What follows belongs to an exercise in optimizing a design on an open flow for small area and a short achievable clock period; a production flow would make more cautious choices.
RTL that was checked went through simulation tests only; none was proved equivalent to the original.
Not every run is shown, and edits may drop behaviour that the tests do not exercise.
Function not checked in runs 1 to 6: the RTL went through the layout flow alone.
No driver is modelled on the clock port, so clock power and skew are understated where the tree is cut down; a real chip needs a root buffer or a tree.

Fig. 1: run 1, power grid
Pins as bars on the die edge.
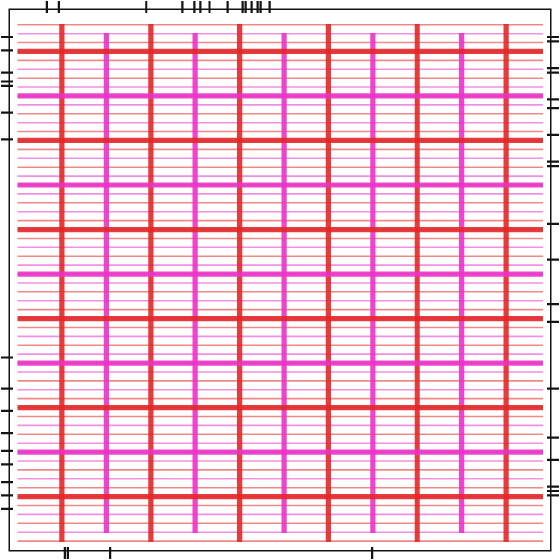
Fig. 2: run 1, cell classes on the final placement
Fill, decap, tap and diode cells in grey.
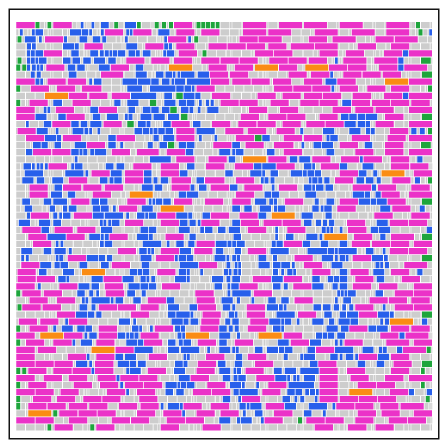
Fig. 3: run 1, clock wires, drivers and flops
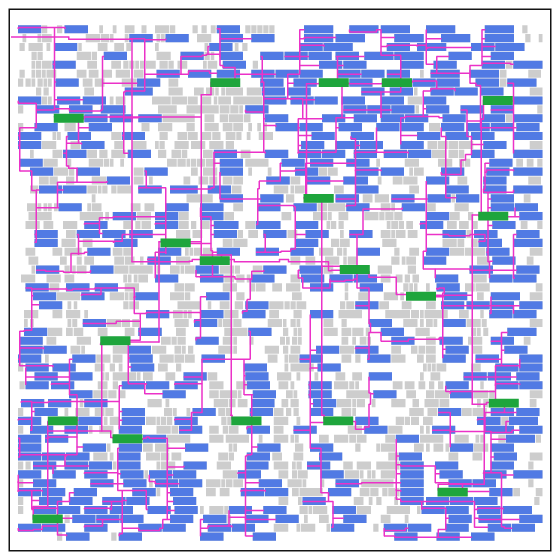
Fig. 4: run 1, signal wires by layer
Bar = 50 um. Only two layers are drawn.
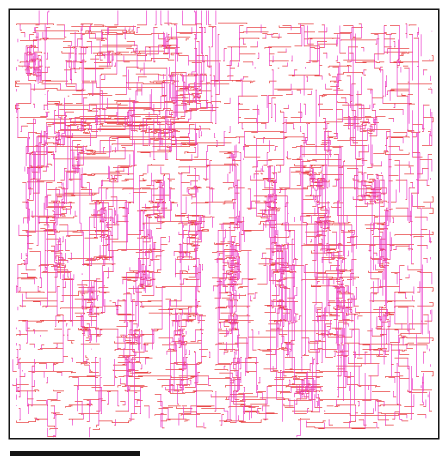
--- flow/design.v: outline only ---
// module top: 918 lines
module top (
    input clk,
    input rst_n,
    input vld_in,
    input [31:0] x,
    output reg vld_out,
    output reg [16:0] y
);
  // ...
==> flow/flow/run.sh <==
#!/bin/bash
# Standard ORFS layout with these changes:
#  - the port buffers are buf_2 cells instead of the flow's default choice
#    (a slow clkdlybuf4s50_1 delay cell);
#  - clock tree synthesis uses clkbuf_8/clkbuf_16, larger sink clusters and no
#    dummy balancing loads;
set -euo pipefail
here=$(pwd)
export BUFFER_PORTS_ARGS="-buffer_cell sky130_fd_sc_hd__buf_2"
export CTS_ARGS="-sink_clustering_enable -repair_clock_nets -sink_clustering_size 30 -sink_clustering_max_diameter 80 -buf_list {sky130_fd_sc_hd__clkbuf_8 sky130_fd_sc_hd__clkbuf_16} -root_buf sky130_fd_sc_hd__clkbuf_16 -dont_use_dummy_load"
export SETUP_SLACK_MARGIN=${SETUP_SLACK_MARGIN:-7.1}
bash standard.sh cts > standard_cts.log 2>&1
res=$(ls -d "$here"/orfs/results/*/top/base)
cp "$res/4_cts.odb" "$res/4_cts_with_root.odb"
RES="$res" openroad -no_init -exit "$here/flow/drop_root.tcl" > drop_root.log 2>&1
bash standard.sh > standard_flow.log 2>&1
==> flow/flow/drop_root.tcl <==
read_db $::env(RES)/4_cts.odb
set block [ord::get_db_block]
set clk [$block findNet clk]
set loads {}
foreach it [$clk getITerms] { lappend loads $it }
if {[llength $loads] != 1} { puts "root: clock port drives [llength $loads] pins; unchanged"; exit 0 }
set root [[lindex $loads 0] getInst]
set out ""
foreach it [$root getITerms] {
  if {[$it isOutputSignal]} { set out [$it getNet] }
}
set sinks {}
foreach it [$out getITerms] {
  if {![$it isOutputSignal]} { lappend sinks $it }
}
if {[llength $sinks] > 4} { puts "root drives [llength $sinks] pins; unchanged"; exit 0 }
puts "removing [$root getName] ([[$root getMaster] getName]) driving [llength $sinks] pins"
foreach it $sinks {
  $it disconnect
  $it connect $clk
}
foreach it [$root getITerms] { $it disconnect }
odb::dbInst_destroy $root
odb::dbNet_destroy $out
write_db $::env(RES)/4_cts.odb
==> flow/standard.sh <==
#!/bin/bash
# synth_recipe.tcl (not shown) runs the flow's synth.tcl, then flattens the netlist and writes it again
# the make line also repeats each setting of config.mk as NAME=value (left out here)
make -C /OpenROAD-flow-scripts/flow DESIGN_CONFIG=/design/flow/config.mk WORK_HOME=/design/flow/orfs CLKGATE_MAP_FILE= SYNTH_SCRIPT=/design/flow/synth_recipe.tcl "${@:-finish}"
==> flow/config.mk <==
export PLATFORM = sky130hd
export DESIGN_NAME = top
export DESIGN_NICKNAME = top
export VERILOG_FILES = /design/flow/design.v
export SDC_FILE = /design/flow/constraint.sdc
export NUM_CORES = 4
export LEC_CHECK = 0
export CAP_MARGIN = 20
export CORE_MARGIN = 2
export CORE_UTILIZATION = 60
export SLEW_MARGIN = 20
==> flow/constraint.sdc <==
create_clock -name core_clock -period 10.0 [get_ports {clk}]
set_input_delay 2.0000 -clock core_clock [delete_from_list [all_inputs] [get_ports {clk}]]
set_output_delay 2.0000 -clock core_clock [all_outputs]
set_load 0.01 [all_outputs]
==> impl_metrics.py, run 1 <==
metrics = {
    "run_status": {
        "outcome": "timing/DRC/antenna clean",
    },
    "sta": {
        "setup_viol_count_final": 0,
        "max_slew_margin": 0.4458,
        "drv_slew": 0,
        "setup_tns_ns": 0,
        "worst_pin_slew_ns": 0.8301,
    },
    "worst_setup_path": {
        "cp_max_fo": 6,
        "worstPathCellList": "xor2_4 -> ha_4 -> a21oi_2 -> a21boi_2 -> o21ai_2 -> nand2b_4 -> xnor2_2 -> ha_1 -> nor3b_2 -> o21a_1 -> o21ai_1 -> nand2b_1 -> a31oi_1 -> xnor3_1",
        "arrival_ns": 3.25,
        "cp-end-kind": "flip-flop",
        "critPathBufInv": 0,
        "crit_family": "compound AO/OA/AOI/OAI gates",
        "cp.required_ns": 10.28,
        "path_class": "reg2reg",
    },
    "worst_hold_path": {
        "min_delay_path_depth": 0,
        "min-delay-path-class": "reg2reg",
    },
    "layout": {
        "area_growth_syn_to_layout_pct": 8.094,
        "fill_cells": 1956,
        "antenna_cells": 0,
        "fin_nets": 1467,
    },
    "clock_network": {
        "clk_pin_slew_worst_paths_ns": 0.11,
        "clock-sinks": 476,
    },
    "synth": {
        "synth_edf_count": 0,
        "syn_avg_cell_area_sq_um": 12.67,
        "synth.distinct_cells": 65,
        "ys_warn_count": 1,
        "netlist_area_sq_mm": 0.01555,
        "synthArstFlopShare": 0.06933,
    },
    "routing": {
        "drtIter0Drc": 269,
        "drc": 0,
        "final_antenna_net_count": 0,
    },
    "global_route": {
        "grt_pass1_wl_um": 34220,
    },
    "die": {
        "start_util": 0.6140,
        "die_x_um": 165.0,
    },
    "place": {
        "gp_routability_congestion": 0.8162,
        "io_buffers": 51,
    },
}
About Fig. 1:
colour	net
magenta	VDD
red	VSS
met4 straps	11
met1 rails	59

About Fig. 2:
colour	class	cells
magenta	flip-flops	476
orange	cells driving clock nets	19
green	other buffers and delay cells	58
blue	all other logic	736
Core Area: 0.02533 sq mm
cell area after layout: 0.01681 sq mm

About Fig. 3:
[magenta] clock wires | length: 4010 um
[blue] flip-flops | count: 476
[green] cells driving clock nets | count: 19
flops lie	all over the die
routed clock nets	20
worst-skew pair later-pin latency: 0.38 ns
Worst Skew: 0.03789 ns

About Fig. 4:
colour	layer	wire length
red	met1	8800 um
magenta	met2	10100 um
Routed WL: 19980 um
Vias: 7765
All-Layer GR Usage: 0.1527
drt wl/cell: 12.34 um

==> run 1: cell usage after synthesis (13+ instances only) <==
library cell / instances / area, sq um
a21oi_1: 41 / 205.2
nand2_1: 23 / 86.33
nand3_1: 14 / 70.07
xor2_1: 130 / 1139
dfxtp_1: 443 / 8869
fa_1: 16 / 320.3
and2_1: 18 / 112.6
dfrtp_1: 33 / 825.8
nor2_1: 45 / 168.9
xnor2_1: 63 / 551.8
inv_1: 117 / 439.2
ha_1: 125 / 1564
nor3_1: 22 / 110.1
a21o_1: 13 / 97.59
==> run 1: kinds of logic after synthesis <==
logic type                 share of synthesized area
adders and majority gates                     0.1212
and+or+nand+nor                              0.05326
xor gates and xnor gates                      0.1130
buffers and inverters                        0.03234
AOI/OAI and AO/OA                            0.05664
other                                      0.0002411
DFF                                           0.6234
==> run 1: per-layer routing <==
metal / vias to the layer above / wire length (um) / global-route usage
met5: - / 0 / 0
met4: 0 / 645 / 0.04783
met1: 3571 / 8795 / 0.1770
li1: 4084 / - / -
met2: 75 / 10100 / 0.2915
met3: 35 / 435 / 0.01783
==> run 1: cell type report <==
type                       instances  area [sq um]  area share
clock buffer                      19         475.5     0.02828
inverter                         117         439.2     0.02613
multi-input combinational        619          5411      0.3219
sequential                       476          9707      0.5774
tap                              330         412.9     0.02456
timing repair buffer              58         364.1     0.02166
==> run 1: through the flow <==
step           worst slack (ns)  instances  hold slack, ns  utilization
6_report                  7.033       1619          0.2819       0.6637
5_1_grt                   6.868       1619          0.2827       0.6637
4_1_cts                   6.927       1616          0.2838       0.6593
3_5_place_dp              6.831       1594          0.3121       0.6389
3_3_place_gp              6.933       1594          0.3098       0.6389
2_1_floorplan             7.112       1227          0.3096            -
==> run 1: what timing repair did <==
action,in CTS,in global routing
hold buffers,0,0
setup endpoints to repair,20,34
pin swaps,0,8
gates resized for setup,1,21
buffers inserted,2,4
==> run 1: cells in the final DEF, fill, tap and decap left out, drive strengths merged, types with 22 or more instances in the layout <==
master,synthesis,routed
a21oi,41,41
ha,125,125
buf,8,58
xnor2,63,63
nor3,22,22
inv,117,117
nor2,45,45
dfxtp,443,443
xor2,132,132
dfrtp,33,33
nand2,23,23
## Run 2: large edit since run 1, in outline
flow/design.v: 918 -> 968 lines; modules unchanged: 0
  top: edited, 918 -> 968 lines
--- a/flow/flow/run.sh
+++ b/flow/flow/run.sh
@@ -9,5 +9,5 @@
 export BUFFER_PORTS_ARGS="-buffer_cell sky130_fd_sc_hd__buf_2"
 export CTS_ARGS="-sink_clustering_enable -repair_clock_nets -sink_clustering_size 30 -sink_clustering_max_diameter 80 -buf_list {sky130_fd_sc_hd__clkbuf_8 sky130_fd_sc_hd__clkbuf_16} -root_buf sky130_fd_sc_hd__clkbuf_16 -dont_use_dummy_load"
-export SETUP_SLACK_MARGIN=${SETUP_SLACK_MARGIN:-7.1}
+export SETUP_SLACK_MARGIN=${SETUP_SLACK_MARGIN:-7.0}
 bash standard.sh cts > standard_cts.log 2>&1
 res=$(ls -d "$here"/orfs/results/*/top/base)
Fig. 5: run 2, power grid
Pins as bars on the die edge.
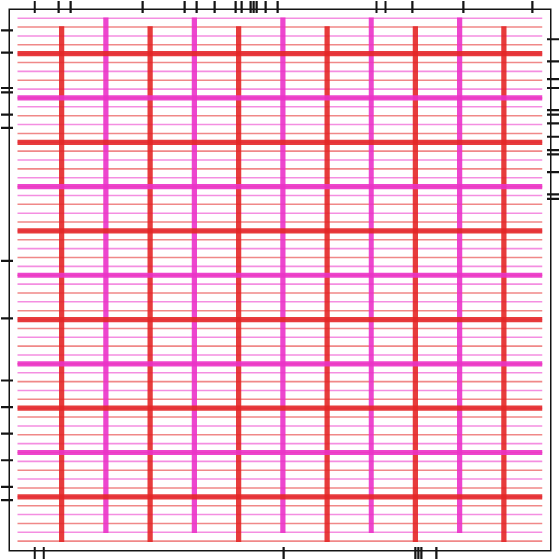
colour	net
red	VSS
magenta	VDD
rows	59
met5 straps	11
signal pins	53
met4 straps	11
met1 rails	60
chip width: 165.7 um
Core Area: 0.02584 sq mm

Fig. 6: run 2, signal wires by layer
Bar = 50 um. Only two layers are drawn.
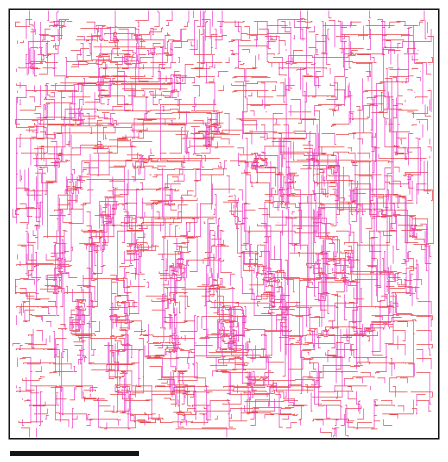
colour	layer	wire length
red	met1	8950 um
magenta	met2	10200 um

Fig. 7: run 2, the whole layout, all layers
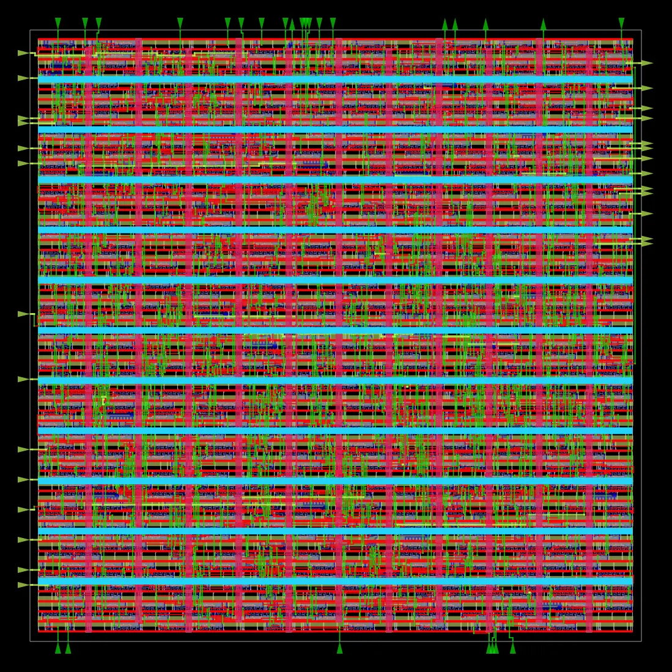
post-route insts no fill: 1586
Row Count: 59
cell area after layout: 0.01682 sq mm

==> impl_metrics.py, run 2 <==
metrics = {
    "synth": {
        "synth-main-ff-cell": "dfxtp_1",
        "syn_inst": 1196,
        "synth_seq_cells": 493,
        "synthTopCellsByArea": "dfxtp_1 59%, ha_1 10%, xor2_1 8.2%",
        "synth.distinct_cells": 58,
        "netlist_area_sq_mm": 0.01569,
        "ys_warn_count": 1,
        "syn_avg_cell_area_sq_um": 13.12,
        "synth_seq_area_share": 0.6395,
        "synth.largest_area_cell": "dfxtp_1",
        "synthArstFlopShare": 0.06694,
        "synth.most_common_cell": "dfxtp_1",
        "yosysTopAreaCellShare": 0.5869,
        "synth_common_cells": "460 x dfxtp_1, 147 x xor2_1, 129 x ha_1",
        "synth_edf_count": 0,
    },
    "worst_setup_path": {
        "cp-end-kind": "flip-flop",
        "path_class": "in2reg",
        "cp_max_fo": 3,
        "cp.required_ns": 10.33,
        "cp-start-kind": "input pin",
        "arrival_ns": 3.25,
        "rrSetupSlack_ns": 7.23,
    },
    "layout": {
        "area_growth_syn_to_layout_pct": 7.224,
        "fin_nets": 1435,
        "drive_gt1_frac": 0.07674,
        "multiInputGateArea_sq_mm": 0.005286,
        "largest_reg_flops": 26,
        "layout_common_cells": "457 x dfxtp_1, 147 x xor2_1, 128 x ha_1",
        "antenna_cells": 0,
        "layout_commonest_cell": "dfxtp_1",
        "final-seq-area_sq_mm": 0.01004,
        "fill_cells": 1997,
    },
    "global_route": {
        "grt_pass1_vias": 7655,
        "grt_remaining_overflow": 0,
        "antenna_found_initial": 0,
        "grt_max_degree": 34,
        "grt_use_total": 0.1487,
        "grt_pass1_wl_um": 34440,
    },
    "routing": {
        "drc": 0,
        "vias": 7642,
        "drtIter0Drc": 277,
        "final_antenna_net_count": 0,
        "viasPerCell": 4.818,
        "wirelength_um": 20110,
        "routedWlPerCell_um": 12.68,
    },
    "place": {
        "gp_routability_congestion": 0.7442,
        "placed_area_sq_mm": 0.01635,
        "io_buffers": 51,
    },
    "clock_network": {
        "clkLatencyLatePin_ns": 0.39,
        "hold_buffers": 0,
        "clk_pin_slew_worst_paths_ns": 0.10,
        "post-cts-setup-buffers": 0,
        "clock-sinks": 493,
    },
    "sta": {
        "max_freq_mhz": 342.5,
        "worst_pin_slew_ns": 0.8518,
        "max_slew_margin": 0.4314,
        "setup_viol_count_final": 0,
        "skew_ns": 0.02655,
        "period_minus_slack_ns": 2.920,
        "grt_setup_unrepaired": "false",
        "fin_crit_sh": 0.2920,
        "drv_slew": 0,
        "setup_tns_ns": 0,
        "finalHoldViolations": 0,
        "fin_hold_ws_ns": 0.3054,
    },
    "run_status": {
        "outcome": "timing/DRC/antenna clean",
    },
    "worst_hold_path": {
        "min_delay_path_depth": 0,
        "min-delay-path-class": "reg2reg",
    },
    "die": {
        "die_area_sq_mm": 0.02746,
        "start_util": 0.6073,
    },
}
[run 2: worst max-delay path, cell delays in order]
cell	delay (ns)
buf_2	0.16
inv_12	0.04
ha_4	0.15
nor2b_4	0.12
xnor2_1	0.12
ha_1	0.33
a31oi_1	0.18
xor2_1	0.15
[run 2: what timing repair did]
item	in CTS	in global routing
endpoints found under the setup margin	17	4
cloned	0	0
gates resized for setup	0	3
endpoints found under the hold margin	0	0
[run 2: cells by family (layout without fill, tap and decap cells)]
| kind of cell | after synthesis | after routing | synth area share |
|---|---|---|---|
| AOI/OAI and AO/OA | 120 | 120 | 0.05327 |
| and+or+nand+nor | 133 | 133 | 0.04465 |
| xor gates and xnor gates | 200 | 200 | 0.1116 |
| DFF | 493 | 493 | 0.6395 |
| other | 1 | 1 | 0.0002390 |
| buffers and inverters | 102 | 157 | 0.02488 |
| adders and majority gates | 147 | 147 | 0.1258 |
[run 2: layout make-up]
class	count	area share
multi-input cells	601	0.3142
well taps	335	0.02491
clock buffers	19	0.02826
flip-flops and latches	493	0.5966
inverters	86	0.02038
repair buffers	52	0.01562
[run 2: routing by layer]
metal,vias to the layer above,routed length (um),share of wire,track usage
li1,3988,-,-,-
met1,3569,8948,0.45,0.1816
met2,61,10220,0.51,0.2775
met3,24,506,0.025,0.02055
met4,0,436,0.022,0.03554
met5,-,0,0,0
[run 2: through the flow]
step / std cells / utilization / setup slack, ns
floorplan: 1196 / - / 6.936
global placement: 1567 / 0.6326 / 6.710
detailed placement: 1567 / 0.6326 / 6.664
CTS: 1587 / 0.6520 / 6.920
global route: 1586 / 0.6512 / 7.004
finish: 1586 / 0.6512 / 7.080
==> run 3, diff against run 2 <==
==> flow/flow/run.sh (replaced) <==
#!/bin/bash
# Standard ORFS layout with two changes: the port buffers are buf_2 cells
# instead of the flow's default choice (a slow clkdlybuf4s50_1 delay cell), and
# clock tree synthesis inserts no dummy balancing loads.
set -euo pipefail
export BUFFER_PORTS_ARGS="-buffer_cell sky130_fd_sc_hd__buf_2"
export CTS_ARGS="-sink_clustering_enable -repair_clock_nets -sink_clustering_size 30 -sink_clustering_max_diameter 80 -buf_list {sky130_fd_sc_hd__clkbuf_8 sky130_fd_sc_hd__clkbuf_16} -root_buf sky130_fd_sc_hd__clkbuf_16 -dont_use_dummy_load"
bash standard.sh > standard_flow.log 2>&1
removed: flow/flow/drop_root.tcl
Fig. 8: run 3, signal wires by layer
Bar = 50 um. Only two layers are drawn.
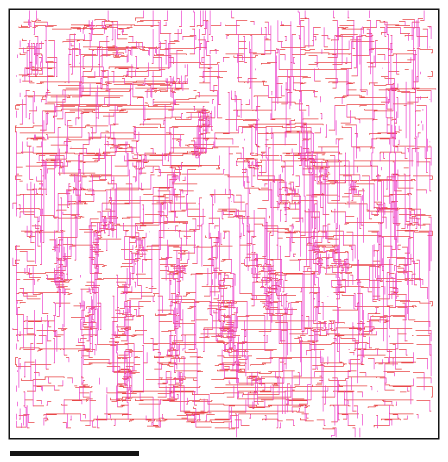
colour	layer	wire length
red	met1	9060 um
magenta	met2	10100 um

Fig. 9: run 3, power grid
Pins as bars on the die edge.
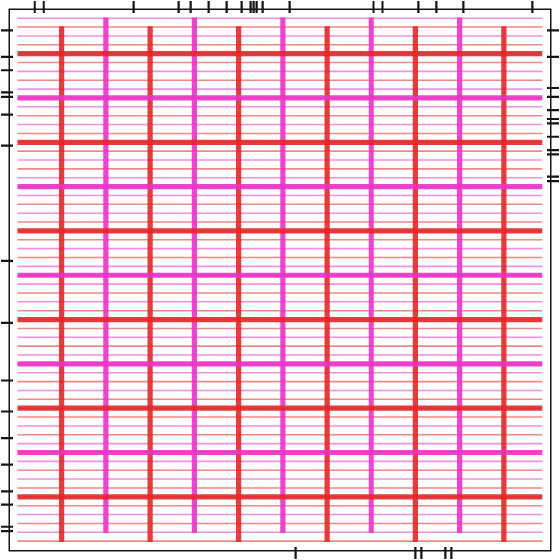
chip height: 165.7 um

Fig. 10: run 3, cell classes on the final placement
Fill, decap, tap and diode cells in grey.
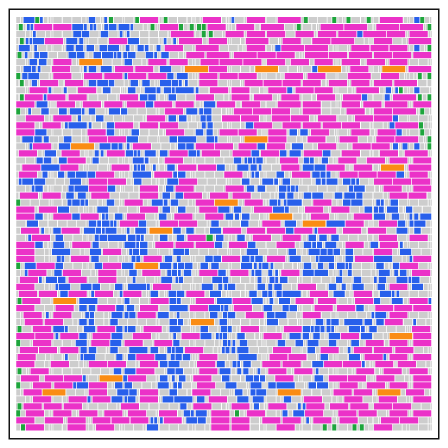
colour	class	cells
magenta	flip-flops	493
blue	all other logic	687
green	other buffers and delay cells	52
orange	cells driving clock nets	20

==> impl_metrics.py, run 3 <==
metrics = {
    "run_status": {
        "outcome": "timing/DRC/antenna clean",
    },
    "routing": {
        "routedWlPerCell_um": 12.78,
        "drc": 0,
        "vias": 7613,
        "viasPerCell": 4.797,
        "final_antenna_net_count": 0,
    },
    "sta": {
        "setup_tns_ns": 0,
        "max_freq_mhz": 327.9,
        "grt_setup_unrepaired": "false",
        "drv_slew": 0,
        "worst_slack_ns": 6.950,
        "skew_ns": 0.04223,
        "fin_crit_sh": 0.3050,
    },
    "synth": {
        "synthTopCellsByArea": "dfxtp_1 59%, ha_1 10%, xor2_1 8.2%",
        "syn_avg_cell_area_sq_um": 13.12,
        "ys_warn_count": 1,
        "synth.distinct_cells": 58,
        "yosysTopAreaCellShare": 0.5869,
        "netlist_area_sq_mm": 0.01569,
        "synth_seq_area_share": 0.6395,
        "synth.most_common_cell": "dfxtp_1",
        "synth_edf_count": 0,
        "synthArstFlopShare": 0.06694,
        "synth_seq_cells": 493,
    },
    "global_route": {
        "grt.busiest_layer": "met2",
        "grt_use_met2": 0.2854,
        "grt_remaining_overflow": 0,
        "grt_use_total": 0.1529,
        "use_met1": 0.1826,
        "grt_max_degree": 34,
        "antenna_found_initial": 0,
        "grt_pass1_vias": 7766,
        "grt_use_met3": 0.02389,
    },
    "worst_setup_path": {
        "cp_max_fo": 1,
        "cp.required_ns": 8.00,
        "worstPathCellList": "buf_2",
        "slowest_delay_ns": 0.39,
        "cp-start-kind": "flip-flop",
        "cp-end-kind": "primary output",
        "critPathBufInv": 1,
        "crit_cells": 1,
        "crit_family": "flip-flops",
        "arrival_ns": 1.05,
    },
    "die": {
        "core_area_sq_mm": 0.02584,
        "rows": 59,
        "die_x_um": 165.7,
    },
    "layout": {
        "antenna_cells": 0,
        "final_area_sq_mm": 0.01681,
        "layout_commonest_cell": "dfxtp_1",
        "fin_nets": 1436,
        "area_growth_syn_to_layout_pct": 7.105,
        "largest_reg_flops": 26,
        "drive_gt1_frac": 0.07188,
    },
    "place": {
        "pre_cts_slack_ns": 6.553,
        "placed_area_sq_mm": 0.01631,
    },
    "worst_hold_path": {
        "min_delay_path_depth": 0,
    },
    "clock_network": {
        "clock-sinks": 493,
        "clkLatencyLatePin_ns": 0.53,
    },
}
## run 3: cell counts after synthesis
No cell type changed its count.
## run 3: cell families (layout without fill, tap and decap cells)
| kind of cell | Yosys count | in the layout | synth area share |
|---|---|---|---|
| AND/OR/NAND/NOR | 133 | 133 | 0.04465 |
| adder cells (fa/ha/maj) | 147 | 147 | 0.1258 |
| buffers and inverters | 102 | 158 | 0.02488 |
| AO/OA/AOI/OAI | 120 | 120 | 0.05327 |
| other | 1 | 1 | 0.0002390 |
| XOR/XNOR | 200 | 200 | 0.1116 |
| flip-flops | 493 | 493 | 0.6395 |
## run 3: per-stage QoR
stage,cells,hold WS [ns]
4_1_cts,1587,0.2927
5_1_grt,1587,0.2988
3_5_place_dp,1567,0.3121
6_report,1587,0.2907
2_1_floorplan,1196,0.3096
3_3_place_gp,1567,0.3100
## run 3: layout make-up
class	instances	area (sq um)	area share
multi-input combinational	601	5266	0.3134
timing repair buffer	52	262.8	0.01563
tap	335	419.2	0.02494
sequential	493	10030	0.5971
inverter	86	322.8	0.01921
clock buffer	20	500.5	0.02978
## run 3: metal layers
layer	vias up	wire, um
met5	-	0
met4	0	538
met3	32	545
met2	69	10150
met1	3524	9055
li1	3988	-
==> run 4, diff against run 3 <==
==> flow/flow/run.sh (replaced) <==
#!/bin/bash
# Standard ORFS layout with two changes: the port buffers are buf_2 cells
# instead of the flow's default choice (a slow clkdlybuf4s50_1 delay cell), and
# clock tree synthesis inserts no dummy balancing loads.
set -euo pipefail
export BUFFER_PORTS_ARGS="-buffer_cell sky130_fd_sc_hd__buf_2"
export CTS_ARGS="-sink_clustering_enable -repair_clock_nets -sink_clustering_size 16 -sink_clustering_max_diameter 50 -buf_list sky130_fd_sc_hd__clkbuf_8 -dont_use_dummy_load"
bash standard.sh > standard_flow.log 2>&1
Fig. 11: run 4, cell classes on the final placement
Fill, decap, tap and diode cells in grey.
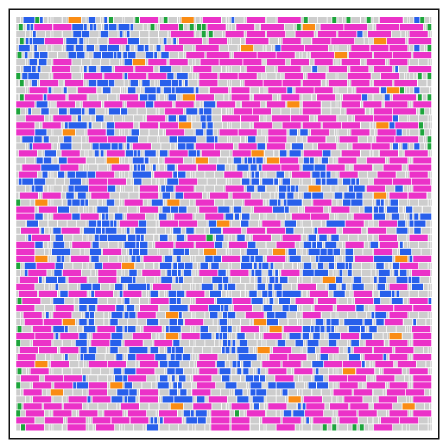
cell area after layout: 0.01688 sq mm
Seq/total area: 0.5943
fin util: 0.6535

Fig. 12: run 4, signal wires by layer
Bar = 50 um. Only two layers are drawn.
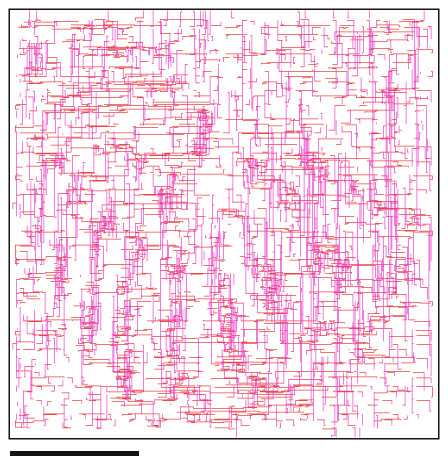
colour	layer	wire length
red	met1	8990 um
magenta	met2	10200 um

Fig. 13: run 4, clock wires, drivers and flops
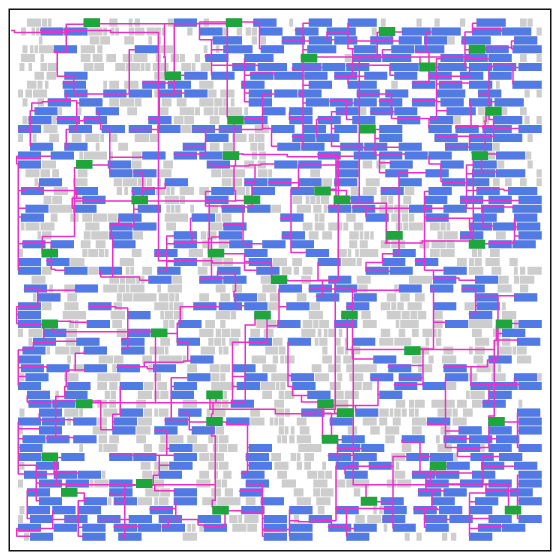
Worst Skew: 0.03452 ns
worst-skew pair later-pin latency: 0.56 ns

==> impl_metrics.py, run 4 <==
metrics = {
    "synth": {
        "synth_edf_count": 0,
        "synth.distinct_cells": 58,
        "syn_avg_cell_area_sq_um": 13.12,
        "synth_seq_cells": 493,
        "synth_seq_area_share": 0.6395,
        "synth.most_common_cell": "dfxtp_1",
        "ys_warn_count": 1,
        "synthArstFlopShare": 0.06694,
        "netlist_area_sq_mm": 0.01569,
    },
    "routing": {
        "vias": 7773,
        "drc": 0,
        "wirelength_met1_um": 8993,
        "final_antenna_net_count": 0,
        "dr_wl_met3_um": 753,
        "wl_met2_um": 10190,
        "viasPerCell": 4.831,
        "topRoutingLayerUsed": "met4",
    },
    "worst_setup_path": {
        "worstPathCellList": "buf_2",
        "arrival_ns": 1.07,
        "cp_max_fo": 1,
        "cp.required_ns": 8.00,
        "slowest_delay_ns": 0.38,
        "cp-end-kind": "primary output",
        "crit_cells": 1,
        "crit_family": "flip-flops",
        "critPathBufInv": 1,
    },
    "run_status": {
        "outcome": "timing/DRC/antenna clean",
    },
    "global_route": {
        "grt_pass1_vias": 8015,
        "grt_remaining_overflow": 0,
        "antenna_found_initial": 0,
        "grt_max_degree": 34,
    },
    "place": {
        "dpl.cell_count": 1567,
        "pre_cts_slack_ns": 6.553,
    },
    "clock_network": {
        "ctsHtreeMaxLevel": 2,
        "cts_resized": 0,
        "clock-sinks": 493,
    },
    "die": {
        "die_h_um": 165.7,
        "die_x_um": 165.7,
        "rows": 59,
        "core_area_sq_mm": 0.02584,
    },
    "sta": {
        "worst_slack_ns": 6.930,
        "setup_tns_ns": 0,
        "grt_setup_unrepaired": "false",
        "drv_slew": 0,
        "fin_crit_sh": 0.3070,
        "max_freq_mhz": 325.8,
    },
    "layout": {
        "antenna_cells": 0,
        "final_cells": 1609,
        "largest_reg_flops": 26,
        "area_growth_syn_to_layout_pct": 7.599,
        "multiInputGateArea_sq_mm": 0.005266,
        "layout_commonest_cell": "dfxtp_1",
    },
}
[run 4: cell count changes in the layout (fill, tap and decap cells not counted)]
cell and change:
clkbuf_8 +42, clkbuf_16 -20
[run 4: metal layers]
layer  track usage  up-vias
met4       0.06163        0
met5             0        -
met3       0.03465       55
li1              -     4043
met1        0.1794     3578
met2        0.2865       97
[run 4: layout make-up]
| class | count | area share |
|---|---|---|
| inverters | 86 | 0.01912 |
| well taps | 335 | 0.02483 |
| repair buffers | 52 | 0.01556 |
| multi-input cells | 601 | 0.3119 |
| flip-flops and latches | 493 | 0.5943 |
| clock buffers | 42 | 0.03424 |
[run 4: logic make-up after synthesis]
| family | count (synthesis) | synth area share |
|---|---|---|
| flops | 493 | 0.6395 |
| simple gates | 133 | 0.04465 |
| xor+xnor | 200 | 0.1116 |
| fa+ha+maj | 147 | 0.1258 |
| other cells | 1 | 0.0002390 |
| compound gates | 120 | 0.05327 |
| buf+inv | 102 | 0.02488 |
[run 4: stage by stage]
step	util	area (sq um)	hold WS, ns
2_1_floorplan	-	15690	0.3096
3_3_place_gp	0.6311	16310	0.3100
3_5_place_dp	0.6311	16310	0.3121
4_1_cts	0.6535	16880	0.2980
5_1_grt	0.6535	16880	0.3070
6_report	0.6535	16880	0.2943
==> run 5, diff against run 4 <==
==> flow/flow/run.sh (replaced) <==
#!/bin/bash
# Standard ORFS layout with two changes: the port buffers are buf_2 cells
# instead of the flow's default choice (a slow clkdlybuf4s50_1 delay cell), and
# clock tree synthesis inserts no dummy balancing loads; timing repair aims
# for 7 ns of setup slack.
set -euo pipefail
export BUFFER_PORTS_ARGS="-buffer_cell sky130_fd_sc_hd__buf_2"
export CTS_ARGS="-sink_clustering_enable -repair_clock_nets -sink_clustering_size 16 -sink_clustering_max_diameter 50 -buf_list sky130_fd_sc_hd__clkbuf_8 -dont_use_dummy_load"
export SETUP_SLACK_MARGIN=7.0
bash standard.sh > standard_flow.log 2>&1
Fig. 14: run 5, cell classes on the final placement
Fill, decap, tap and diode cells in grey.
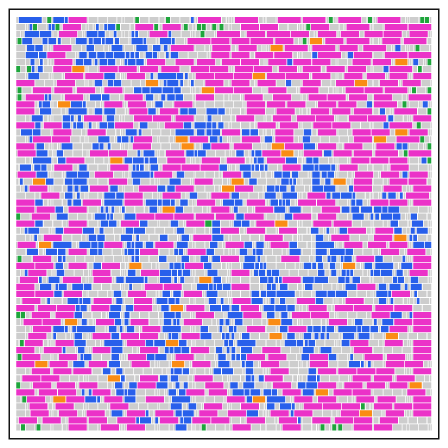
colour	class	cells
blue	all other logic	687
magenta	flip-flops	493
green	other buffers and delay cells	52
orange	cells driving clock nets	41
cell area after layout: 0.01691 sq mm
fin util: 0.6546

Fig. 15: run 5, signal wires by layer
Bar = 50 um. Only two layers are drawn.
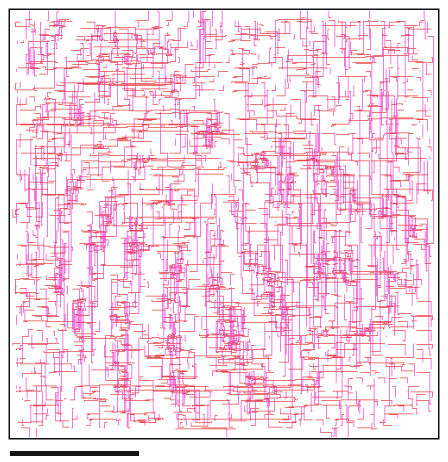
Routed WL: 20420 um
All-Layer GR Usage: 0.1539
Vias: 7780
drt wl/cell: 12.70 um

Fig. 16: run 5, the whole layout, all layers
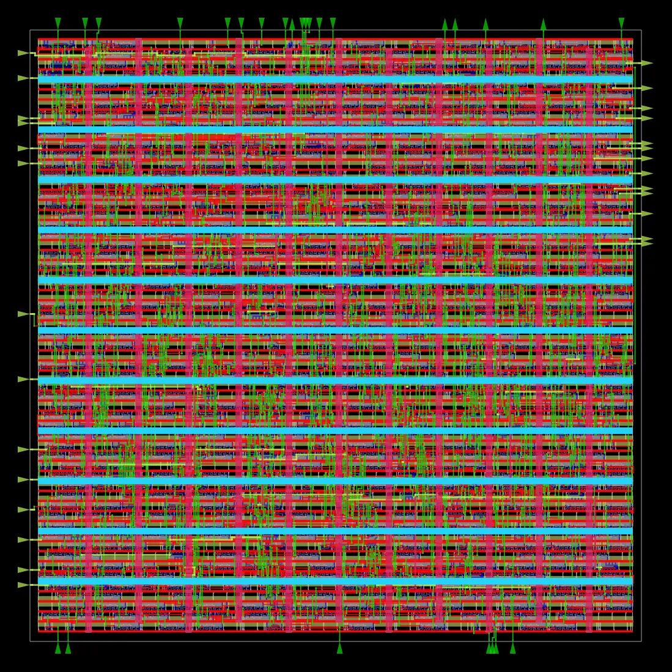
post-route insts no fill: 1608
die area: 0.02746 sq mm
Ports: 53

==> impl_metrics.py, run 5 <==
metrics = {
    "run_status": {
        "outcome": "timing/DRC/antenna clean",
    },
    "sta": {
        "grt_setup_unrepaired": "true",
        "setup_tns_ns": 0,
        "skew_ns": 0.04800,
        "fin_hold_ws_ns": 0.3084,
        "fin_crit_sh": 0.3059,
    },
    "layout": {
        "area_growth_syn_to_layout_pct": 7.783,
        "antenna_cells": 0,
        "multiInputGateArea_sq_mm": 0.005286,
        "largest_reg_flops": 26,
    },
    "synth": {
        "synth_seq_cells": 493,
        "synth.most_common_cell": "dfxtp_1",
        "synth_seq_area_share": 0.6395,
        "syn_avg_cell_area_sq_um": 13.12,
        "netlist_area_sq_mm": 0.01569,
        "synth_edf_count": 0,
        "ys_warn_count": 1,
        "synthArstFlopShare": 0.06694,
    },
    "global_route": {
        "grt_max_degree": 34,
        "grt_pass1_vias": 7895,
        "antenna_found_initial": 0,
        "grt_remaining_overflow": 0,
    },
    "worst_setup_path": {
        "crit_family": "flip-flops",
        "cp-end-kind": "primary output",
        "critPathBufInv": 1,
        "cp.required_ns": 8.00,
        "crit_cells": 1,
    },
    "die": {
        "core_area_sq_mm": 0.02584,
        "die_h_um": 165.7,
    },
    "clock_network": {
        "clock-sinks": 493,
        "ctsHtreeMaxLevel": 2,
    },
    "routing": {
        "final_antenna_net_count": 0,
    },
}
[run 5: cell types whose count changed in the layout (fill, tap and decap cells not counted), sizes merged]
cell | previous run | this run
clkbuf | 42 | 41
[run 5: repair_timing]
| item | 4_1_cts | 5_1_grt |
|---|---|---|
| resized for setup | 0 | 2 |
| pin swaps | 0 | 0 |
| setup endpoints to repair | 17 | 21 |
[run 5: stage by stage]
| stage | setup WS [ns] | cells | cell area (sq um) |
|---|---|---|---|
| after floorplan | 6.936 | 1196 | 15730 |
| after global routing | 6.872 | 1608 | 16910 |
| after detailed placement | 6.664 | 1567 | 16350 |
| after CTS | 6.887 | 1608 | 16910 |
| final | 6.941 | 1608 | 16910 |
| after global placement | 6.710 | 1567 | 16350 |
[run 5: kinds of logic (layout without fill, tap and decap cells)]
group	count (synthesis)	count (layout)	share of synthesized area
flip-flops	493	493	0.6395
AND/OR/NAND/NOR	133	133	0.04465
XOR/XNOR	200	200	0.1116
AO/OA/AOI/OAI	120	120	0.05327
other	1	1	0.0002390
buffers and inverters	102	179	0.02488
adder cells (fa/ha/maj)	147	147	0.1258
[run 5: layout make-up]
type	instances	share of cell area
clock buffers	41	0.03337
well taps	335	0.02478
flip-flops and latches	493	0.5935
repair buffers	52	0.01554
multi-input cells	601	0.3126
inverters	86	0.02027
[run 5: layer usage]
| layer | up-vias | track usage | share of wire |
|---|---|---|---|
| met1 | 3629 | 0.1798 | 0.43 |
| met5 | - | 0 | 0 |
| met3 | 40 | 0.03369 | 0.039 |
| li1 | 4035 | - | - |
| met2 | 76 | 0.2814 | 0.51 |
| met4 | 0 | 0.04839 | 0.022 |
==> run 6, diff against run 5 <==
==> flow/flow/run.sh (replaced) <==
#!/bin/bash
# Standard ORFS layout, with the port buffers made from buf_2 cells instead of
# the flow's default choice (a slow clkdlybuf4s50_1 delay cell).
set -euo pipefail
export BUFFER_PORTS_ARGS="-buffer_cell sky130_fd_sc_hd__buf_2"
bash standard.sh > standard_flow.log 2>&1
--- a/flow/config.mk
+++ b/flow/config.mk
@@ -9,3 +9,6 @@
 export CORE_MARGIN = 2
 export CORE_UTILIZATION = 60
+export CTS_BUF_LIST = sky130_fd_sc_hd__clkbuf_8
+export CTS_CLUSTER_DIAMETER = 50
+export CTS_CLUSTER_SIZE = 16
 export SLEW_MARGIN = 20
==> impl_metrics.py, run 6 <==
metrics = {
    "layout": {
        "fin_nets": 1458,
        "layout_commonest_cell": "dfxtp_1",
        "antenna_cells": 0,
        "area_growth_syn_to_layout_pct": 9.577,
        "largest_reg_flops": 26,
        "drive_gt1_frac": 0.1014,
    },
    "worst_setup_path": {
        "crit_family": "flip-flops",
        "worstPathCellList": "buf_2",
        "arrival_ns": 1.07,
        "crit_cells": 1,
        "cp.required_ns": 8.00,
        "path_class": "reg2out",
        "cp-end-kind": "primary output",
        "critPathBufInv": 1,
        "rrSetupSlack_ns": 7.17,
    },
    "synth": {
        "synth_seq_cells": 493,
        "syn_inst": 1196,
        "synth_edf_count": 0,
        "synth.distinct_cells": 58,
        "synth.most_common_cell": "dfxtp_1",
        "yosysTopAreaCellShare": 0.5869,
        "syn_avg_cell_area_sq_um": 13.12,
        "netlist_area_sq_mm": 0.01569,
        "synthArstFlopShare": 0.06694,
        "ys_warn_count": 1,
        "synth_seq_area_share": 0.6395,
    },
    "die": {
        "die_h_um": 165.7,
        "ios": 53,
        "die_area_sq_mm": 0.02746,
        "core_area_sq_mm": 0.02584,
    },
    "clock_network": {
        "clock-sinks": 493,
        "ctsHtreeMaxLevel": 2,
        "cts_resized": 0,
        "post-cts-setup-buffers": 0,
        "hold_buffers": 0,
        "clk_pin_slew_worst_paths_ns": 0.09,
    },
    "global_route": {
        "antenna_found_initial": 0,
        "grt_remaining_overflow": 0,
        "grt_max_degree": 34,
        "grt_pass1_vias": 8131,
    },
    "worst_hold_path": {
        "min_delay_path_depth": 0,
        "min-delay-path-class": "reg2reg",
    },
    "place": {
        "placed_area_sq_mm": 0.01631,
        "gp_routability_congestion": 0.7489,
    },
    "sta": {
        "skew_ns": 0.01480,
        "grt_setup_unrepaired": "false",
        "setup_tns_ns": 0,
        "fin_crit_sh": 0.3072,
        "worst_pin_slew_ns": 0.8626,
        "max_freq_mhz": 325.5,
        "setup_viol_count_final": 0,
    },
    "routing": {
        "final_antenna_net_count": 0,
        "viasPerCell": 4.798,
        "drc": 0,
    },
    "run_status": {
        "outcome": "timing/DRC/antenna clean",
    },
}
run 6: cell counts after synthesis:
Identical to the previous run, type by type.
run 6: kinds of logic after synthesis:
kind of cell	count (synthesis)	synth area share
compound gates	120	0.05327
xor+xnor	200	0.1116
fa+ha+maj	147	0.1258
buf+inv	102	0.02488
flops	493	0.6395
other cells	1	0.0002390
simple gates	133	0.04465
run 6: stage by stage:
step | setup WS, ns | cells | hold slack, ns
floorplan | 6.787 | 1196 | 0.3096
global placement | 6.632 | 1567 | 0.3100
detailed placement | 6.553 | 1567 | 0.3121
CTS | 6.873 | 1637 | 0.3233
global route | 6.863 | 1637 | 0.3338
finish | 6.928 | 1637 | 0.3207
run 6: layer usage:
metal  wire length [um]  part of all wire  vias to the layer above  global-route usage
met1               9115              0.44                     3617              0.1821
met2              10310              0.50                      104              0.2878
li1                   -                 -                     4068                   -
met5                  0                 0                        -                   0
met3                634             0.030                       66             0.02867
met4                741             0.036                        0             0.06805
run 6: layout make-up:
cell class                 count  area (sq um)
clock inverter                24         255.2
inverter                      86         322.8
clock buffer                  46         633.1
fill                        1984          8643
sequential                   493         10030
timing repair buffer          52         262.8
multi-input combinational    601          5266
tap                          335         419.2
Fig. 17: run 6, signal wires by layer
Bar = 50 um. Only two layers are drawn.
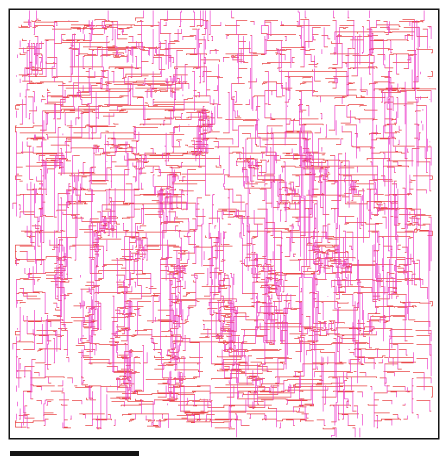
colour	layer	wire length
red	met1	9120 um
magenta	met2	10300 um
Vias: 7855
Routed WL: 20800 um
drt wl/cell: 12.70 um
All-Layer GR Usage: 0.1581

Fig. 18: run 6, cell classes on the final placement
Fill, decap, tap and diode cells in grey.
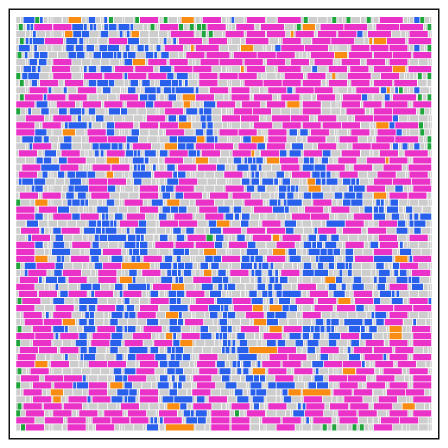
Seq/total area: 0.5836
cell area after layout: 0.01719 sq mm

Fig. 19: run 6, the whole layout, all layers
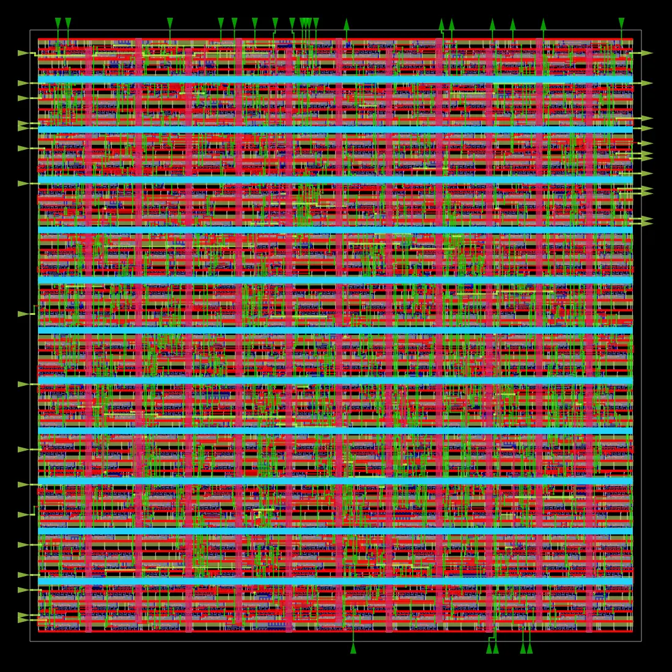
fin util: 0.6655
post-route insts no fill: 1637

==> run 7, diff against run 6 <==
--- a/flow/design.v
+++ b/flow/design.v
@@ -7,48 +7,75 @@
     output reg [16:0] y
 );
-    wire [2:0] s1_0_sum = {1'b0, x[31:30]} - 3'd1;
-    wire [1:0] s1_0_r = s1_0_sum[1:0];
-    wire [0:0] s1_0_q = ~s1_0_sum[2];
-    wire s1_1_s = ~s1_0_q[0];
-    wire [3:0] s1_1_a = {s1_0_r, x[29:28]};
-    wire [3:0] s1_1_b = {~s1_1_s, s1_0_q ^ {1{~s1_1_s}}, 2'b11};
-    wire [3:0] s1_1_p = s1_1_a ^ s1_1_b;
-    wire s1_1_n1 = (s1_1_a[0] & s1_1_b[0]);
-    wire s1_1_n2 = (s1_1_a[1] & s1_1_b[1]);
-    wire s1_1_n3 = (s1_1_a[2] & s1_1_b[2]);
-    wire s1_1_n4 = (s1_1_a[3] & s1_1_b[3]);
-    wire s1_1_n5 = s1_1_n2 | (s1_1_p[1] & s1_1_n1);
-    wire s1_1_n6 = s1_1_p[1] & s1_1_p[0];
-    wire s1_1_n7 = s1_1_n4 | (s1_1_p[3] & s1_1_n3);
-    wire s1_1_n8 = s1_1_p[3] & s1_1_p[2];
-    wire s1_1_n9 = s1_1_n3 | (s1_1_p[2] & s1_1_n5);
-    wire s1_1_n10 = s1_1_p[2] & s1_1_n6;
-    wire s1_1_n11 = s1_1_n7 | (s1_1_n8 & s1_1_n5);
-    wire s1_1_n12 = s1_1_n8 & s1_1_n6;
-    wire [3:0] s1_1_sum = {s1_1_p[3] ^ s1_1_n9, s1_1_p[2] ^ s1_1_n5, s1_1_p[1] ^ s1_1_n1, s1_1_p[0]};
-    wire [2:0] s1_1_r = s1_1_sum[2:0];
-    wire [1:0] s1_1_q = {s1_0_q, ~s1_1_sum[3]};
-    wire s1_2_s = ~s1_1_q[0];
-    wire [4:0] s1_2_a = {s1_1_r, x[27:26]};
-    wire [4:0] s1_2_b = {~s1_2_s, s1_1_q ^ {2{~s1_2_s}}, 2'b11};
-    wire [4:0] s1_2_p = s1_2_a ^ s1_2_b;
-    wire s1_2_n1 = (s1_2_a[0] & s1_2_b[0]);
-    wire s1_2_n2 = (s1_2_a[1] & s1_2_b[1]);
-    wire s1_2_n3 = (s1_2_a[2] & s1_2_b[2]);
-    wire s1_2_n4 = (s1_2_a[3] & s1_2_b[3]);
-    wire s1_2_n5 = (s1_2_a[4] & s1_2_b[4]);
-    wire s1_2_n6 = s1_2_n2 | (s1_2_p[1] & s1_2_n1);
-    wire s1_2_n7 = s1_2_p[1] & s1_2_p[0];
-    wire s1_2_n8 = s1_2_n4 | (s1_2_p[3] & s1_2_n3);
-    wire s1_2_n9 = s1_2_p[3] & s1_2_p[2];
-    wire s1_2_n10 = s1_2_n3 | (s1_2_p[2] & s1_2_n6);
-    wire s1_2_n11 = s1_2_p[2] & s1_2_n7;
-    wire s1_2_n12 = s1_2_n8 | (s1_2_n9 & s1_2_n6);
-    wire s1_2_n13 = s1_2_n9 & s1_2_n7;
-    wire s1_2_n14 = s1_2_n5 | (s1_2_p[4] & s1_2_n12);
-    wire s1_2_n15 = s1_2_p[4] & s1_2_n13;
-    wire [4:0] s1_2_sum = {s1_2_p[4] ^ s1_2_n12, s1_2_p[3] ^ s1_2_n10, s1_2_p[2] ^ s1_2_n6, s1_2_p[1] ^ s1_2_n1, s1_2_p[0]};
-    wire [3:0] s1_2_r = s1_2_sum[3:0];
-    wire [2:0] s1_2_q = {s1_1_q, ~s1_2_sum[4]};
+    reg [2:0] lut_q;
+    reg [3:0] lut_r;
+    always @(*) begin
+        case (x[31:26])
+            6'd0: begin lut_q = 3'd0; lut_r = 4'd15; end
+            6'd1: begin lut_q = 3'd1; lut_r = 4'd0; end
+            6'd2: begin lut_q = 3'd1; lut_r = 4'd1; end
+            6'd3: begin lut_q = 3'd1; lut_r = 4'd2; end
+            6'd4: begin lut_q = 3'd2; lut_r = 4'd11; end
+            6'd5: begin lut_q = 3'd2; lut_r = 4'd12; end
+            6'd6: begin lut_q = 3'd2; lut_r = 4'd13; end
+            6'd7: begin lut_q = 3'd2; lut_r = 4'd14; end
+            6'd8: begin lut_q = 3'd2; lut_r = 4'd15; end
+            6'd9: begin lut_q = 3'd3; lut_r = 4'd0; end
+            6'd10: begin lut_q = 3'd3; lut_r = 4'd1; end
+            6'd11: begin lut_q = 3'd3; lut_r = 4'd2; end
+            6'd12: begin lut_q = 3'd3; lut_r = 4'd3; end
+            6'd13: begin lut_q = 3'd3; lut_r = 4'd4; end
+            6'd14: begin lut_q = 3'd3; lut_r = 4'd5; end
+            6'd15: begin lut_q = 3'd3; lut_r = 4'd6; end
+            6'd16: begin lut_q = 3'd4; lut_r = 4'd7; end
+            6'd17: begin lut_q = 3'd4; lut_r = 4'd8; end
+            6'd18: begin lut_q = 3'd4; lut_r = 4'd9; end
+            6'd19: begin lut_q = 3'd4; lut_r = 4'd10; end
+            6'd20: begin lut_q = 3'd4; lut_r = 4'd11; end
+            6'd21: begin lut_q = 3'd4; lut_r = 4'd12; end
+            6'd22: begin lut_q = 3'd4; lut_r = 4'd13; end
+            6'd23: begin lut_q = 3'd4; lut_r = 4'd14; end
+            6'd24: begin lut_q = 3'd4; lut_r = 4'd15; end
+            6'd25: begin lut_q = 3'd5; lut_r = 4'd0; end
+            6'd26: begin lut_q = 3'd5; lut_r = 4'd1; end
+            6'd27: begin lut_q = 3'd5; lut_r = 4'd2; end
+            6'd28: begin lut_q = 3'd5; lut_r = 4'd3; end
+            6'd29: begin lut_q = 3'd5; lut_r = 4'd4; end
+            6'd30: begin lut_q = 3'd5; lut_r = 4'd5; end
+            6'd31: begin lut_q = 3'd5; lut_r = 4'd6; end
+            6'd32: begin lut_q = 3'd5; lut_r = 4'd7; end
+            6'd33: begin lut_q = 3'd5; lut_r = 4'd8; end
+            6'd34: begin lut_q = 3'd5; lut_r = 4'd9; end
+            6'd35: begin lut_q = 3'd5; lut_r = 4'd10; end
+            6'd36: begin lut_q = 3'd6; lut_r = 4'd3; end
+            6'd37: begin lut_q = 3'd6; lut_r = 4'd4; end
+            6'd38: begin lut_q = 3'd6; lut_r = 4'd5; end
+            6'd39: begin lut_q = 3'd6; lut_r = 4'd6; end
+            6'd40: begin lut_q = 3'd6; lut_r = 4'd7; end
+            6'd41: begin lut_q = 3'd6; lut_r = 4'd8; end
+            6'd42: begin lut_q = 3'd6; lut_r = 4'd9; end
+            6'd43: begin lut_q = 3'd6; lut_r = 4'd10; end
+            6'd44: begin lut_q = 3'd6; lut_r = 4'd11; end
+            6'd45: begin lut_q = 3'd6; lut_r = 4'd12; end
+            6'd46: begin lut_q = 3'd6; lut_r = 4'd13; end
+            6'd47: begin lut_q = 3'd6; lut_r = 4'd14; end
+            6'd48: begin lut_q = 3'd6; lut_r = 4'd15; end
+            6'd49: begin lut_q = 3'd7; lut_r = 4'd0; end
+            6'd50: begin lut_q = 3'd7; lut_r = 4'd1; end
+            6'd51: begin lut_q = 3'd7; lut_r = 4'd2; end
+            6'd52: begin lut_q = 3'd7; lut_r = 4'd3; end
+            6'd53: begin lut_q = 3'd7; lut_r = 4'd4; end
+            6'd54: begin lut_q = 3'd7; lut_r = 4'd5; end
+            6'd55: begin lut_q = 3'd7; lut_r = 4'd6; end
+            6'd56: begin lut_q = 3'd7; lut_r = 4'd7; end
+            6'd57: begin lut_q = 3'd7; lut_r = 4'd8; end
+            6'd58: begin lut_q = 3'd7; lut_r = 4'd9; end
+            6'd59: begin lut_q = 3'd7; lut_r = 4'd10; end
+            6'd60: begin lut_q = 3'd7; lut_r = 4'd11; end
+            6'd61: begin lut_q = 3'd7; lut_r = 4'd12; end
+            6'd62: begin lut_q = 3'd7; lut_r = 4'd13; end
+            6'd63: begin lut_q = 3'd7; lut_r = 4'd14; end
+            default: begin lut_q = 3'd0; lut_r = 4'd0; end
+        endcase
+    end
     reg v1;
     always @(posedge clk or negedge rst_n)
@@ -59,6 +86,6 @@
     reg [25:0] x1;
     always @(posedge clk) begin
-        q1 <= s1_2_q;
-        r1 <= s1_2_r;
+        q1 <= lut_q;
+        r1 <= lut_r;
         x1 <= x[25:0];
     end
==> flow/flow/run.sh (replaced) <==
#!/bin/bash
# Standard ORFS layout with these changes:
#  - the port buffers are buf_2 cells instead of the flow's default choice
#    (a slow clkdlybuf4s50_1 delay cell);
#  - clock tree synthesis uses clkbuf_8/clkbuf_16, larger sink clusters and no
#    dummy balancing loads;
set -euo pipefail
here=$(pwd)
export BUFFER_PORTS_ARGS="-buffer_cell sky130_fd_sc_hd__buf_2"
export CTS_ARGS="-sink_clustering_enable -repair_clock_nets -sink_clustering_size 20 -sink_clustering_max_diameter 60 -buf_list {sky130_fd_sc_hd__clkbuf_8 sky130_fd_sc_hd__clkbuf_16} -root_buf sky130_fd_sc_hd__clkbuf_16 -dont_use_dummy_load"
export SETUP_SLACK_MARGIN=${SETUP_SLACK_MARGIN:-7.0}
bash standard.sh cts > standard_cts.log 2>&1
res=$(ls -d "$here"/orfs/results/*/top/base)
cp "$res/4_cts.odb" "$res/4_cts_with_root.odb"
RES="$res" openroad -no_init -exit "$here/flow/drop_root.tcl" > drop_root.log 2>&1
bash standard.sh > standard_flow.log 2>&1
==> flow/flow/drop_root.tcl (new file) <==
read_db $::env(RES)/4_cts.odb
set block [ord::get_db_block]
set clk [$block findNet clk]
set loads {}
foreach it [$clk getITerms] { lappend loads $it }
if {[llength $loads] != 1} { puts "root: clock port drives [llength $loads] pins; unchanged"; exit 0 }
set root [[lindex $loads 0] getInst]
set out ""
foreach it [$root getITerms] {
  if {[$it isOutputSignal]} { set out [$it getNet] }
}
set sinks {}
foreach it [$out getITerms] {
  if {![$it isOutputSignal]} { lappend sinks $it }
}
if {[llength $sinks] > 4} { puts "root drives [llength $sinks] pins; unchanged"; exit 0 }
puts "removing [$root getName] ([[$root getMaster] getName]) driving [llength $sinks] pins"
foreach it $sinks {
  $it disconnect
  $it connect $clk
}
foreach it [$root getITerms] { $it disconnect }
odb::dbInst_destroy $root
odb::dbNet_destroy $out
write_db $::env(RES)/4_cts.odb
--- a/flow/config.mk
+++ b/flow/config.mk
@@ -9,6 +9,3 @@
 export CORE_MARGIN = 2
 export CORE_UTILIZATION = 60
-export CTS_BUF_LIST = sky130_fd_sc_hd__clkbuf_8
-export CTS_CLUSTER_DIAMETER = 50
-export CTS_CLUSTER_SIZE = 16
 export SLEW_MARGIN = 20
Fig. 20: run 7, power grid
Pins as bars on the die edge.
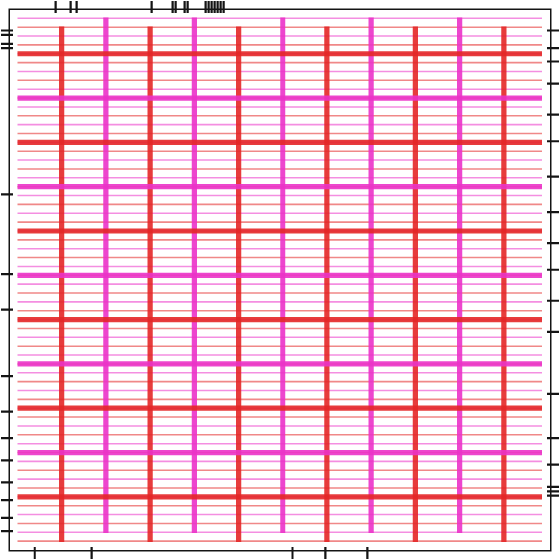
colour	net
red	VSS
magenta	VDD
signal pins	53
met4 straps	11
rows	59

Fig. 21: run 7, cell classes on the final placement
Fill, decap, tap and diode cells in grey.
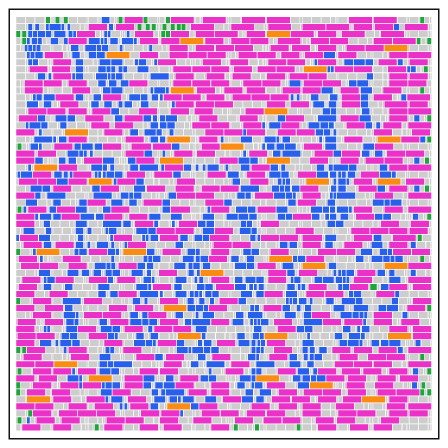
colour	class	cells
orange	cells driving clock nets	34
blue	all other logic	687
green	other buffers and delay cells	52
magenta	flip-flops	493
fin util: 0.6644
Seq/total area: 0.5849
cell area after layout: 0.01717 sq mm

==> impl_metrics.py, run 7 <==
metrics = {
    "run_status": {
        "outcome": "timing/DRC/antenna clean",
    },
    "worst_setup_path": {
        "cp-end-kind": "primary output",
        "rrSetupSlack_ns": 7.24,
        "crit_cells": 1,
        "path_class": "reg2out",
        "cp.required_ns": 8.00,
        "worst_r2r_path_depth": 12,
        "arrival_ns": 0.87,
        "cp-start-kind": "flip-flop",
        "crit_family": "flip-flops",
        "critPathBufInv": 1,
        "worstPathCellList": "buf_2",
        "slowest_delay_ns": 0.38,
        "cp_max_fo": 1,
    },
    "synth": {
        "synth-main-ff-cell": "dfxtp_1",
        "synth.most_common_cell": "dfxtp_1",
        "ys_warn_count": 1,
        "synth.distinct_cells": 61,
        "synthArstFlopShare": 0.06694,
        "syn_avg_cell_area_sq_um": 13.11,
        "synth_nets": 1377,
        "syn_inst": 1197,
        "synth_common_cells": "460 x dfxtp_1, 145 x xor2_1, 127 x ha_1",
        "synth_seq_cells": 493,
        "netlist_area_sq_mm": 0.01570,
        "synth_edf_count": 0,
        "synth_seq_area_share": 0.6392,
        "yosysTopAreaCellShare": 0.5866,
    },
    "die": {
        "core_area_sq_mm": 0.02584,
        "die_x_um": 165.8,
        "die_h_um": 165.8,
        "start_util": 0.6076,
        "die_area_sq_mm": 0.02747,
        "ios": 53,
        "rows": 59,
    },
    "global_route": {
        "grt_use_total": 0.1525,
        "grt_max_degree": 34,
        "grt_pass1_wl_um": 34930,
        "antenna_found_initial": 0,
        "grt_remaining_overflow": 0,
        "grt_pass1_vias": 7893,
    },
    "routing": {
        "routedWlPerCell_um": 12.76,
        "wirelength_um": 20440,
        "drtIter0Drc": 286,
        "final_antenna_net_count": 0,
        "drc": 0,
        "vias": 7788,
        "viasPerCell": 4.864,
    },
    "sta": {
        "grt_setup_unrepaired": "false",
        "max_freq_mhz": 348.6,
        "fin_crit_sh": 0.2869,
        "period_minus_slack_ns": 2.869,
        "setup_tns_ns": 0,
        "fin_hold_ws_ns": 0.2932,
        "worst_pin_slew_ns": 0.7224,
        "setup_viol_count_final": 0,
    },
    "layout": {
        "largest_reg_flops": 26,
        "layout_commonest_cell": "dfxtp_1",
        "fill_cells": 1948,
        "area_growth_syn_to_layout_pct": 9.350,
        "fin_nets": 1448,
        "antenna_cells": 0,
        "drive_gt1_frac": 0.08610,
    },
    "place": {
        "hpwl_um": 15300,
        "io_buffers": 51,
        "gp_routability_congestion": 0.7875,
    },
    "worst_hold_path": {
        "min-delay-path-class": "reg2reg",
        "min_delay_path_depth": 0,
    },
    "clock_network": {
        "post-cts-setup-buffers": 0,
        "clock-sinks": 493,
        "clk_pin_slew_worst_paths_ns": 0.07,
    },
    "flow_run": {
        "maxCapViolations": 0,
    },
}
Fig. 22: run 7, clock wires, drivers and flops
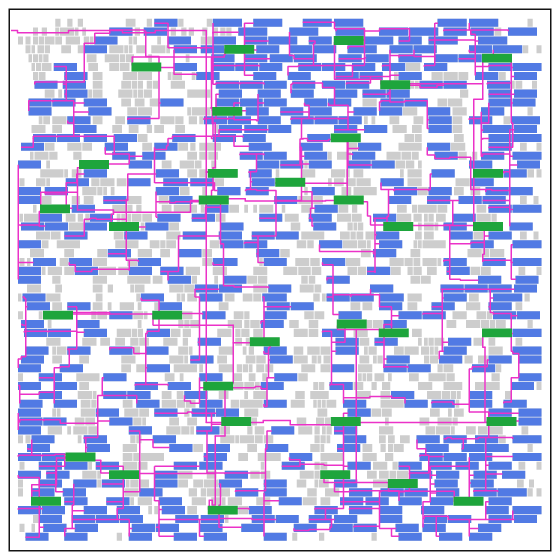
[blue] flip-flops | count: 493
[green] cells driving clock nets | count: 34
[magenta] clock wires | length: 4360 um
flops lie	all over the die
worst-skew pair later-pin latency: 0.35 ns
Worst Skew: 0.03514 ns

## run 7: cell types whose count changed after synthesis, moves of 2 or more
cell	delta
nand2b_1	+2
xor2_1	-2
nand4_1	-3
nor3_1	+2
nand3_1	-3
a21oi_1	+3
ha_1	-2
inv_1	-4
o211ai_1	-2
o21ai_0	+3
## run 7: kinds of logic after synthesis
group / count (synthesis) / synth area share
compound gates: 129 / 0.05715
xor+xnor: 199 / 0.1110
fa+ha+maj: 145 / 0.1242
buf+inv: 99 / 0.02407
flops: 493 / 0.6392
other cells: 1 / 0.0002389
simple gates: 131 / 0.04408
## run 7: repair_timing
action | 4_1_cts | 5_1_grt
cloned | 0 | 0
hold buffers | 0 | 0
resized for setup | 0 | 4
pin swaps | 0 | 0
setup endpoints to repair | 17 | 8
## run 7: stage by stage
| step | area, sq um | cells | setup WS (ns) |
|---|---|---|---|
| 6_report | 17170 | 1601 | 7.131 |
| 5_1_grt | 17170 | 1601 | 7.026 |
| 4_1_cts | 17190 | 1602 | 6.940 |
| 3_5_place_dp | 16310 | 1567 | 6.977 |
| 3_3_place_gp | 16310 | 1567 | 7.028 |
| 2_1_floorplan | 15700 | 1197 | 7.152 |
## run 7: area by class of cell
cell class | count | area [sq um] | share of cell area
sequential | 493 | 10040 | 0.5849
clock buffer | 34 | 850.8 | 0.04957
timing repair buffer | 52 | 262.8 | 0.01531
inverter | 82 | 307.8 | 0.01793
tap | 335 | 419.2 | 0.02442
multi-input combinational | 605 | 5285 | 0.3079
## run 7: metal layers
metal / GRT usage / part of all wire / vias up
met3: 0.03098 / 0.035 / 36
met2: 0.2928 / 0.52 / 95
met5: 0 / 0 / -
met4: 0.05558 / 0.029 / 0
met1: 0.1645 / 0.41 / 3613
li1: - / - / 4044
==> run 8, diff against run 7 <==
--- a/flow/flow/run.sh
+++ b/flow/flow/run.sh
@@ -8,5 +8,5 @@
 here=$(pwd)
 export BUFFER_PORTS_ARGS="-buffer_cell sky130_fd_sc_hd__buf_2"
-export CTS_ARGS="-sink_clustering_enable -repair_clock_nets -sink_clustering_size 20 -sink_clustering_max_diameter 60 -buf_list {sky130_fd_sc_hd__clkbuf_8 sky130_fd_sc_hd__clkbuf_16} -root_buf sky130_fd_sc_hd__clkbuf_16 -dont_use_dummy_load"
+export CTS_ARGS="-sink_clustering_enable -repair_clock_nets -sink_clustering_size 30 -sink_clustering_max_diameter 80 -buf_list {sky130_fd_sc_hd__clkbuf_8 sky130_fd_sc_hd__clkbuf_16} -root_buf sky130_fd_sc_hd__clkbuf_16 -dont_use_dummy_load"
 export SETUP_SLACK_MARGIN=${SETUP_SLACK_MARGIN:-7.0}
 bash standard.sh cts > standard_cts.log 2>&1
--- a/flow/config.mk
+++ b/flow/config.mk
@@ -8,4 +8,4 @@
 export CAP_MARGIN = 20
 export CORE_MARGIN = 2
-export CORE_UTILIZATION = 60
+export CORE_UTILIZATION = 75
 export SLEW_MARGIN = 20
Fig. 23: run 8, power grid
Pins as bars on the die edge.
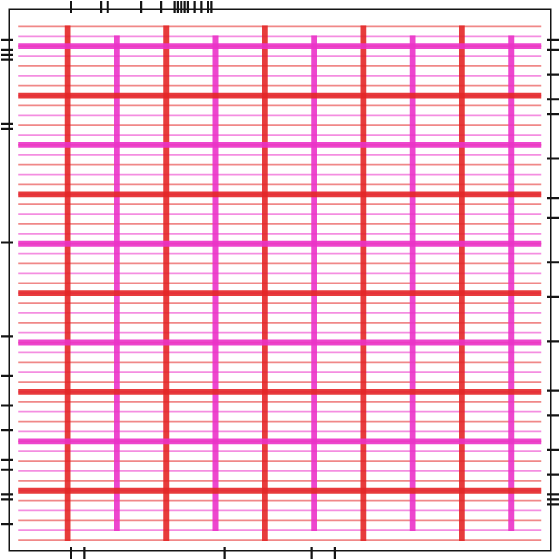
colour	net
magenta	VDD
red	VSS
met4 straps	10
signal pins	53
rows	52

Fig. 24: run 8, cell classes on the final placement
Fill, decap, tap and diode cells in grey.
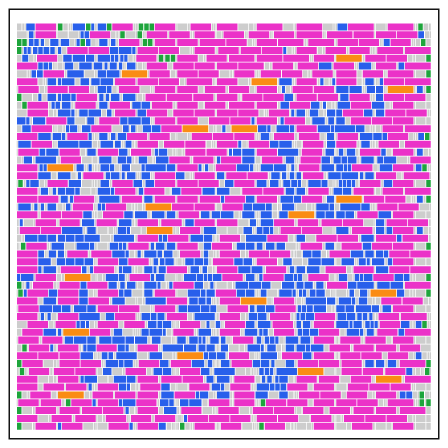
colour	class	cells
orange	cells driving clock nets	19
green	other buffers and delay cells	51
blue	all other logic	687
magenta	flip-flops	493
cell area after layout: 0.01671 sq mm
Seq/total area: 0.6007
Row Count: 52

Fig. 25: run 8, clock wires, drivers and flops
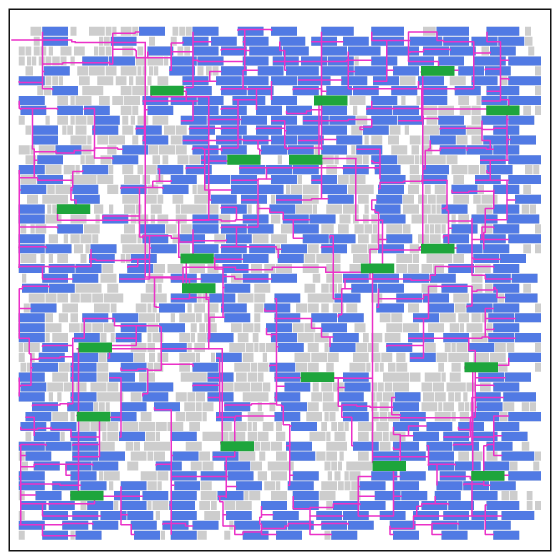
[green] cells driving clock nets | count: 19
[blue] flip-flops | count: 493
[magenta] clock wires | length: 3930 um
flops lie	all over the die
worst-skew pair later-pin latency: 0.38 ns

==> impl_metrics.py, run 8 <==
metrics = {
    "run_status": {
        "outcome": "timing/DRC/antenna clean",
    },
    "worst_setup_path": {
        "critPathBufInv": 1,
        "cp-start-kind": "flip-flop",
        "arrival_ns": 0.91,
        "rrSetupSlack_ns": 7.17,
        "slowest_delay_ns": 0.38,
        "worstPathCellList": "buf_2",
        "cp-end-kind": "primary output",
        "crit_cells": 1,
        "slowest_stage": "dfrtp_1",
        "cp_max_fo": 1,
        "crit_family": "flip-flops",
        "path_class": "reg2out",
        "cp.required_ns": 8.00,
        "worst_r2r_path_depth": 8,
    },
    "synth": {
        "synth_nets": 1377,
        "netlist_area_sq_mm": 0.01570,
        "synth-main-ff-cell": "dfxtp_1",
        "synth_seq_cells": 493,
        "synth.largest_area_cell": "dfxtp_1",
        "syn_avg_cell_area_sq_um": 13.11,
        "synthArstFlopShare": 0.06694,
        "syn_inst": 1197,
        "ys_warn_count": 1,
        "yosysTopAreaCellShare": 0.5866,
        "synth_seq_area_share": 0.6392,
        "synthTopCellsByArea": "dfxtp_1 59%, ha_1 10%, xor2_1 8.1%",
        "synth_common_cells": "460 x dfxtp_1, 145 x xor2_1, 127 x ha_1",
        "synth.most_common_cell": "dfxtp_1",
        "synth.distinct_cells": 61,
        "synth_edf_count": 0,
    },
    "place": {
        "dpl.cell_count": 1501,
        "hpwl_um": 16230,
        "io_buffers": 51,
        "gp_routability_congestion": 0.8799,
    },
    "layout": {
        "final_cells": 1520,
        "drive_gt1_frac": 0.07440,
        "fin_nets": 1432,
        "fill_cells": 1158,
        "layout_common_cells": "458 x dfxtp_1, 145 x xor2_1, 127 x ha_1",
        "largest_reg_flops": 26,
        "area_growth_syn_to_layout_pct": 6.448,
        "fin_util": 0.8205,
        "layout_commonest_cell": "dfxtp_1",
        "antenna_cells": 0,
    },
    "die": {
        "die_x_um": 148.7,
        "die_h_um": 148.7,
        "core_area_sq_mm": 0.02036,
        "ios": 53,
        "die_area_sq_mm": 0.02210,
        "start_util": 0.7708,
    },
    "sta": {
        "period_minus_slack_ns": 2.906,
        "fin_hold_ws_ns": 0.2968,
        "setup_tns_ns": 0,
        "drv_slew": 0,
        "max_freq_mhz": 344.1,
        "max_slew_margin": 0.4132,
        "setup_viol_count_final": 0,
        "worst_pin_slew_ns": 0.8790,
        "finalHoldViolations": 0,
        "fin_crit_sh": 0.2906,
        "grt_setup_unrepaired": "false",
        "skew_ns": 0.04196,
    },
    "routing": {
        "viasPerCell": 5.207,
        "drtIter0Drc": 236,
        "drc": 0,
        "vias": 7915,
        "routedWlPerCell_um": 14.59,
        "final_antenna_net_count": 0,
        "wirelength_um": 22170,
        "drt_pass1_iterations": 4,
    },
    "global_route": {
        "grt_pass1_wl_um": 37310,
        "grt_remaining_overflow": 0,
        "grt_pass1_vias": 8455,
        "grt_use_total": 0.2082,
        "grt_max_degree": 34,
        "antenna_found_initial": 0,
    },
    "clock_network": {
        "hold_buffers": 0,
        "clk_pin_slew_worst_paths_ns": 0.10,
        "clock-sinks": 493,
        "post-cts-setup-buffers": 0,
    },
    "worst_hold_path": {
        "min-delay-path-class": "reg2reg",
        "min_delay_path_depth": 0,
    },
    "flow_run": {
        "maxCapViolations": 0,
    },
}
run 8: metal layers:
metal	global-route usage	vias to the layer above	part of all wire
li1	-	4007	-
met1	0.2158	3741	0.39
met2	0.4218	104	0.55
met3	0.02362	63	0.022
met4	0.08143	0	0.039
met5	0	-	0
run 8: cell families after synthesis:
| family | Yosys count | synth area share |
|---|---|---|
| compound gates | 129 | 0.05715 |
| buf+inv | 99 | 0.02407 |
| fa+ha+maj | 145 | 0.1242 |
| simple gates | 131 | 0.04408 |
| flops | 493 | 0.6392 |
| other cells | 1 | 0.0002389 |
| xor+xnor | 199 | 0.1110 |
run 8: repair_timing:
| item | CTS | global route |
|---|---|---|
| setup endpoints to repair | 17 | 6 |
| gates resized for setup | 0 | 4 |
| endpoints found under the hold margin | 0 | 0 |
run 8: per-stage QoR:
step	cell area [sq um]	worst slack [ns]
after global placement	16220	7.029
after detailed placement	16220	6.986
final	16710	7.094
after CTS	16720	6.937
after floorplan	15700	7.152
after global routing	16710	7.025
run 8: area by class of cell:
cell class / count / area (sq um) / area share
clock buffer: 19 / 475.5 / 0.02845
inverter: 82 / 307.8 / 0.01842
multi-input combinational: 605 / 5296 / 0.3170
timing repair buffer: 51 / 255.2 / 0.01528
tap: 270 / 337.8 / 0.02022
sequential: 493 / 10040 / 0.6007
==> run 9, diff against run 8 <==
--- a/flow/config.mk
+++ b/flow/config.mk
@@ -8,4 +8,4 @@
 export CAP_MARGIN = 20
 export CORE_MARGIN = 2
-export CORE_UTILIZATION = 75
+export CORE_UTILIZATION = 60
 export SLEW_MARGIN = 20
Fig. 26: run 9, signal wires by layer
Bar = 50 um. Only two layers are drawn.
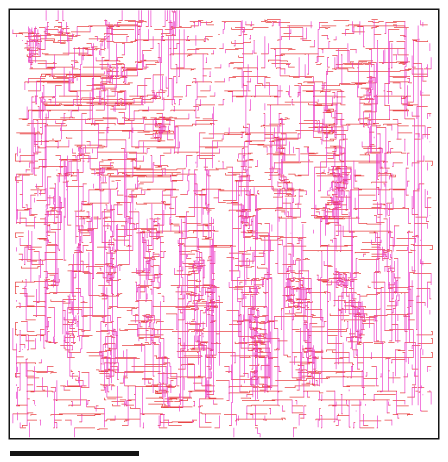
drt wl/cell: 12.83 um
Vias: 7673
Routed WL: 20350 um

Fig. 27: run 9, the whole layout, all layers
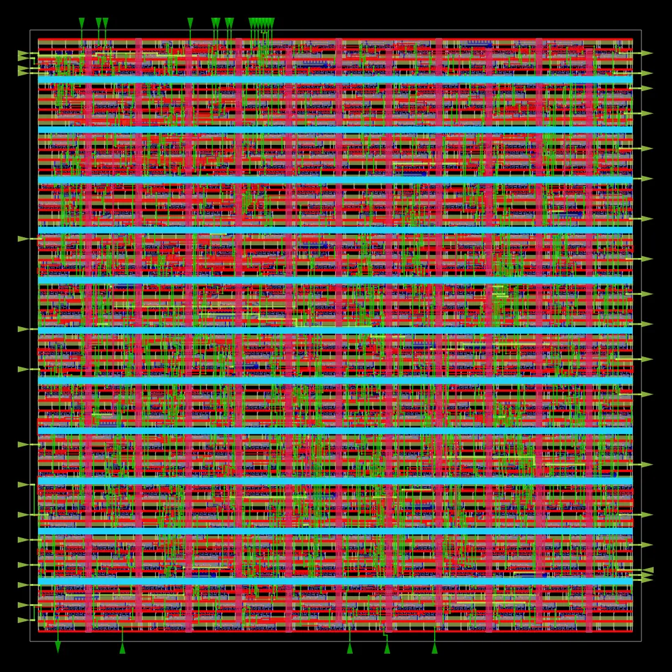
Row Count: 59
fin util: 0.6501
chip height: 165.8 um
die area: 0.02747 sq mm

==> impl_metrics.py, run 9 <==
metrics = {
    "synth": {
        "synth-main-ff-cell": "dfxtp_1",
        "syn_inst": 1197,
        "synthTopCellsByArea": "dfxtp_1 59%, ha_1 10%, xor2_1 8.1%",
        "synth_edf_count": 0,
        "ys_warn_count": 1,
        "synth_seq_cells": 493,
        "synth_common_cells": "460 x dfxtp_1, 145 x xor2_1, 127 x ha_1",
        "synth.distinct_cells": 61,
        "syn_avg_cell_area_sq_um": 13.11,
        "synth_nets": 1377,
        "synth.largest_area_cell": "dfxtp_1",
    },
    "run_status": {
        "outcome": "timing/DRC/antenna clean",
    },
    "worst_setup_path": {
        "critPathBufInv": 1,
        "crit_family": "flip-flops",
        "arrival_ns": 0.91,
        "cp.required_ns": 8.00,
        "slowest_stage": "dfrtp_1",
        "slowest_delay_ns": 0.39,
        "cp_max_fo": 1,
        "cp-start-kind": "flip-flop",
        "rrSetupSlack_ns": 7.20,
        "worst_r2r_path_depth": 12,
        "cp-end-kind": "primary output",
    },
    "global_route": {
        "antenna_found_initial": 0,
        "grt_pass1_wl_um": 34760,
        "grt_max_degree": 34,
        "grt_use_total": 0.1504,
    },
    "place": {
        "gp_routability_congestion": 0.7875,
        "pre_cts_slack_ns": 6.977,
    },
    "routing": {
        "drc": 0,
        "viasPerCell": 4.838,
        "final_antenna_net_count": 0,
    },
    "die": {
        "start_util": 0.6076,
        "die_x_um": 165.8,
        "core_area_sq_mm": 0.02584,
    },
    "sta": {
        "grt_setup_unrepaired": "false",
        "max_freq_mhz": 343.2,
        "max_slew_margin": 0.5177,
        "setup_viol_count_final": 0,
        "worst_slack_ns": 7.086,
        "period_minus_slack_ns": 2.914,
    },
    "layout": {
        "area_growth_syn_to_layout_pct": 7.006,
        "fill_cells": 1992,
        "layout_common_cells": "456 x dfxtp_1, 145 x xor2_1, 127 x ha_1",
        "largest_reg_flops": 26,
    },
    "flow_run": {
        "maxCapViolations": 0,
    },
    "clock_network": {
        "clk_pin_slew_worst_paths_ns": 0.10,
    },
}
Fig. 28: run 9, clock wires, drivers and flops
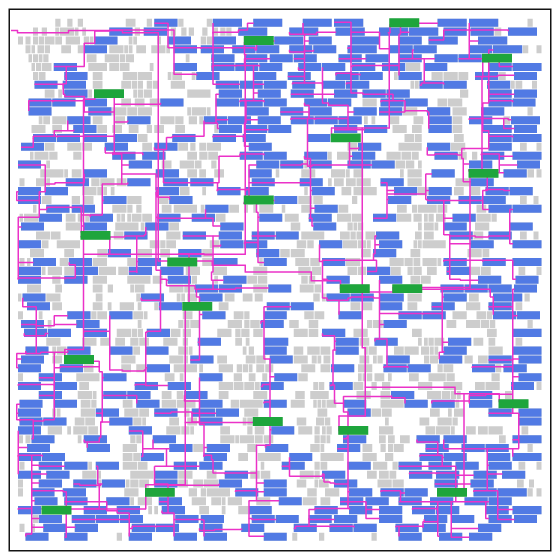
[blue] flip-flops | count: 493
[green] cells driving clock nets | count: 19
[magenta] clock wires | length: 4290 um
routed clock nets	20
flops lie	all over the die

[run 9: through the flow]
stage	hold slack, ns	cells
after detailed placement	0.3121	1567
after global routing	0.2960	1586
after CTS	0.2972	1587
final	0.2946	1586
after floorplan	0.3096	1197
after global placement	0.3095	1567
[run 9: logic make-up after synthesis]
logic type / share of synthesized area
xor+xnor: 0.1110
flops: 0.6392
simple gates: 0.04408
fa+ha+maj: 0.1242
other cells: 0.0002389
buf+inv: 0.02407
compound gates: 0.05715
[run 9: timing repair]
item | 4_1_cts | 5_1_grt
gates resized for setup | 0 | 5
endpoints found under the setup margin | 17 | 9
hold buffers | 0 | 0
buffers inserted | 0 | 0
[run 9: layer usage]
metal,part of all wire,vias to the layer above,global-route usage
met1,0.42,3553,0.1646
met3,0.026,36,0.01907
met4,0.040,0,0.06011
li1,-,4004,-
met5,0,-,0
met2,0.51,80,0.2923
[run 9: cell type report]
class | count | area [sq um] | area share
Sequential cell | 493 | 10040 | 0.5977
Multi-Input combinational cell | 605 | 5293 | 0.3151
Inverter | 82 | 307.8 | 0.01832
Clock buffer | 19 | 475.5 | 0.02831
Timing Repair Buffer | 52 | 262.8 | 0.01564
Tap cell | 335 | 419.2 | 0.02495
==> run 10, diff against run 9 <==
--- a/flow/flow/run.sh
+++ b/flow/flow/run.sh
@@ -8,5 +8,5 @@
 here=$(pwd)
 export BUFFER_PORTS_ARGS="-buffer_cell sky130_fd_sc_hd__buf_2"
-export CTS_ARGS="-sink_clustering_enable -repair_clock_nets -sink_clustering_size 30 -sink_clustering_max_diameter 80 -buf_list {sky130_fd_sc_hd__clkbuf_8 sky130_fd_sc_hd__clkbuf_16} -root_buf sky130_fd_sc_hd__clkbuf_16 -dont_use_dummy_load"
+export CTS_ARGS="-sink_clustering_enable -repair_clock_nets -sink_clustering_size 20 -sink_clustering_max_diameter 60 -buf_list sky130_fd_sc_hd__clkbuf_8 -root_buf sky130_fd_sc_hd__clkbuf_16 -dont_use_dummy_load"
 export SETUP_SLACK_MARGIN=${SETUP_SLACK_MARGIN:-7.0}
 bash standard.sh cts > standard_cts.log 2>&1
--- a/flow/config.mk
+++ b/flow/config.mk
@@ -8,4 +8,4 @@
 export CAP_MARGIN = 20
 export CORE_MARGIN = 2
-export CORE_UTILIZATION = 60
+export CORE_UTILIZATION = 75
 export SLEW_MARGIN = 20
Fig. 29: run 10, the whole layout, all layers
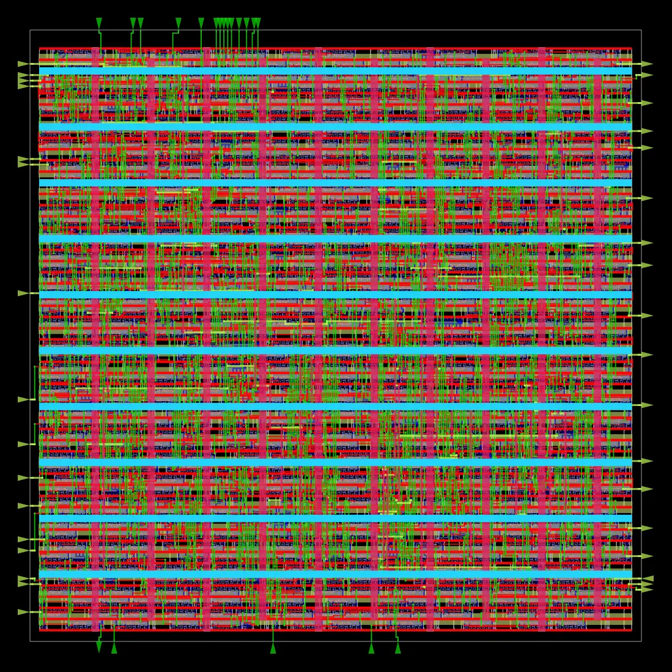
fin util: 0.8186
chip width: 148.7 um
Routed WL: 21650 um
cell area after layout: 0.01667 sq mm
die area: 0.02210 sq mm

Fig. 30: run 10, clock wires, drivers and flops
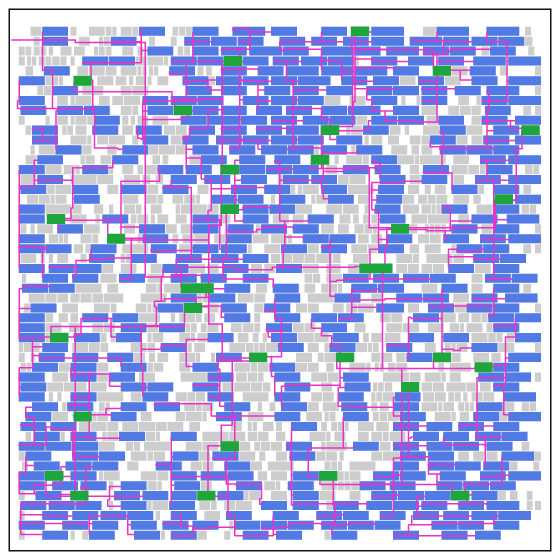
[magenta] clock wires | length: 4130 um
[green] cells driving clock nets | count: 30
[blue] flip-flops | count: 493
flops lie	all over the die
routed clock nets	31
worst-skew pair later-pin latency: 0.39 ns
Worst Skew: 0.04519 ns

Fig. 31: run 10, cell classes on the final placement
Fill, decap, tap and diode cells in grey.
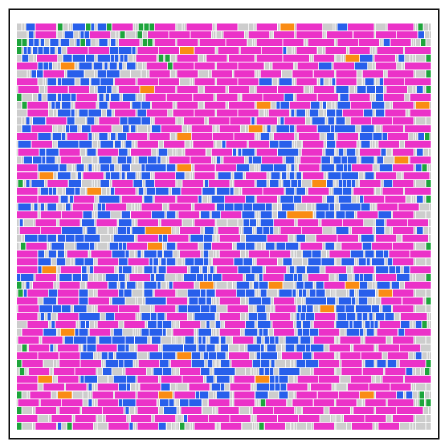
Core Area: 0.02036 sq mm
Seq/total area: 0.6021
Row Count: 52

==> impl_metrics.py, run 10 <==
metrics = {
    "routing": {
        "final_antenna_net_count": 0,
        "viasPerCell": 5.183,
        "routedWlPerCell_um": 14.14,
        "vias": 7935,
        "drc": 0,
        "drtIter0Drc": 220,
        "drt_pass1_iterations": 5,
    },
    "layout": {
        "layout_commonest_cell": "dfxtp_1",
        "fin_nets": 1443,
        "drive_gt1_frac": 0.08247,
        "layout_common_cells": "458 x dfxtp_1, 145 x xor2_1, 127 x ha_1",
        "largest_reg_flops": 26,
        "area_growth_syn_to_layout_pct": 6.193,
        "final_cells": 1531,
        "fill_cells": 1191,
        "antenna_cells": 0,
    },
    "sta": {
        "setup_viol_count_final": 0,
        "worst_pin_slew_ns": 0.8673,
        "fin_hold_ws_ns": 0.2795,
        "period_minus_slack_ns": 2.895,
        "max_slew_margin": 0.4210,
        "grt_setup_unrepaired": "false",
        "worst_slack_ns": 7.105,
        "fin_crit_sh": 0.2895,
        "setup_tns_ns": 0,
        "max_freq_mhz": 345.4,
        "finalHoldViolations": 0,
        "drv_slew": 0,
    },
    "worst_setup_path": {
        "slowest_delay_ns": 0.38,
        "arrival_ns": 0.90,
        "worst_r2r_path_depth": 8,
        "cp-start-kind": "flip-flop",
        "cp-end-kind": "primary output",
        "crit_cells": 1,
        "critPathBufInv": 1,
        "rrSetupSlack_ns": 7.20,
        "crit_family": "flip-flops",
        "cp.required_ns": 8.00,
        "worstPathCellList": "buf_2",
        "path_class": "reg2out",
        "slowest_stage": "dfrtp_1",
        "cp_max_fo": 1,
    },
    "synth": {
        "syn_avg_cell_area_sq_um": 13.11,
        "synth_edf_count": 0,
        "synth-main-ff-cell": "dfxtp_1",
        "synth.distinct_cells": 61,
        "synth.most_common_cell": "dfxtp_1",
        "synthArstFlopShare": 0.06694,
        "synth_common_cells": "460 x dfxtp_1, 145 x xor2_1, 127 x ha_1",
        "synth.largest_area_cell": "dfxtp_1",
        "yosysTopAreaCellShare": 0.5866,
        "syn_inst": 1197,
        "ys_warn_count": 1,
        "synth_nets": 1377,
        "synth_seq_area_share": 0.6392,
        "synth_seq_cells": 493,
        "synthTopCellsByArea": "dfxtp_1 59%, ha_1 10%, xor2_1 8.1%",
    },
    "global_route": {
        "grt_use_met3": 0.02699,
        "grt_pass1_vias": 8475,
        "grt_pass1_wl_um": 36490,
        "grt_use_met2": 0.4123,
        "grt_remaining_overflow": 0,
        "antenna_found_initial": 0,
        "use_met1": 0.2069,
        "grt_use_total": 0.2022,
        "grt.busiest_layer": "met2",
        "grt_max_degree": 34,
    },
    "clock_network": {
        "hold_buffers": 0,
        "clk_pin_slew_worst_paths_ns": 0.11,
        "post-cts-setup-buffers": 0,
        "clock-sinks": 493,
    },
    "place": {
        "placed_area_sq_mm": 0.01622,
        "dpl.cell_count": 1501,
        "gp_routability_congestion": 0.8799,
        "hpwl_um": 16230,
        "io_buffers": 51,
        "pre_cts_slack_ns": 6.986,
    },
    "run_status": {
        "outcome": "timing/DRC/antenna clean",
    },
    "die": {
        "ios": 53,
        "start_util": 0.7708,
    },
    "flow_run": {
        "maxCapViolations": 0,
    },
    "worst_hold_path": {
        "min-delay-path-class": "reg2reg",
    },
}
[run 10: timing repair]
action                     CTS  global route
setup endpoints to repair   17             6
gates cloned                 0             0
gates resized for setup      0             4
[run 10: per-layer routing]
metal	vias up	share of wire
met5	-	0
met4	0	0.036
met3	60	0.028
met2	135	0.55
met1	3718	0.39
li1	4022	-
[run 10: kinds of logic after synthesis]
kind of cell / after synthesis / share of synthesized area
fa+ha+maj: 145 / 0.1242
buf+inv: 99 / 0.02407
other cells: 1 / 0.0002389
compound gates: 129 / 0.05715
xor+xnor: 199 / 0.1110
simple gates: 131 / 0.04408
flops: 493 / 0.6392
[run 10: final cells by class]
type	count	area (sq um)	area share
clock buffer	30	435.4	0.02612
inverter	82	307.8	0.01846
multi-input combinational	605	5296	0.3177
sequential	493	10040	0.6021
tap	270	337.8	0.02027
timing repair buffer	51	255.2	0.01531
==> run 11, diff against run 10 <==
--- a/flow/flow/run.sh
+++ b/flow/flow/run.sh
@@ -8,5 +8,5 @@
 here=$(pwd)
 export BUFFER_PORTS_ARGS="-buffer_cell sky130_fd_sc_hd__buf_2"
-export CTS_ARGS="-sink_clustering_enable -repair_clock_nets -sink_clustering_size 20 -sink_clustering_max_diameter 60 -buf_list sky130_fd_sc_hd__clkbuf_8 -root_buf sky130_fd_sc_hd__clkbuf_16 -dont_use_dummy_load"
+export CTS_ARGS="-sink_clustering_enable -repair_clock_nets -sink_clustering_size 25 -sink_clustering_max_diameter 70 -buf_list {sky130_fd_sc_hd__clkbuf_8 sky130_fd_sc_hd__clkbuf_16} -root_buf sky130_fd_sc_hd__clkbuf_16 -dont_use_dummy_load"
 export SETUP_SLACK_MARGIN=${SETUP_SLACK_MARGIN:-7.0}
 bash standard.sh cts > standard_cts.log 2>&1
Fig. 32: run 11, the whole layout, all layers
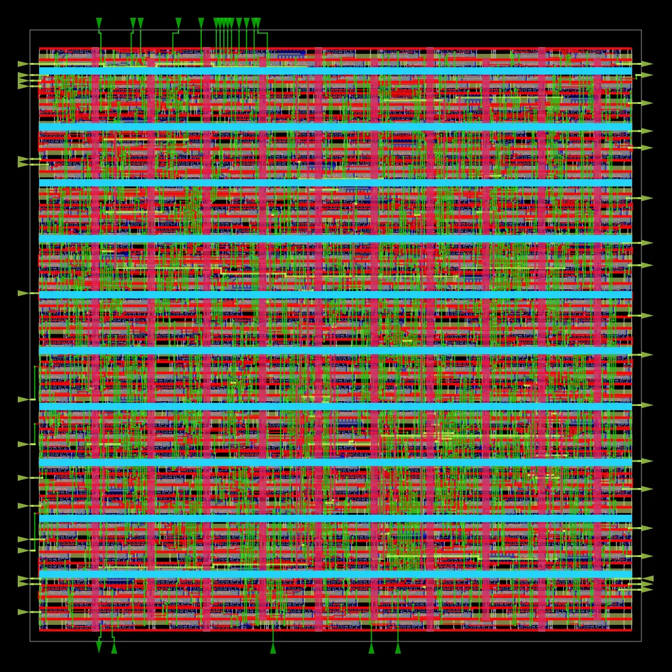
fin util: 0.8243
chip height: 148.7 um

Fig. 33: run 11, cell classes on the final placement
Fill, decap, tap and diode cells in grey.
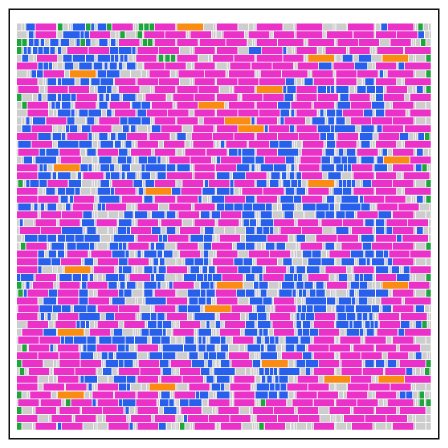
cell area after layout: 0.01679 sq mm
Seq/total area: 0.5979

==> impl_metrics.py, run 11 <==
metrics = {
    "sta": {
        "worst_pin_slew_ns": 0.8764,
        "setup_viol_count_final": 0,
        "max_freq_mhz": 344.5,
        "worst_slack_ns": 7.097,
        "finalHoldViolations": 0,
        "max_slew_margin": 0.4150,
        "period_minus_slack_ns": 2.903,
        "grt_setup_unrepaired": "false",
        "drv_slew": 0,
        "setup_tns_ns": 0,
        "fin_crit_sh": 0.2903,
    },
    "global_route": {
        "antenna_found_initial": 0,
        "grt_max_degree": 34,
        "grt_remaining_overflow": 0,
        "grt_use_total": 0.2143,
        "grt_pass1_vias": 8539,
        "grt_pass1_wl_um": 38250,
    },
    "worst_setup_path": {
        "cp-end-kind": "primary output",
        "crit_cells": 1,
        "crit_family": "flip-flops",
        "arrival_ns": 0.90,
        "cp_max_fo": 1,
        "worstPathCellList": "buf_2",
        "worst_r2r_path_depth": 8,
        "rrSetupSlack_ns": 7.13,
        "cp-start-kind": "flip-flop",
        "slowest_stage": "dfrtp_1",
        "slowest_delay_ns": 0.37,
        "critPathBufInv": 1,
        "cp.required_ns": 8.00,
        "path_class": "reg2out",
    },
    "synth": {
        "synth_seq_area_share": 0.6392,
        "synth_seq_cells": 493,
        "synth.most_common_cell": "dfxtp_1",
        "synth.distinct_cells": 61,
        "synth.largest_area_cell": "dfxtp_1",
        "netlist_area_sq_mm": 0.01570,
        "syn_inst": 1197,
        "syn_avg_cell_area_sq_um": 13.11,
        "synth_common_cells": "460 x dfxtp_1, 145 x xor2_1, 127 x ha_1",
        "synth_nets": 1377,
        "synth-main-ff-cell": "dfxtp_1",
        "synthTopCellsByArea": "dfxtp_1 59%, ha_1 10%, xor2_1 8.1%",
        "synthArstFlopShare": 0.06694,
        "synth_edf_count": 0,
        "yosysTopAreaCellShare": 0.5866,
        "ys_warn_count": 1,
    },
    "clock_network": {
        "hold_buffers": 0,
        "clock-sinks": 493,
        "clkLatencyLatePin_ns": 0.41,
        "post-cts-setup-buffers": 0,
        "clk_pin_slew_worst_paths_ns": 0.09,
    },
    "layout": {
        "fin_nets": 1435,
        "area_growth_syn_to_layout_pct": 6.934,
        "antenna_cells": 0,
        "multiInputGateArea_sq_mm": 0.005298,
        "drive_gt1_frac": 0.07662,
        "largest_reg_flops": 26,
        "layout_common_cells": "458 x dfxtp_1, 145 x xor2_1, 127 x ha_1",
        "layout_commonest_cell": "dfxtp_1",
        "final-seq-area_sq_mm": 0.01004,
        "fill_cells": 1121,
    },
    "die": {
        "start_util": 0.7708,
        "core_area_sq_mm": 0.02036,
        "rows": 52,
        "die_area_sq_mm": 0.02210,
        "ios": 53,
        "die_x_um": 148.7,
    },
    "worst_hold_path": {
        "min-delay-path-class": "reg2reg",
        "min_delay_path_depth": 0,
    },
    "place": {
        "io_buffers": 51,
        "gp_routability_congestion": 0.8799,
        "pre_cts_slack_ns": 6.986,
        "hpwl_um": 16230,
    },
    "run_status": {
        "outcome": "timing/DRC/antenna clean",
    },
    "routing": {
        "vias": 7936,
        "final_antenna_net_count": 0,
        "drc": 0,
        "drt_pass1_iterations": 4,
        "viasPerCell": 5.211,
        "drtIter0Drc": 243,
        "wirelength_um": 22830,
        "routedWlPerCell_um": 14.99,
    },
    "flow_run": {
        "maxCapViolations": 0,
    },
}
Fig. 34: run 11, clock wires, drivers and flops
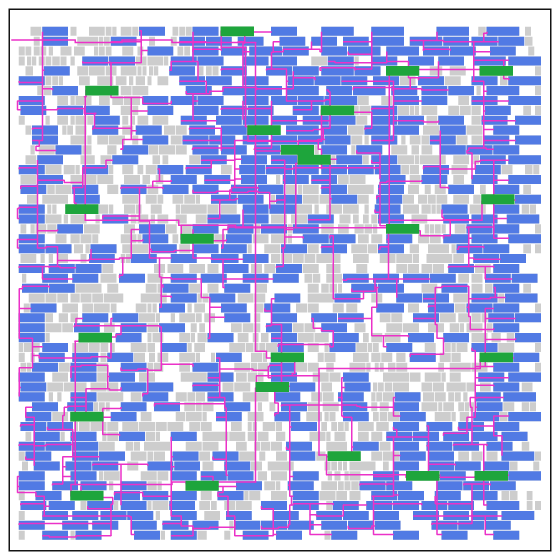
[magenta] clock wires | length: 4040 um
[green] cells driving clock nets | count: 22
[blue] flip-flops | count: 493
flops lie	all over the die
routed clock nets	23
Worst Skew: 0.04115 ns

[run 11: metrics by stage]
| stage | util | hold WS (ns) | area (sq um) | cells |
|---|---|---|---|---|
| 3_3_place_gp | 0.7965 | 0.3096 | 16220 | 1501 |
| 3_5_place_dp | 0.7965 | 0.3121 | 16220 | 1501 |
| 4_1_cts | 0.8248 | 0.3082 | 16800 | 1524 |
| 5_1_grt | 0.8243 | 0.3173 | 16790 | 1523 |
| 6_report | 0.8243 | 0.3106 | 16790 | 1523 |
| 2_1_floorplan | - | 0.3096 | 15700 | 1197 |
[run 11: cells by family after synthesis]
group                    share of synthesized area
AO/OA/AOI/OAI                              0.05715
flip-flops                                  0.6392
buffers and inverters                      0.02407
XOR/XNOR                                    0.1110
adder cells (fa/ha/maj)                     0.1242
other                                    0.0002389
AND/OR/NAND/NOR                            0.04408
[run 11: timing repair]
item                       4_1_cts  5_1_grt
hold endpoints to repair         0        0
setup endpoints to repair       18        3
gates resized for setup          1        4
[run 11: layout make-up]
cell class,count,area share
Inverter,82,0.01834
Multi-Input combinational cell,605,0.3156
Tap cell,270,0.02013
Clock buffer,22,0.03280
Sequential cell,493,0.5979
Timing Repair Buffer,51,0.01521
[run 11: layer usage]
metal  routed length, um  up-vias  part of all wire  global-route usage
li1                    -     4017                 -                   -
met1                8726     3740              0.38              0.2213
met2               12640      121              0.55              0.4333
met3                 630       58             0.028             0.02546
met4                 828        0             0.036             0.08524
met5                   0        -                 0                   0
==> run 12, diff against run 11 <==
--- a/flow/flow/run.sh
+++ b/flow/flow/run.sh
@@ -8,5 +8,5 @@
 here=$(pwd)
 export BUFFER_PORTS_ARGS="-buffer_cell sky130_fd_sc_hd__buf_2"
-export CTS_ARGS="-sink_clustering_enable -repair_clock_nets -sink_clustering_size 25 -sink_clustering_max_diameter 70 -buf_list {sky130_fd_sc_hd__clkbuf_8 sky130_fd_sc_hd__clkbuf_16} -root_buf sky130_fd_sc_hd__clkbuf_16 -dont_use_dummy_load"
+export CTS_ARGS="-sink_clustering_enable -repair_clock_nets -sink_clustering_size 20 -sink_clustering_max_diameter 60 -buf_list sky130_fd_sc_hd__clkbuf_8 -root_buf sky130_fd_sc_hd__clkbuf_16 -dont_use_dummy_load"
 export SETUP_SLACK_MARGIN=${SETUP_SLACK_MARGIN:-7.0}
 bash standard.sh cts > standard_cts.log 2>&1
==> flow/flow/drop_root.tcl (replaced) <==
read_db $::env(RES)/4_cts.odb
set block [ord::get_db_block]
set db [ord::get_db]
set clk [$block findNet clk]

proc out_net {inst} {
  foreach it [$inst getITerms] {
    if {[$it isOutputSignal]} { return [$it getNet] }
  }
  return ""
}
proc sinks_of {net} {
  set s {}
  foreach it [$net getITerms] {
    if {![$it isOutputSignal]} { lappend s $it }
  }
  return $s
}

set loads [sinks_of $clk]
if {[llength $loads] != 1} { puts "root: clock port drives [llength $loads] pins; unchanged"; exit 0 }
set root [[lindex $loads 0] getInst]
set out [out_net $root]
set sinks [sinks_of $out]
if {[llength $sinks] > 4} { puts "root drives [llength $sinks] pins; unchanged"; exit 0 }
puts "removing [$root getName] ([[$root getMaster] getName]) driving [llength $sinks] pins"
foreach it $sinks {
  $it disconnect
  $it connect $clk
}
foreach it [$root getITerms] { $it disconnect }
odb::dbInst_destroy $root
odb::dbNet_destroy $out

set n 0
while {[llength [sinks_of $clk]] < 4} {
  # the buffer on the port with the most loads
  set best ""
  set bestn 0
  foreach it [sinks_of $clk] {
    set inst [$it getInst]
    set k [llength [sinks_of [out_net $inst]]]
    if {$k > $bestn} { set best $inst; set bestn $k }
  }
  if {$bestn < 4} { break }
  set onet [out_net $best]
  set pts {}
  set xs {}
  set ys {}
  foreach it [sinks_of $onet] {
    set loc [[$it getInst] getLocation]
    lappend pts [list $it [lindex $loc 0] [lindex $loc 1]]
    lappend xs [lindex $loc 0]
    lappend ys [lindex $loc 1]
  }
  set xs [lsort -integer $xs]
  set ys [lsort -integer $ys]
  set axis [expr {([lindex $xs end] - [lindex $xs 0]) >= ([lindex $ys end] - [lindex $ys 0]) ? 1 : 2}]
  set pts [lsort -integer -index $axis $pts]
  set half [expr {[llength $pts] / 2}]
  set moved [lrange $pts $half end]
  set cx 0
  set cy 0
  foreach p $moved { incr cx [lindex $p 1]; incr cy [lindex $p 2] }
  set cx [expr {$cx / [llength $moved]}]
  set cy [expr {$cy / [llength $moved]}]
  incr n
  set name "[$best getName]_split$n"
  set clone [odb::dbInst_create $block [$best getMaster] $name]
  $clone setLocation $cx $cy
  $clone setPlacementStatus PLACED
  set nnet [odb::dbNet_create $block "${name}_net"]
  $nnet setSigType CLOCK
  foreach it [$clone getITerms] {
    set mt [$it getMTerm]
    if {[$mt getSigType] eq "POWER" || [$mt getSigType] eq "GROUND"} { continue }
    if {[$it isOutputSignal]} { $it connect $nnet } else { $it connect $clk }
  }
  foreach p $moved {
    set it [lindex $p 0]
    $it disconnect
    $it connect $nnet
  }
  puts "split [$best getName]: [llength $moved] of $bestn loads to $name"
}
# put the new buffers on legal sites
detailed_placement
check_placement
write_db $::env(RES)/4_cts.odb
==> impl_metrics.py, run 12 <==
metrics = {
    "routing": {
        "wirelength_met1_um": 8382,
        "drt_pass1_iterations": 5,
        "routedWlPerCell_um": 14.15,
        "topRoutingLayerUsed": "met4",
        "drtIter0Drc": 246,
        "wl_met2_um": 11890,
        "dr_wl_met3_um": 590,
    },
    "synth": {
        "synthSimpleGateAreaFrac": 0.04408,
        "synth.largest_area_cell": "dfxtp_1",
        "synthMuxAreaShare": 0,
        "synth-main-ff-cell": "dfxtp_1",
        "synth_top_family_by_area": "adder cells",
        "syn_avg_cell_area_sq_um": 13.11,
        "netlist_area_sq_mm": 0.01570,
        "syn_inst": 1197,
        "ys_warn_count": 1,
        "synth_fa_ha_area_frac": 0.1242,
    },
    "place": {
        "io_buffers": 51,
        "pre_cts_slack_ns": 6.986,
    },
    "worst_setup_path": {
        "path_class": "reg2out",
        "critPathBufInv": 1,
        "crit_family": "flip-flops",
        "cp_max_fo": 1,
        "slowest_delay_ns": 0.38,
        "crit_cells": 1,
    },
    "sta": {
        "setup_tns_ns": 0,
        "worst_pin_slew_ns": 0.8676,
        "worst_slack_ns": 7.158,
        "fin_hold_ws_ns": 0.2791,
        "drv_slew": 0,
        "finalHoldViolations": 0,
        "period_minus_slack_ns": 2.842,
    },
    "die": {
        "start_util": 0.7708,
        "die_h_um": 148.7,
        "rows": 52,
    },
    "layout": {
        "layout_commonest_cell": "dfxtp_1",
        "largest_reg_flops": 26,
        "drive_gt1_frac": 0.08393,
        "area_growth_syn_to_layout_pct": 6.512,
        "layout_common_cells": "458 x dfxtp_1, 145 x xor2_1, 127 x ha_1",
    },
    "global_route": {
        "grt_pass1_wl_um": 36640,
        "grt_use_total": 0.2041,
        "antenna_found_initial": 0,
    },
    "run_status": {
        "outcome": "timing/DRC/antenna clean",
    },
    "clock_network": {
        "clock-sinks": 493,
    },
}
run 12: cell counts after synthesis:
Identical to the previous run, type by type.
run 12: through the flow:
stage | area (sq um)
floorplan | 15700
global placement | 16220
detailed placement | 16220
CTS | 16680
global route | 16720
finish | 16720
run 12: logic make-up (layout without fill, tap and decap cells):
kind of cell    after synthesis  count (layout)
compound gates              129             129
xor+xnor                    199             199
fa+ha+maj                   145             145
buf+inv                      99             165
flops                       493             493
other cells                   1               1
simple gates                131             131
run 12: what timing repair did:
item	4_1_cts	5_1_grt
hold buffers	0	0
endpoints found under the hold margin	0	0
endpoints found under the setup margin	17	6
gates resized for setup	0	4
run 12: area by class of cell:
cell class	instances	area, sq um	share of cell area
tap	270	337.8	0.02021
sequential	493	10040	0.6003
timing repair buffer	51	255.2	0.01527
buffer	2	50.05	0.002993
inverter	82	307.8	0.01841
clock buffer	30	435.4	0.02604
multi-input combinational	605	5296	0.3168
run 12: metal layers:
layer / up-vias / GRT usage
met5: - / 0
met4: 0 / 0.08238
met2: 129 / 0.4134
li1: 4026 / -
met3: 64 / 0.02699
met1: 3712 / 0.2078
Fig. 35: run 12, clock wires, drivers and flops
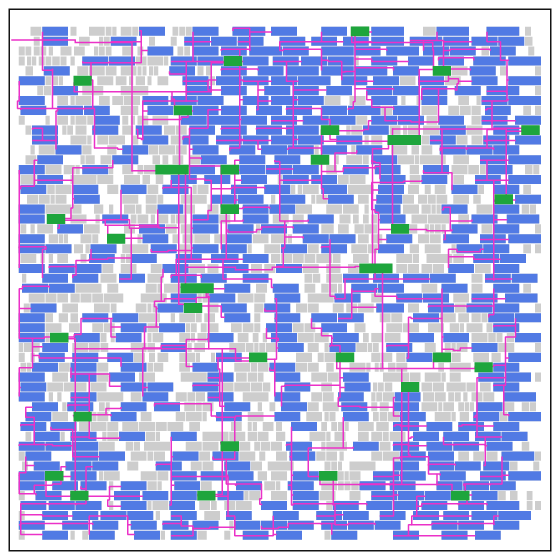
Worst Skew: 0.04520 ns
worst-skew pair later-pin latency: 0.33 ns

Fig. 36: run 12, cell classes on the final placement
Fill, decap, tap and diode cells in grey.
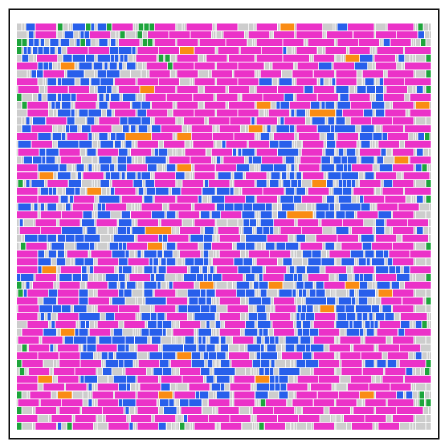
Seq/total area: 0.6003
fin util: 0.8210
cell area after layout: 0.01672 sq mm

Fig. 37: run 12, the whole layout, all layers
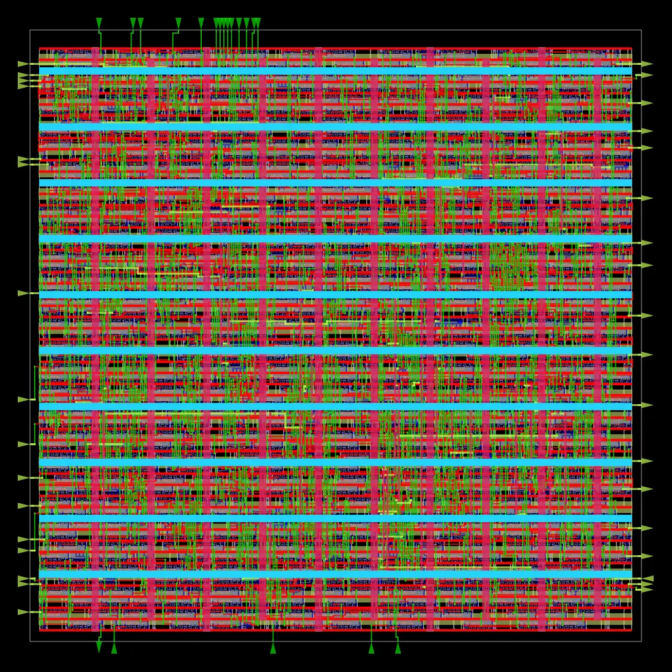
Routed WL: 21700 um
post-route insts no fill: 1533

==> run 13, diff against run 12 <==
--- a/flow/flow/run.sh
+++ b/flow/flow/run.sh
@@ -9,5 +9,5 @@
 export BUFFER_PORTS_ARGS="-buffer_cell sky130_fd_sc_hd__buf_2"
 export CTS_ARGS="-sink_clustering_enable -repair_clock_nets -sink_clustering_size 20 -sink_clustering_max_diameter 60 -buf_list sky130_fd_sc_hd__clkbuf_8 -root_buf sky130_fd_sc_hd__clkbuf_16 -dont_use_dummy_load"
-export SETUP_SLACK_MARGIN=${SETUP_SLACK_MARGIN:-7.0}
+export SETUP_SLACK_MARGIN=${SETUP_SLACK_MARGIN:-7.2}
 bash standard.sh cts > standard_cts.log 2>&1
 res=$(ls -d "$here"/orfs/results/*/top/base)
==> impl_metrics.py, run 13 <==
metrics = {
    "sta": {
        "max_freq_mhz": 351.5,
        "worst_pin_slew_ns": 0.8087,
        "setup_tns_ns": 0,
        "period_minus_slack_ns": 2.845,
        "setup_viol_count_final": 0,
        "fin_crit_sh": 0.2845,
        "finalHoldViolations": 0,
        "grt_setup_unrepaired": "true",
        "drv_slew": 0,
        "max_slew_margin": 0.4608,
    },
    "synth": {
        "synthTopCellsByArea": "dfxtp_1 59%, ha_1 10%, xor2_1 8.1%",
        "synth_common_cells": "460 x dfxtp_1, 145 x xor2_1, 127 x ha_1",
        "synth_nets": 1377,
        "yosysTopAreaCellShare": 0.5866,
        "synth.largest_area_cell": "dfxtp_1",
        "synth_seq_cells": 493,
        "synth.most_common_cell": "dfxtp_1",
        "syn_avg_cell_area_sq_um": 13.11,
        "synth-main-ff-cell": "dfxtp_1",
        "ys_warn_count": 1,
        "syn_inst": 1197,
        "synthArstFlopShare": 0.06694,
        "synth.distinct_cells": 61,
        "netlist_area_sq_mm": 0.01570,
        "synth_edf_count": 0,
    },
    "global_route": {
        "grt_remaining_overflow": 0,
        "grt_use_total": 0.2085,
        "grt_max_degree": 34,
        "grt_pass1_vias": 8392,
        "antenna_found_initial": 0,
        "grt_pass1_wl_um": 37300,
    },
    "place": {
        "hpwl_um": 16280,
        "io_buffers": 51,
        "dpl.cell_count": 1502,
        "gp_routability_congestion": 0.8989,
    },
    "routing": {
        "final_antenna_net_count": 0,
        "drt_pass1_iterations": 4,
        "drtIter0Drc": 206,
        "vias": 7991,
        "wirelength_um": 22620,
        "wl_met2_um": 12590,
        "routedWlPerCell_um": 14.74,
        "wirelength_met1_um": 8733,
        "topRoutingLayerUsed": "met4",
        "drc": 0,
        "viasPerCell": 5.206,
        "dr_wl_met3_um": 589,
    },
    "worst_hold_path": {
        "min_delay_path_depth": 0,
        "min-delay-path-class": "reg2reg",
    },
    "layout": {
        "multiInputGateArea_sq_mm": 0.005310,
        "fill_cells": 1161,
        "drive_gt1_frac": 0.09328,
        "layout_commonest_cell": "dfxtp_1",
        "antenna_cells": 0,
        "final_cells": 1535,
        "final-seq-area_sq_mm": 0.01005,
        "layout_common_cells": "451 x dfxtp_1, 144 x xor2_1, 126 x ha_1",
        "largest_reg_flops": 26,
        "area_growth_syn_to_layout_pct": 6.727,
    },
    "run_status": {
        "outcome": "timing/DRC/antenna clean",
    },
    "clock_network": {
        "hold_buffers": 0,
        "clkLatencyLatePin_ns": 0.33,
        "clk_pin_slew_worst_paths_ns": 0.11,
        "clock-sinks": 493,
    },
    "worst_setup_path": {
        "cp.required_ns": 8.00,
        "crit_cells": 1,
        "cp_max_fo": 1,
        "slowest_stage": "dfrtp_1",
        "path_class": "reg2out",
        "cp-end-kind": "primary output",
        "crit_family": "flip-flops",
        "slowest_delay_ns": 0.38,
        "cp-start-kind": "flip-flop",
        "rrSetupSlack_ns": 7.36,
        "critPathBufInv": 1,
    },
    "flow_run": {
        "maxCapViolations": 0,
    },
    "die": {
        "start_util": 0.7708,
        "core_area_sq_mm": 0.02036,
        "die_area_sq_mm": 0.02210,
        "rows": 52,
        "ios": 53,
        "die_h_um": 148.7,
        "die_x_um": 148.7,
    },
}
-- run 13: logic make-up (layout without fill, tap and decap cells) --
kind of cell / Yosys count / count (layout) / synth area share
simple gates: 131 / 131 / 0.04408
buf+inv: 99 / 167 / 0.02407
compound gates: 129 / 129 / 0.05715
fa+ha+maj: 145 / 145 / 0.1242
other cells: 1 / 1 / 0.0002389
xor+xnor: 199 / 199 / 0.1110
flops: 493 / 493 / 0.6392
-- run 13: repair_timing --
item                       in CTS  in global routing
gates resized for setup         5                 10
pin swaps                       0                  6
gates cloned                    0                  0
buffers inserted                0                  3
setup endpoints to repair      25                 30
-- run 13: cell type report --
class                           instances  area share
Sequential cell                       493      0.5998
Multi-Input combinational cell        605      0.3170
Clock buffer                           28     0.02435
Tap cell                              270     0.02016
Inverter                               82     0.01837
Timing Repair Buffer                   55     0.01740
Buffer                                  2    0.002987
-- run 13: per-stage QoR --
step                area [sq um]  setup slack, ns    util  hold WS [ns]
global placement           16230            7.087  0.7970        0.3095
CTS                        16670            6.933  0.8186        0.3200
global route               16750            7.119  0.8227        0.3205
finish                     16750            7.155  0.8227        0.3126
floorplan                  15700            7.215       -        0.3096
detailed placement         16230            7.031  0.7970        0.3121
-- run 13: metal layers --
| metal | GRT usage | vias to the layer above |
|---|---|---|
| met3 | 0.02699 | 45 |
| met1 | 0.2177 | 3798 |
| met2 | 0.4211 | 116 |
| met5 | 0 | - |
| met4 | 0.07571 | 0 |
| li1 | - | 4032 |
-- run 13: worst reg2reg max path: stages, from the launching register on --
cell and delay [ns]:
dfxtp_2 0.54, xor2_1 0.12, ha_1 0.32, nand3b_1 0.15, a2111oi_0 0.68, nor2_1 0.18
o21ai_0 0.32, a21oi_1 0.14, xnor2_1 0.13
Fig. 38: run 13, power grid
Pins as bars on the die edge.
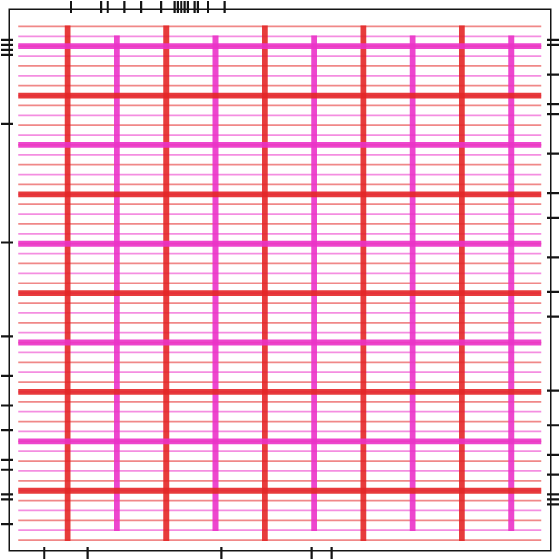
colour	net
red	VSS
magenta	VDD
met4 straps	10
met1 rails	53
rows	52
met5 straps	10

Fig. 39: run 13, cell classes on the final placement
Fill, decap, tap and diode cells in grey.
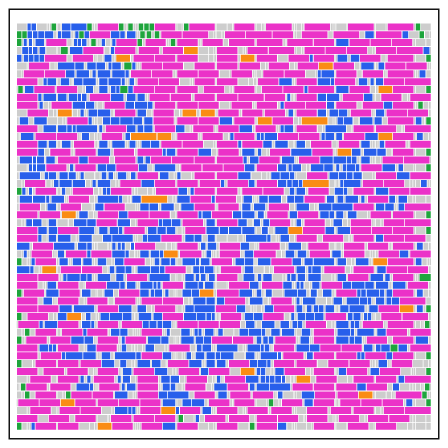
fin util: 0.8227
cell area after layout: 0.01675 sq mm

Fig. 40: run 13, clock wires, drivers and flops
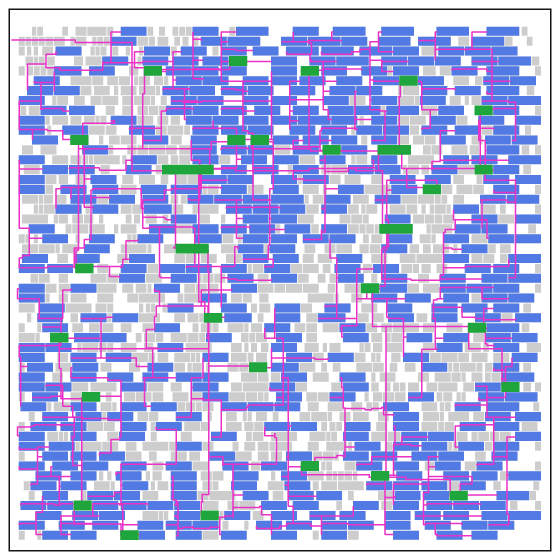
[magenta] clock wires | length: 4160 um
[blue] flip-flops | count: 493
[green] cells driving clock nets | count: 30
flops lie	all over the die
routed clock nets	31
Worst Skew: 0.03092 ns

==> run 14, diff against run 13 <==
--- a/flow/flow/run.sh
+++ b/flow/flow/run.sh
@@ -3,5 +3,6 @@
 #  - the port buffers are buf_2 cells instead of the flow's default choice
 #    (a slow clkdlybuf4s50_1 delay cell);
-#  - clock tree synthesis uses clkbuf_8/clkbuf_16, larger sink clusters and no
+#  - clock tree synthesis uses clkbuf_8 buffers (clkbuf_16 at the root), sink
+#    clusters of up to 20 flip-flops and no
 #    dummy balancing loads;
 set -euo pipefail
@@ -9,5 +10,5 @@
 export BUFFER_PORTS_ARGS="-buffer_cell sky130_fd_sc_hd__buf_2"
 export CTS_ARGS="-sink_clustering_enable -repair_clock_nets -sink_clustering_size 20 -sink_clustering_max_diameter 60 -buf_list sky130_fd_sc_hd__clkbuf_8 -root_buf sky130_fd_sc_hd__clkbuf_16 -dont_use_dummy_load"
-export SETUP_SLACK_MARGIN=${SETUP_SLACK_MARGIN:-7.2}
+export SETUP_SLACK_MARGIN=${SETUP_SLACK_MARGIN:-7.0}
 bash standard.sh cts > standard_cts.log 2>&1
 res=$(ls -d "$here"/orfs/results/*/top/base)
--- a/flow/config.mk
+++ b/flow/config.mk
@@ -8,4 +8,4 @@
 export CAP_MARGIN = 20
 export CORE_MARGIN = 2
-export CORE_UTILIZATION = 75
+export CORE_UTILIZATION = 85
 export SLEW_MARGIN = 20
==> impl_metrics.py, run 14 <==
metrics = {
    "place": {
        "gp_routability_congestion": 0.8261,
        "hpwl_um": 20060,
        "io_buffers": 51,
        "dpl.cell_count": 1461,
        "pre_cts_slack_ns": 6.902,
    },
    "sta": {
        "worst_pin_slew_ns": 0.8234,
        "worst_slack_ns": 7.146,
        "drv_slew": 0,
        "period_minus_slack_ns": 2.854,
        "finalHoldViolations": 0,
        "fin_hold_ws_ns": 0.3131,
        "max_slew_margin": 0.4511,
        "fin_crit_sh": 0.2854,
        "setup_viol_count_final": 0,
        "max_freq_mhz": 350.3,
        "grt_setup_unrepaired": "false",
        "setup_tns_ns": 0,
    },
    "synth": {
        "synth_edf_count": 0,
        "synth_common_cells": "460 x dfxtp_1, 145 x xor2_1, 127 x ha_1",
        "synth.most_common_cell": "dfxtp_1",
        "ys_warn_count": 1,
        "synth.largest_area_cell": "dfxtp_1",
        "synth_seq_cells": 493,
        "yosysTopAreaCellShare": 0.5866,
        "synth_nets": 1377,
        "syn_inst": 1197,
        "synthTopCellsByArea": "dfxtp_1 59%, ha_1 10%, xor2_1 8.1%",
        "synth_seq_area_share": 0.6392,
        "netlist_area_sq_mm": 0.01570,
        "synthArstFlopShare": 0.06694,
        "synth-main-ff-cell": "dfxtp_1",
        "synth.distinct_cells": 61,
        "syn_avg_cell_area_sq_um": 13.11,
    },
    "worst_setup_path": {
        "slowest_delay_ns": 0.38,
        "crit_cells": 1,
        "worst_r2r_path_depth": 8,
        "crit_family": "flip-flops",
        "rrSetupSlack_ns": 7.17,
        "path_class": "reg2out",
        "critPathBufInv": 1,
        "cp-start-kind": "flip-flop",
        "cp.required_ns": 8.00,
        "slowest_stage": "dfrtp_1",
        "cp_max_fo": 1,
        "cp-end-kind": "primary output",
        "worstPathCellList": "buf_2",
    },
    "worst_hold_path": {
        "min-delay-path-class": "reg2reg",
        "min_delay_path_depth": 0,
    },
    "routing": {
        "routedWlPerCell_um": 20.93,
        "drtIter0Drc": 371,
        "drc": 0,
        "vias": 8701,
        "final_antenna_net_count": 0,
        "drt_pass1_iterations": 4,
        "viasPerCell": 5.836,
    },
    "layout": {
        "antenna_cells": 0,
        "final_cells": 1491,
        "largest_reg_flops": 26,
        "fin_nets": 1444,
        "drive_gt1_frac": 0.08558,
        "fin_util": 0.9241,
        "area_growth_syn_to_layout_pct": 6.113,
        "layout_common_cells": "455 x dfxtp_1, 145 x xor2_1, 127 x ha_1",
        "layout_commonest_cell": "dfxtp_1",
    },
    "global_route": {
        "grt_use_met3": 0.04137,
        "grt_use_total": 0.3202,
        "grt_pass1_wl_um": 48980,
        "grt_pass1_vias": 9840,
        "use_met1": 0.3055,
        "grt_use_met2": 0.6395,
        "grt.busiest_layer": "met2",
        "grt_max_degree": 34,
        "grt_remaining_overflow": 0,
        "antenna_found_initial": 0,
    },
    "clock_network": {
        "post-cts-setup-buffers": 0,
        "clk_pin_slew_worst_paths_ns": 0.11,
        "clock-sinks": 493,
    },
    "die": {
        "die_area_sq_mm": 0.01957,
        "start_util": 0.8709,
        "die_x_um": 139.9,
        "core_area_sq_mm": 0.01802,
        "ios": 53,
        "die_h_um": 139.9,
    },
    "flow_run": {
        "maxCapViolations": 0,
    },
    "run_status": {
        "outcome": "timing/DRC/antenna clean",
    },
}
-- run 14: worst register-to-register path, stage by stage, from the launching register on --
cell and delay [ns]:
dfxtp_1 0.69, xor2_1 0.36, ha_1 0.33, a21oi_1 0.14, nand2_1 0.10, and4_1 0.25, a2111oi_2 0.38, fa_1 0.48
inv_1 0.06
-- run 14: logic make-up (layout without fill, tap and decap cells) --
logic type,after synthesis,after routing,share of synthesized area
other,1,1,0.0002389
buffers and inverters,99,164,0.02407
AO/OA/AOI/OAI,129,129,0.05715
flip-flops,493,493,0.6392
adder cells (fa/ha/maj),145,145,0.1242
XOR/XNOR,199,199,0.1110
AND/OR/NAND/NOR,131,131,0.04408
-- run 14: per-stage QoR --
step	cell area, sq um
after CTS	16610
after floorplan	15700
after detailed placement	16180
after global routing	16660
after global placement	16180
final	16660
-- run 14: final cells by class --
| class | instances | area, sq um |
|---|---|---|
| flip-flops and latches | 493 | 10050 |
| multi-input cells | 605 | 5296 |
| fillers | 609 | 1368 |
| clock buffers | 28 | 407.9 |
| inverters | 82 | 307.8 |
| well taps | 229 | 286.5 |
| repair buffers | 52 | 262.8 |
| plain buffers | 2 | 50.05 |
-- run 14: timing repair --
action,CTS,global route
setup endpoints to repair,24,8
gates resized for setup,3,6
hold buffers,0,0
-- run 14: layer usage --
layer  vias to the layer above  wire [um]
met4                         0       2060
met2                       282      17290
met1                      4257      10810
li1                       4021          -
met3                       141       1046
met5                         -          0
Fig. 41: run 14, the whole layout, all layers
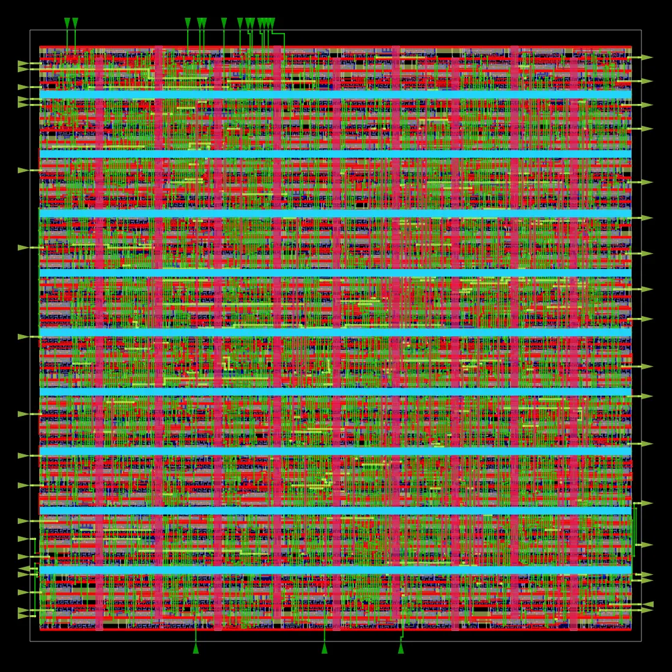
Routed WL: 31210 um
Row Count: 49

Fig. 42: run 14, signal wires by layer
Bar = 50 um. Only two layers are drawn.
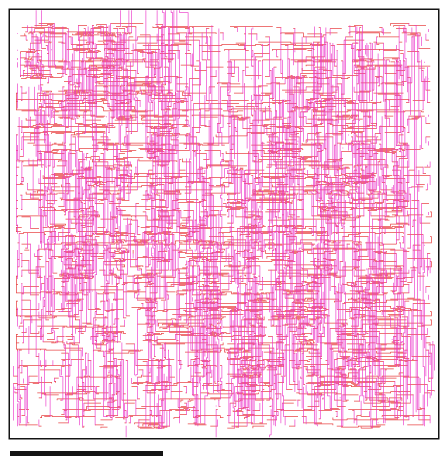
colour	layer	wire length
magenta	met2	17300 um
red	met1	10800 um

Fig. 43: run 14, clock wires, drivers and flops
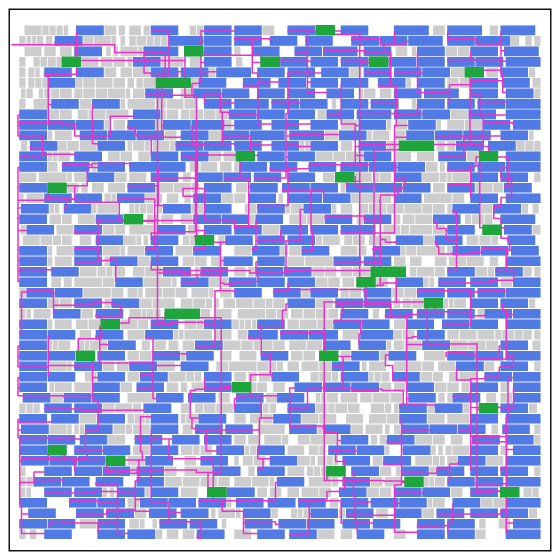
[green] cells driving clock nets | count: 30
[blue] flip-flops | count: 493
[magenta] clock wires | length: 4140 um
flops lie	all over the die
routed clock nets	31
worst-skew pair later-pin latency: 0.34 ns
Worst Skew: 0.03713 ns

afterwards: timing with drivers on the ports:
No port has a modelled driver above. Below, the same layouts with a new extraction and two added sets of constraints. Step 1 assumes that a clkbuf_16 drives the clock port and a buf_2 every other input. Step 2 also shifts input and output timing later by t, the mid clock arrival at the registers, as if the neighbouring blocks saw the same clock. Three values: ideal, step 1, step 2; two values: the first two.
run	shift t [ns]	setup WS [ns]	slew at the worst register clock pin (ns)
run 1	0.431	7.033 / 7.033 / 7.033	0.11 / 0.11
run 2	0.443	7.080 / 7.035 / 6.676	0.10 / 0.10
run 3	0.551	6.950 / 6.904 / 6.585	0.11 / 0.11
run 4	0.587	6.930 / 6.886 / 6.547	0.09 / 0.09
run 5	0.572	6.941 / 6.901 / 6.678	0.09 / 0.09
run 6	0.597	6.928 / 6.884 / 6.565	0.09 / 0.09
run 7	0.419	7.131 / 7.041 / 6.981	0.07 / 0.07
run 8	0.432	7.094 / 7.033 / 7.000	0.11 / 0.11
run 9	0.447	7.086 / 7.026 / 6.993	0.11 / 0.11
run 10	0.432	7.105 / 7.045 / 7.014	0.11 / 0.11
run 11	0.445	7.097 / 7.038 / 7.011	0.09 / 0.09
run 12	0.396	7.158 / 7.073 / 7.015	0.11 / 0.11
run 13	0.400	7.155 / 7.074 / 7.052	0.11 / 0.11
run 14	0.409	7.146 / 7.058 / 6.899	0.12 / 0.12
After both steps setup and hold are still met in every run listed. The setup slack of run 2, which loses most, moves by -0.045 ns with the drivers and by -0.404 ns with both steps.
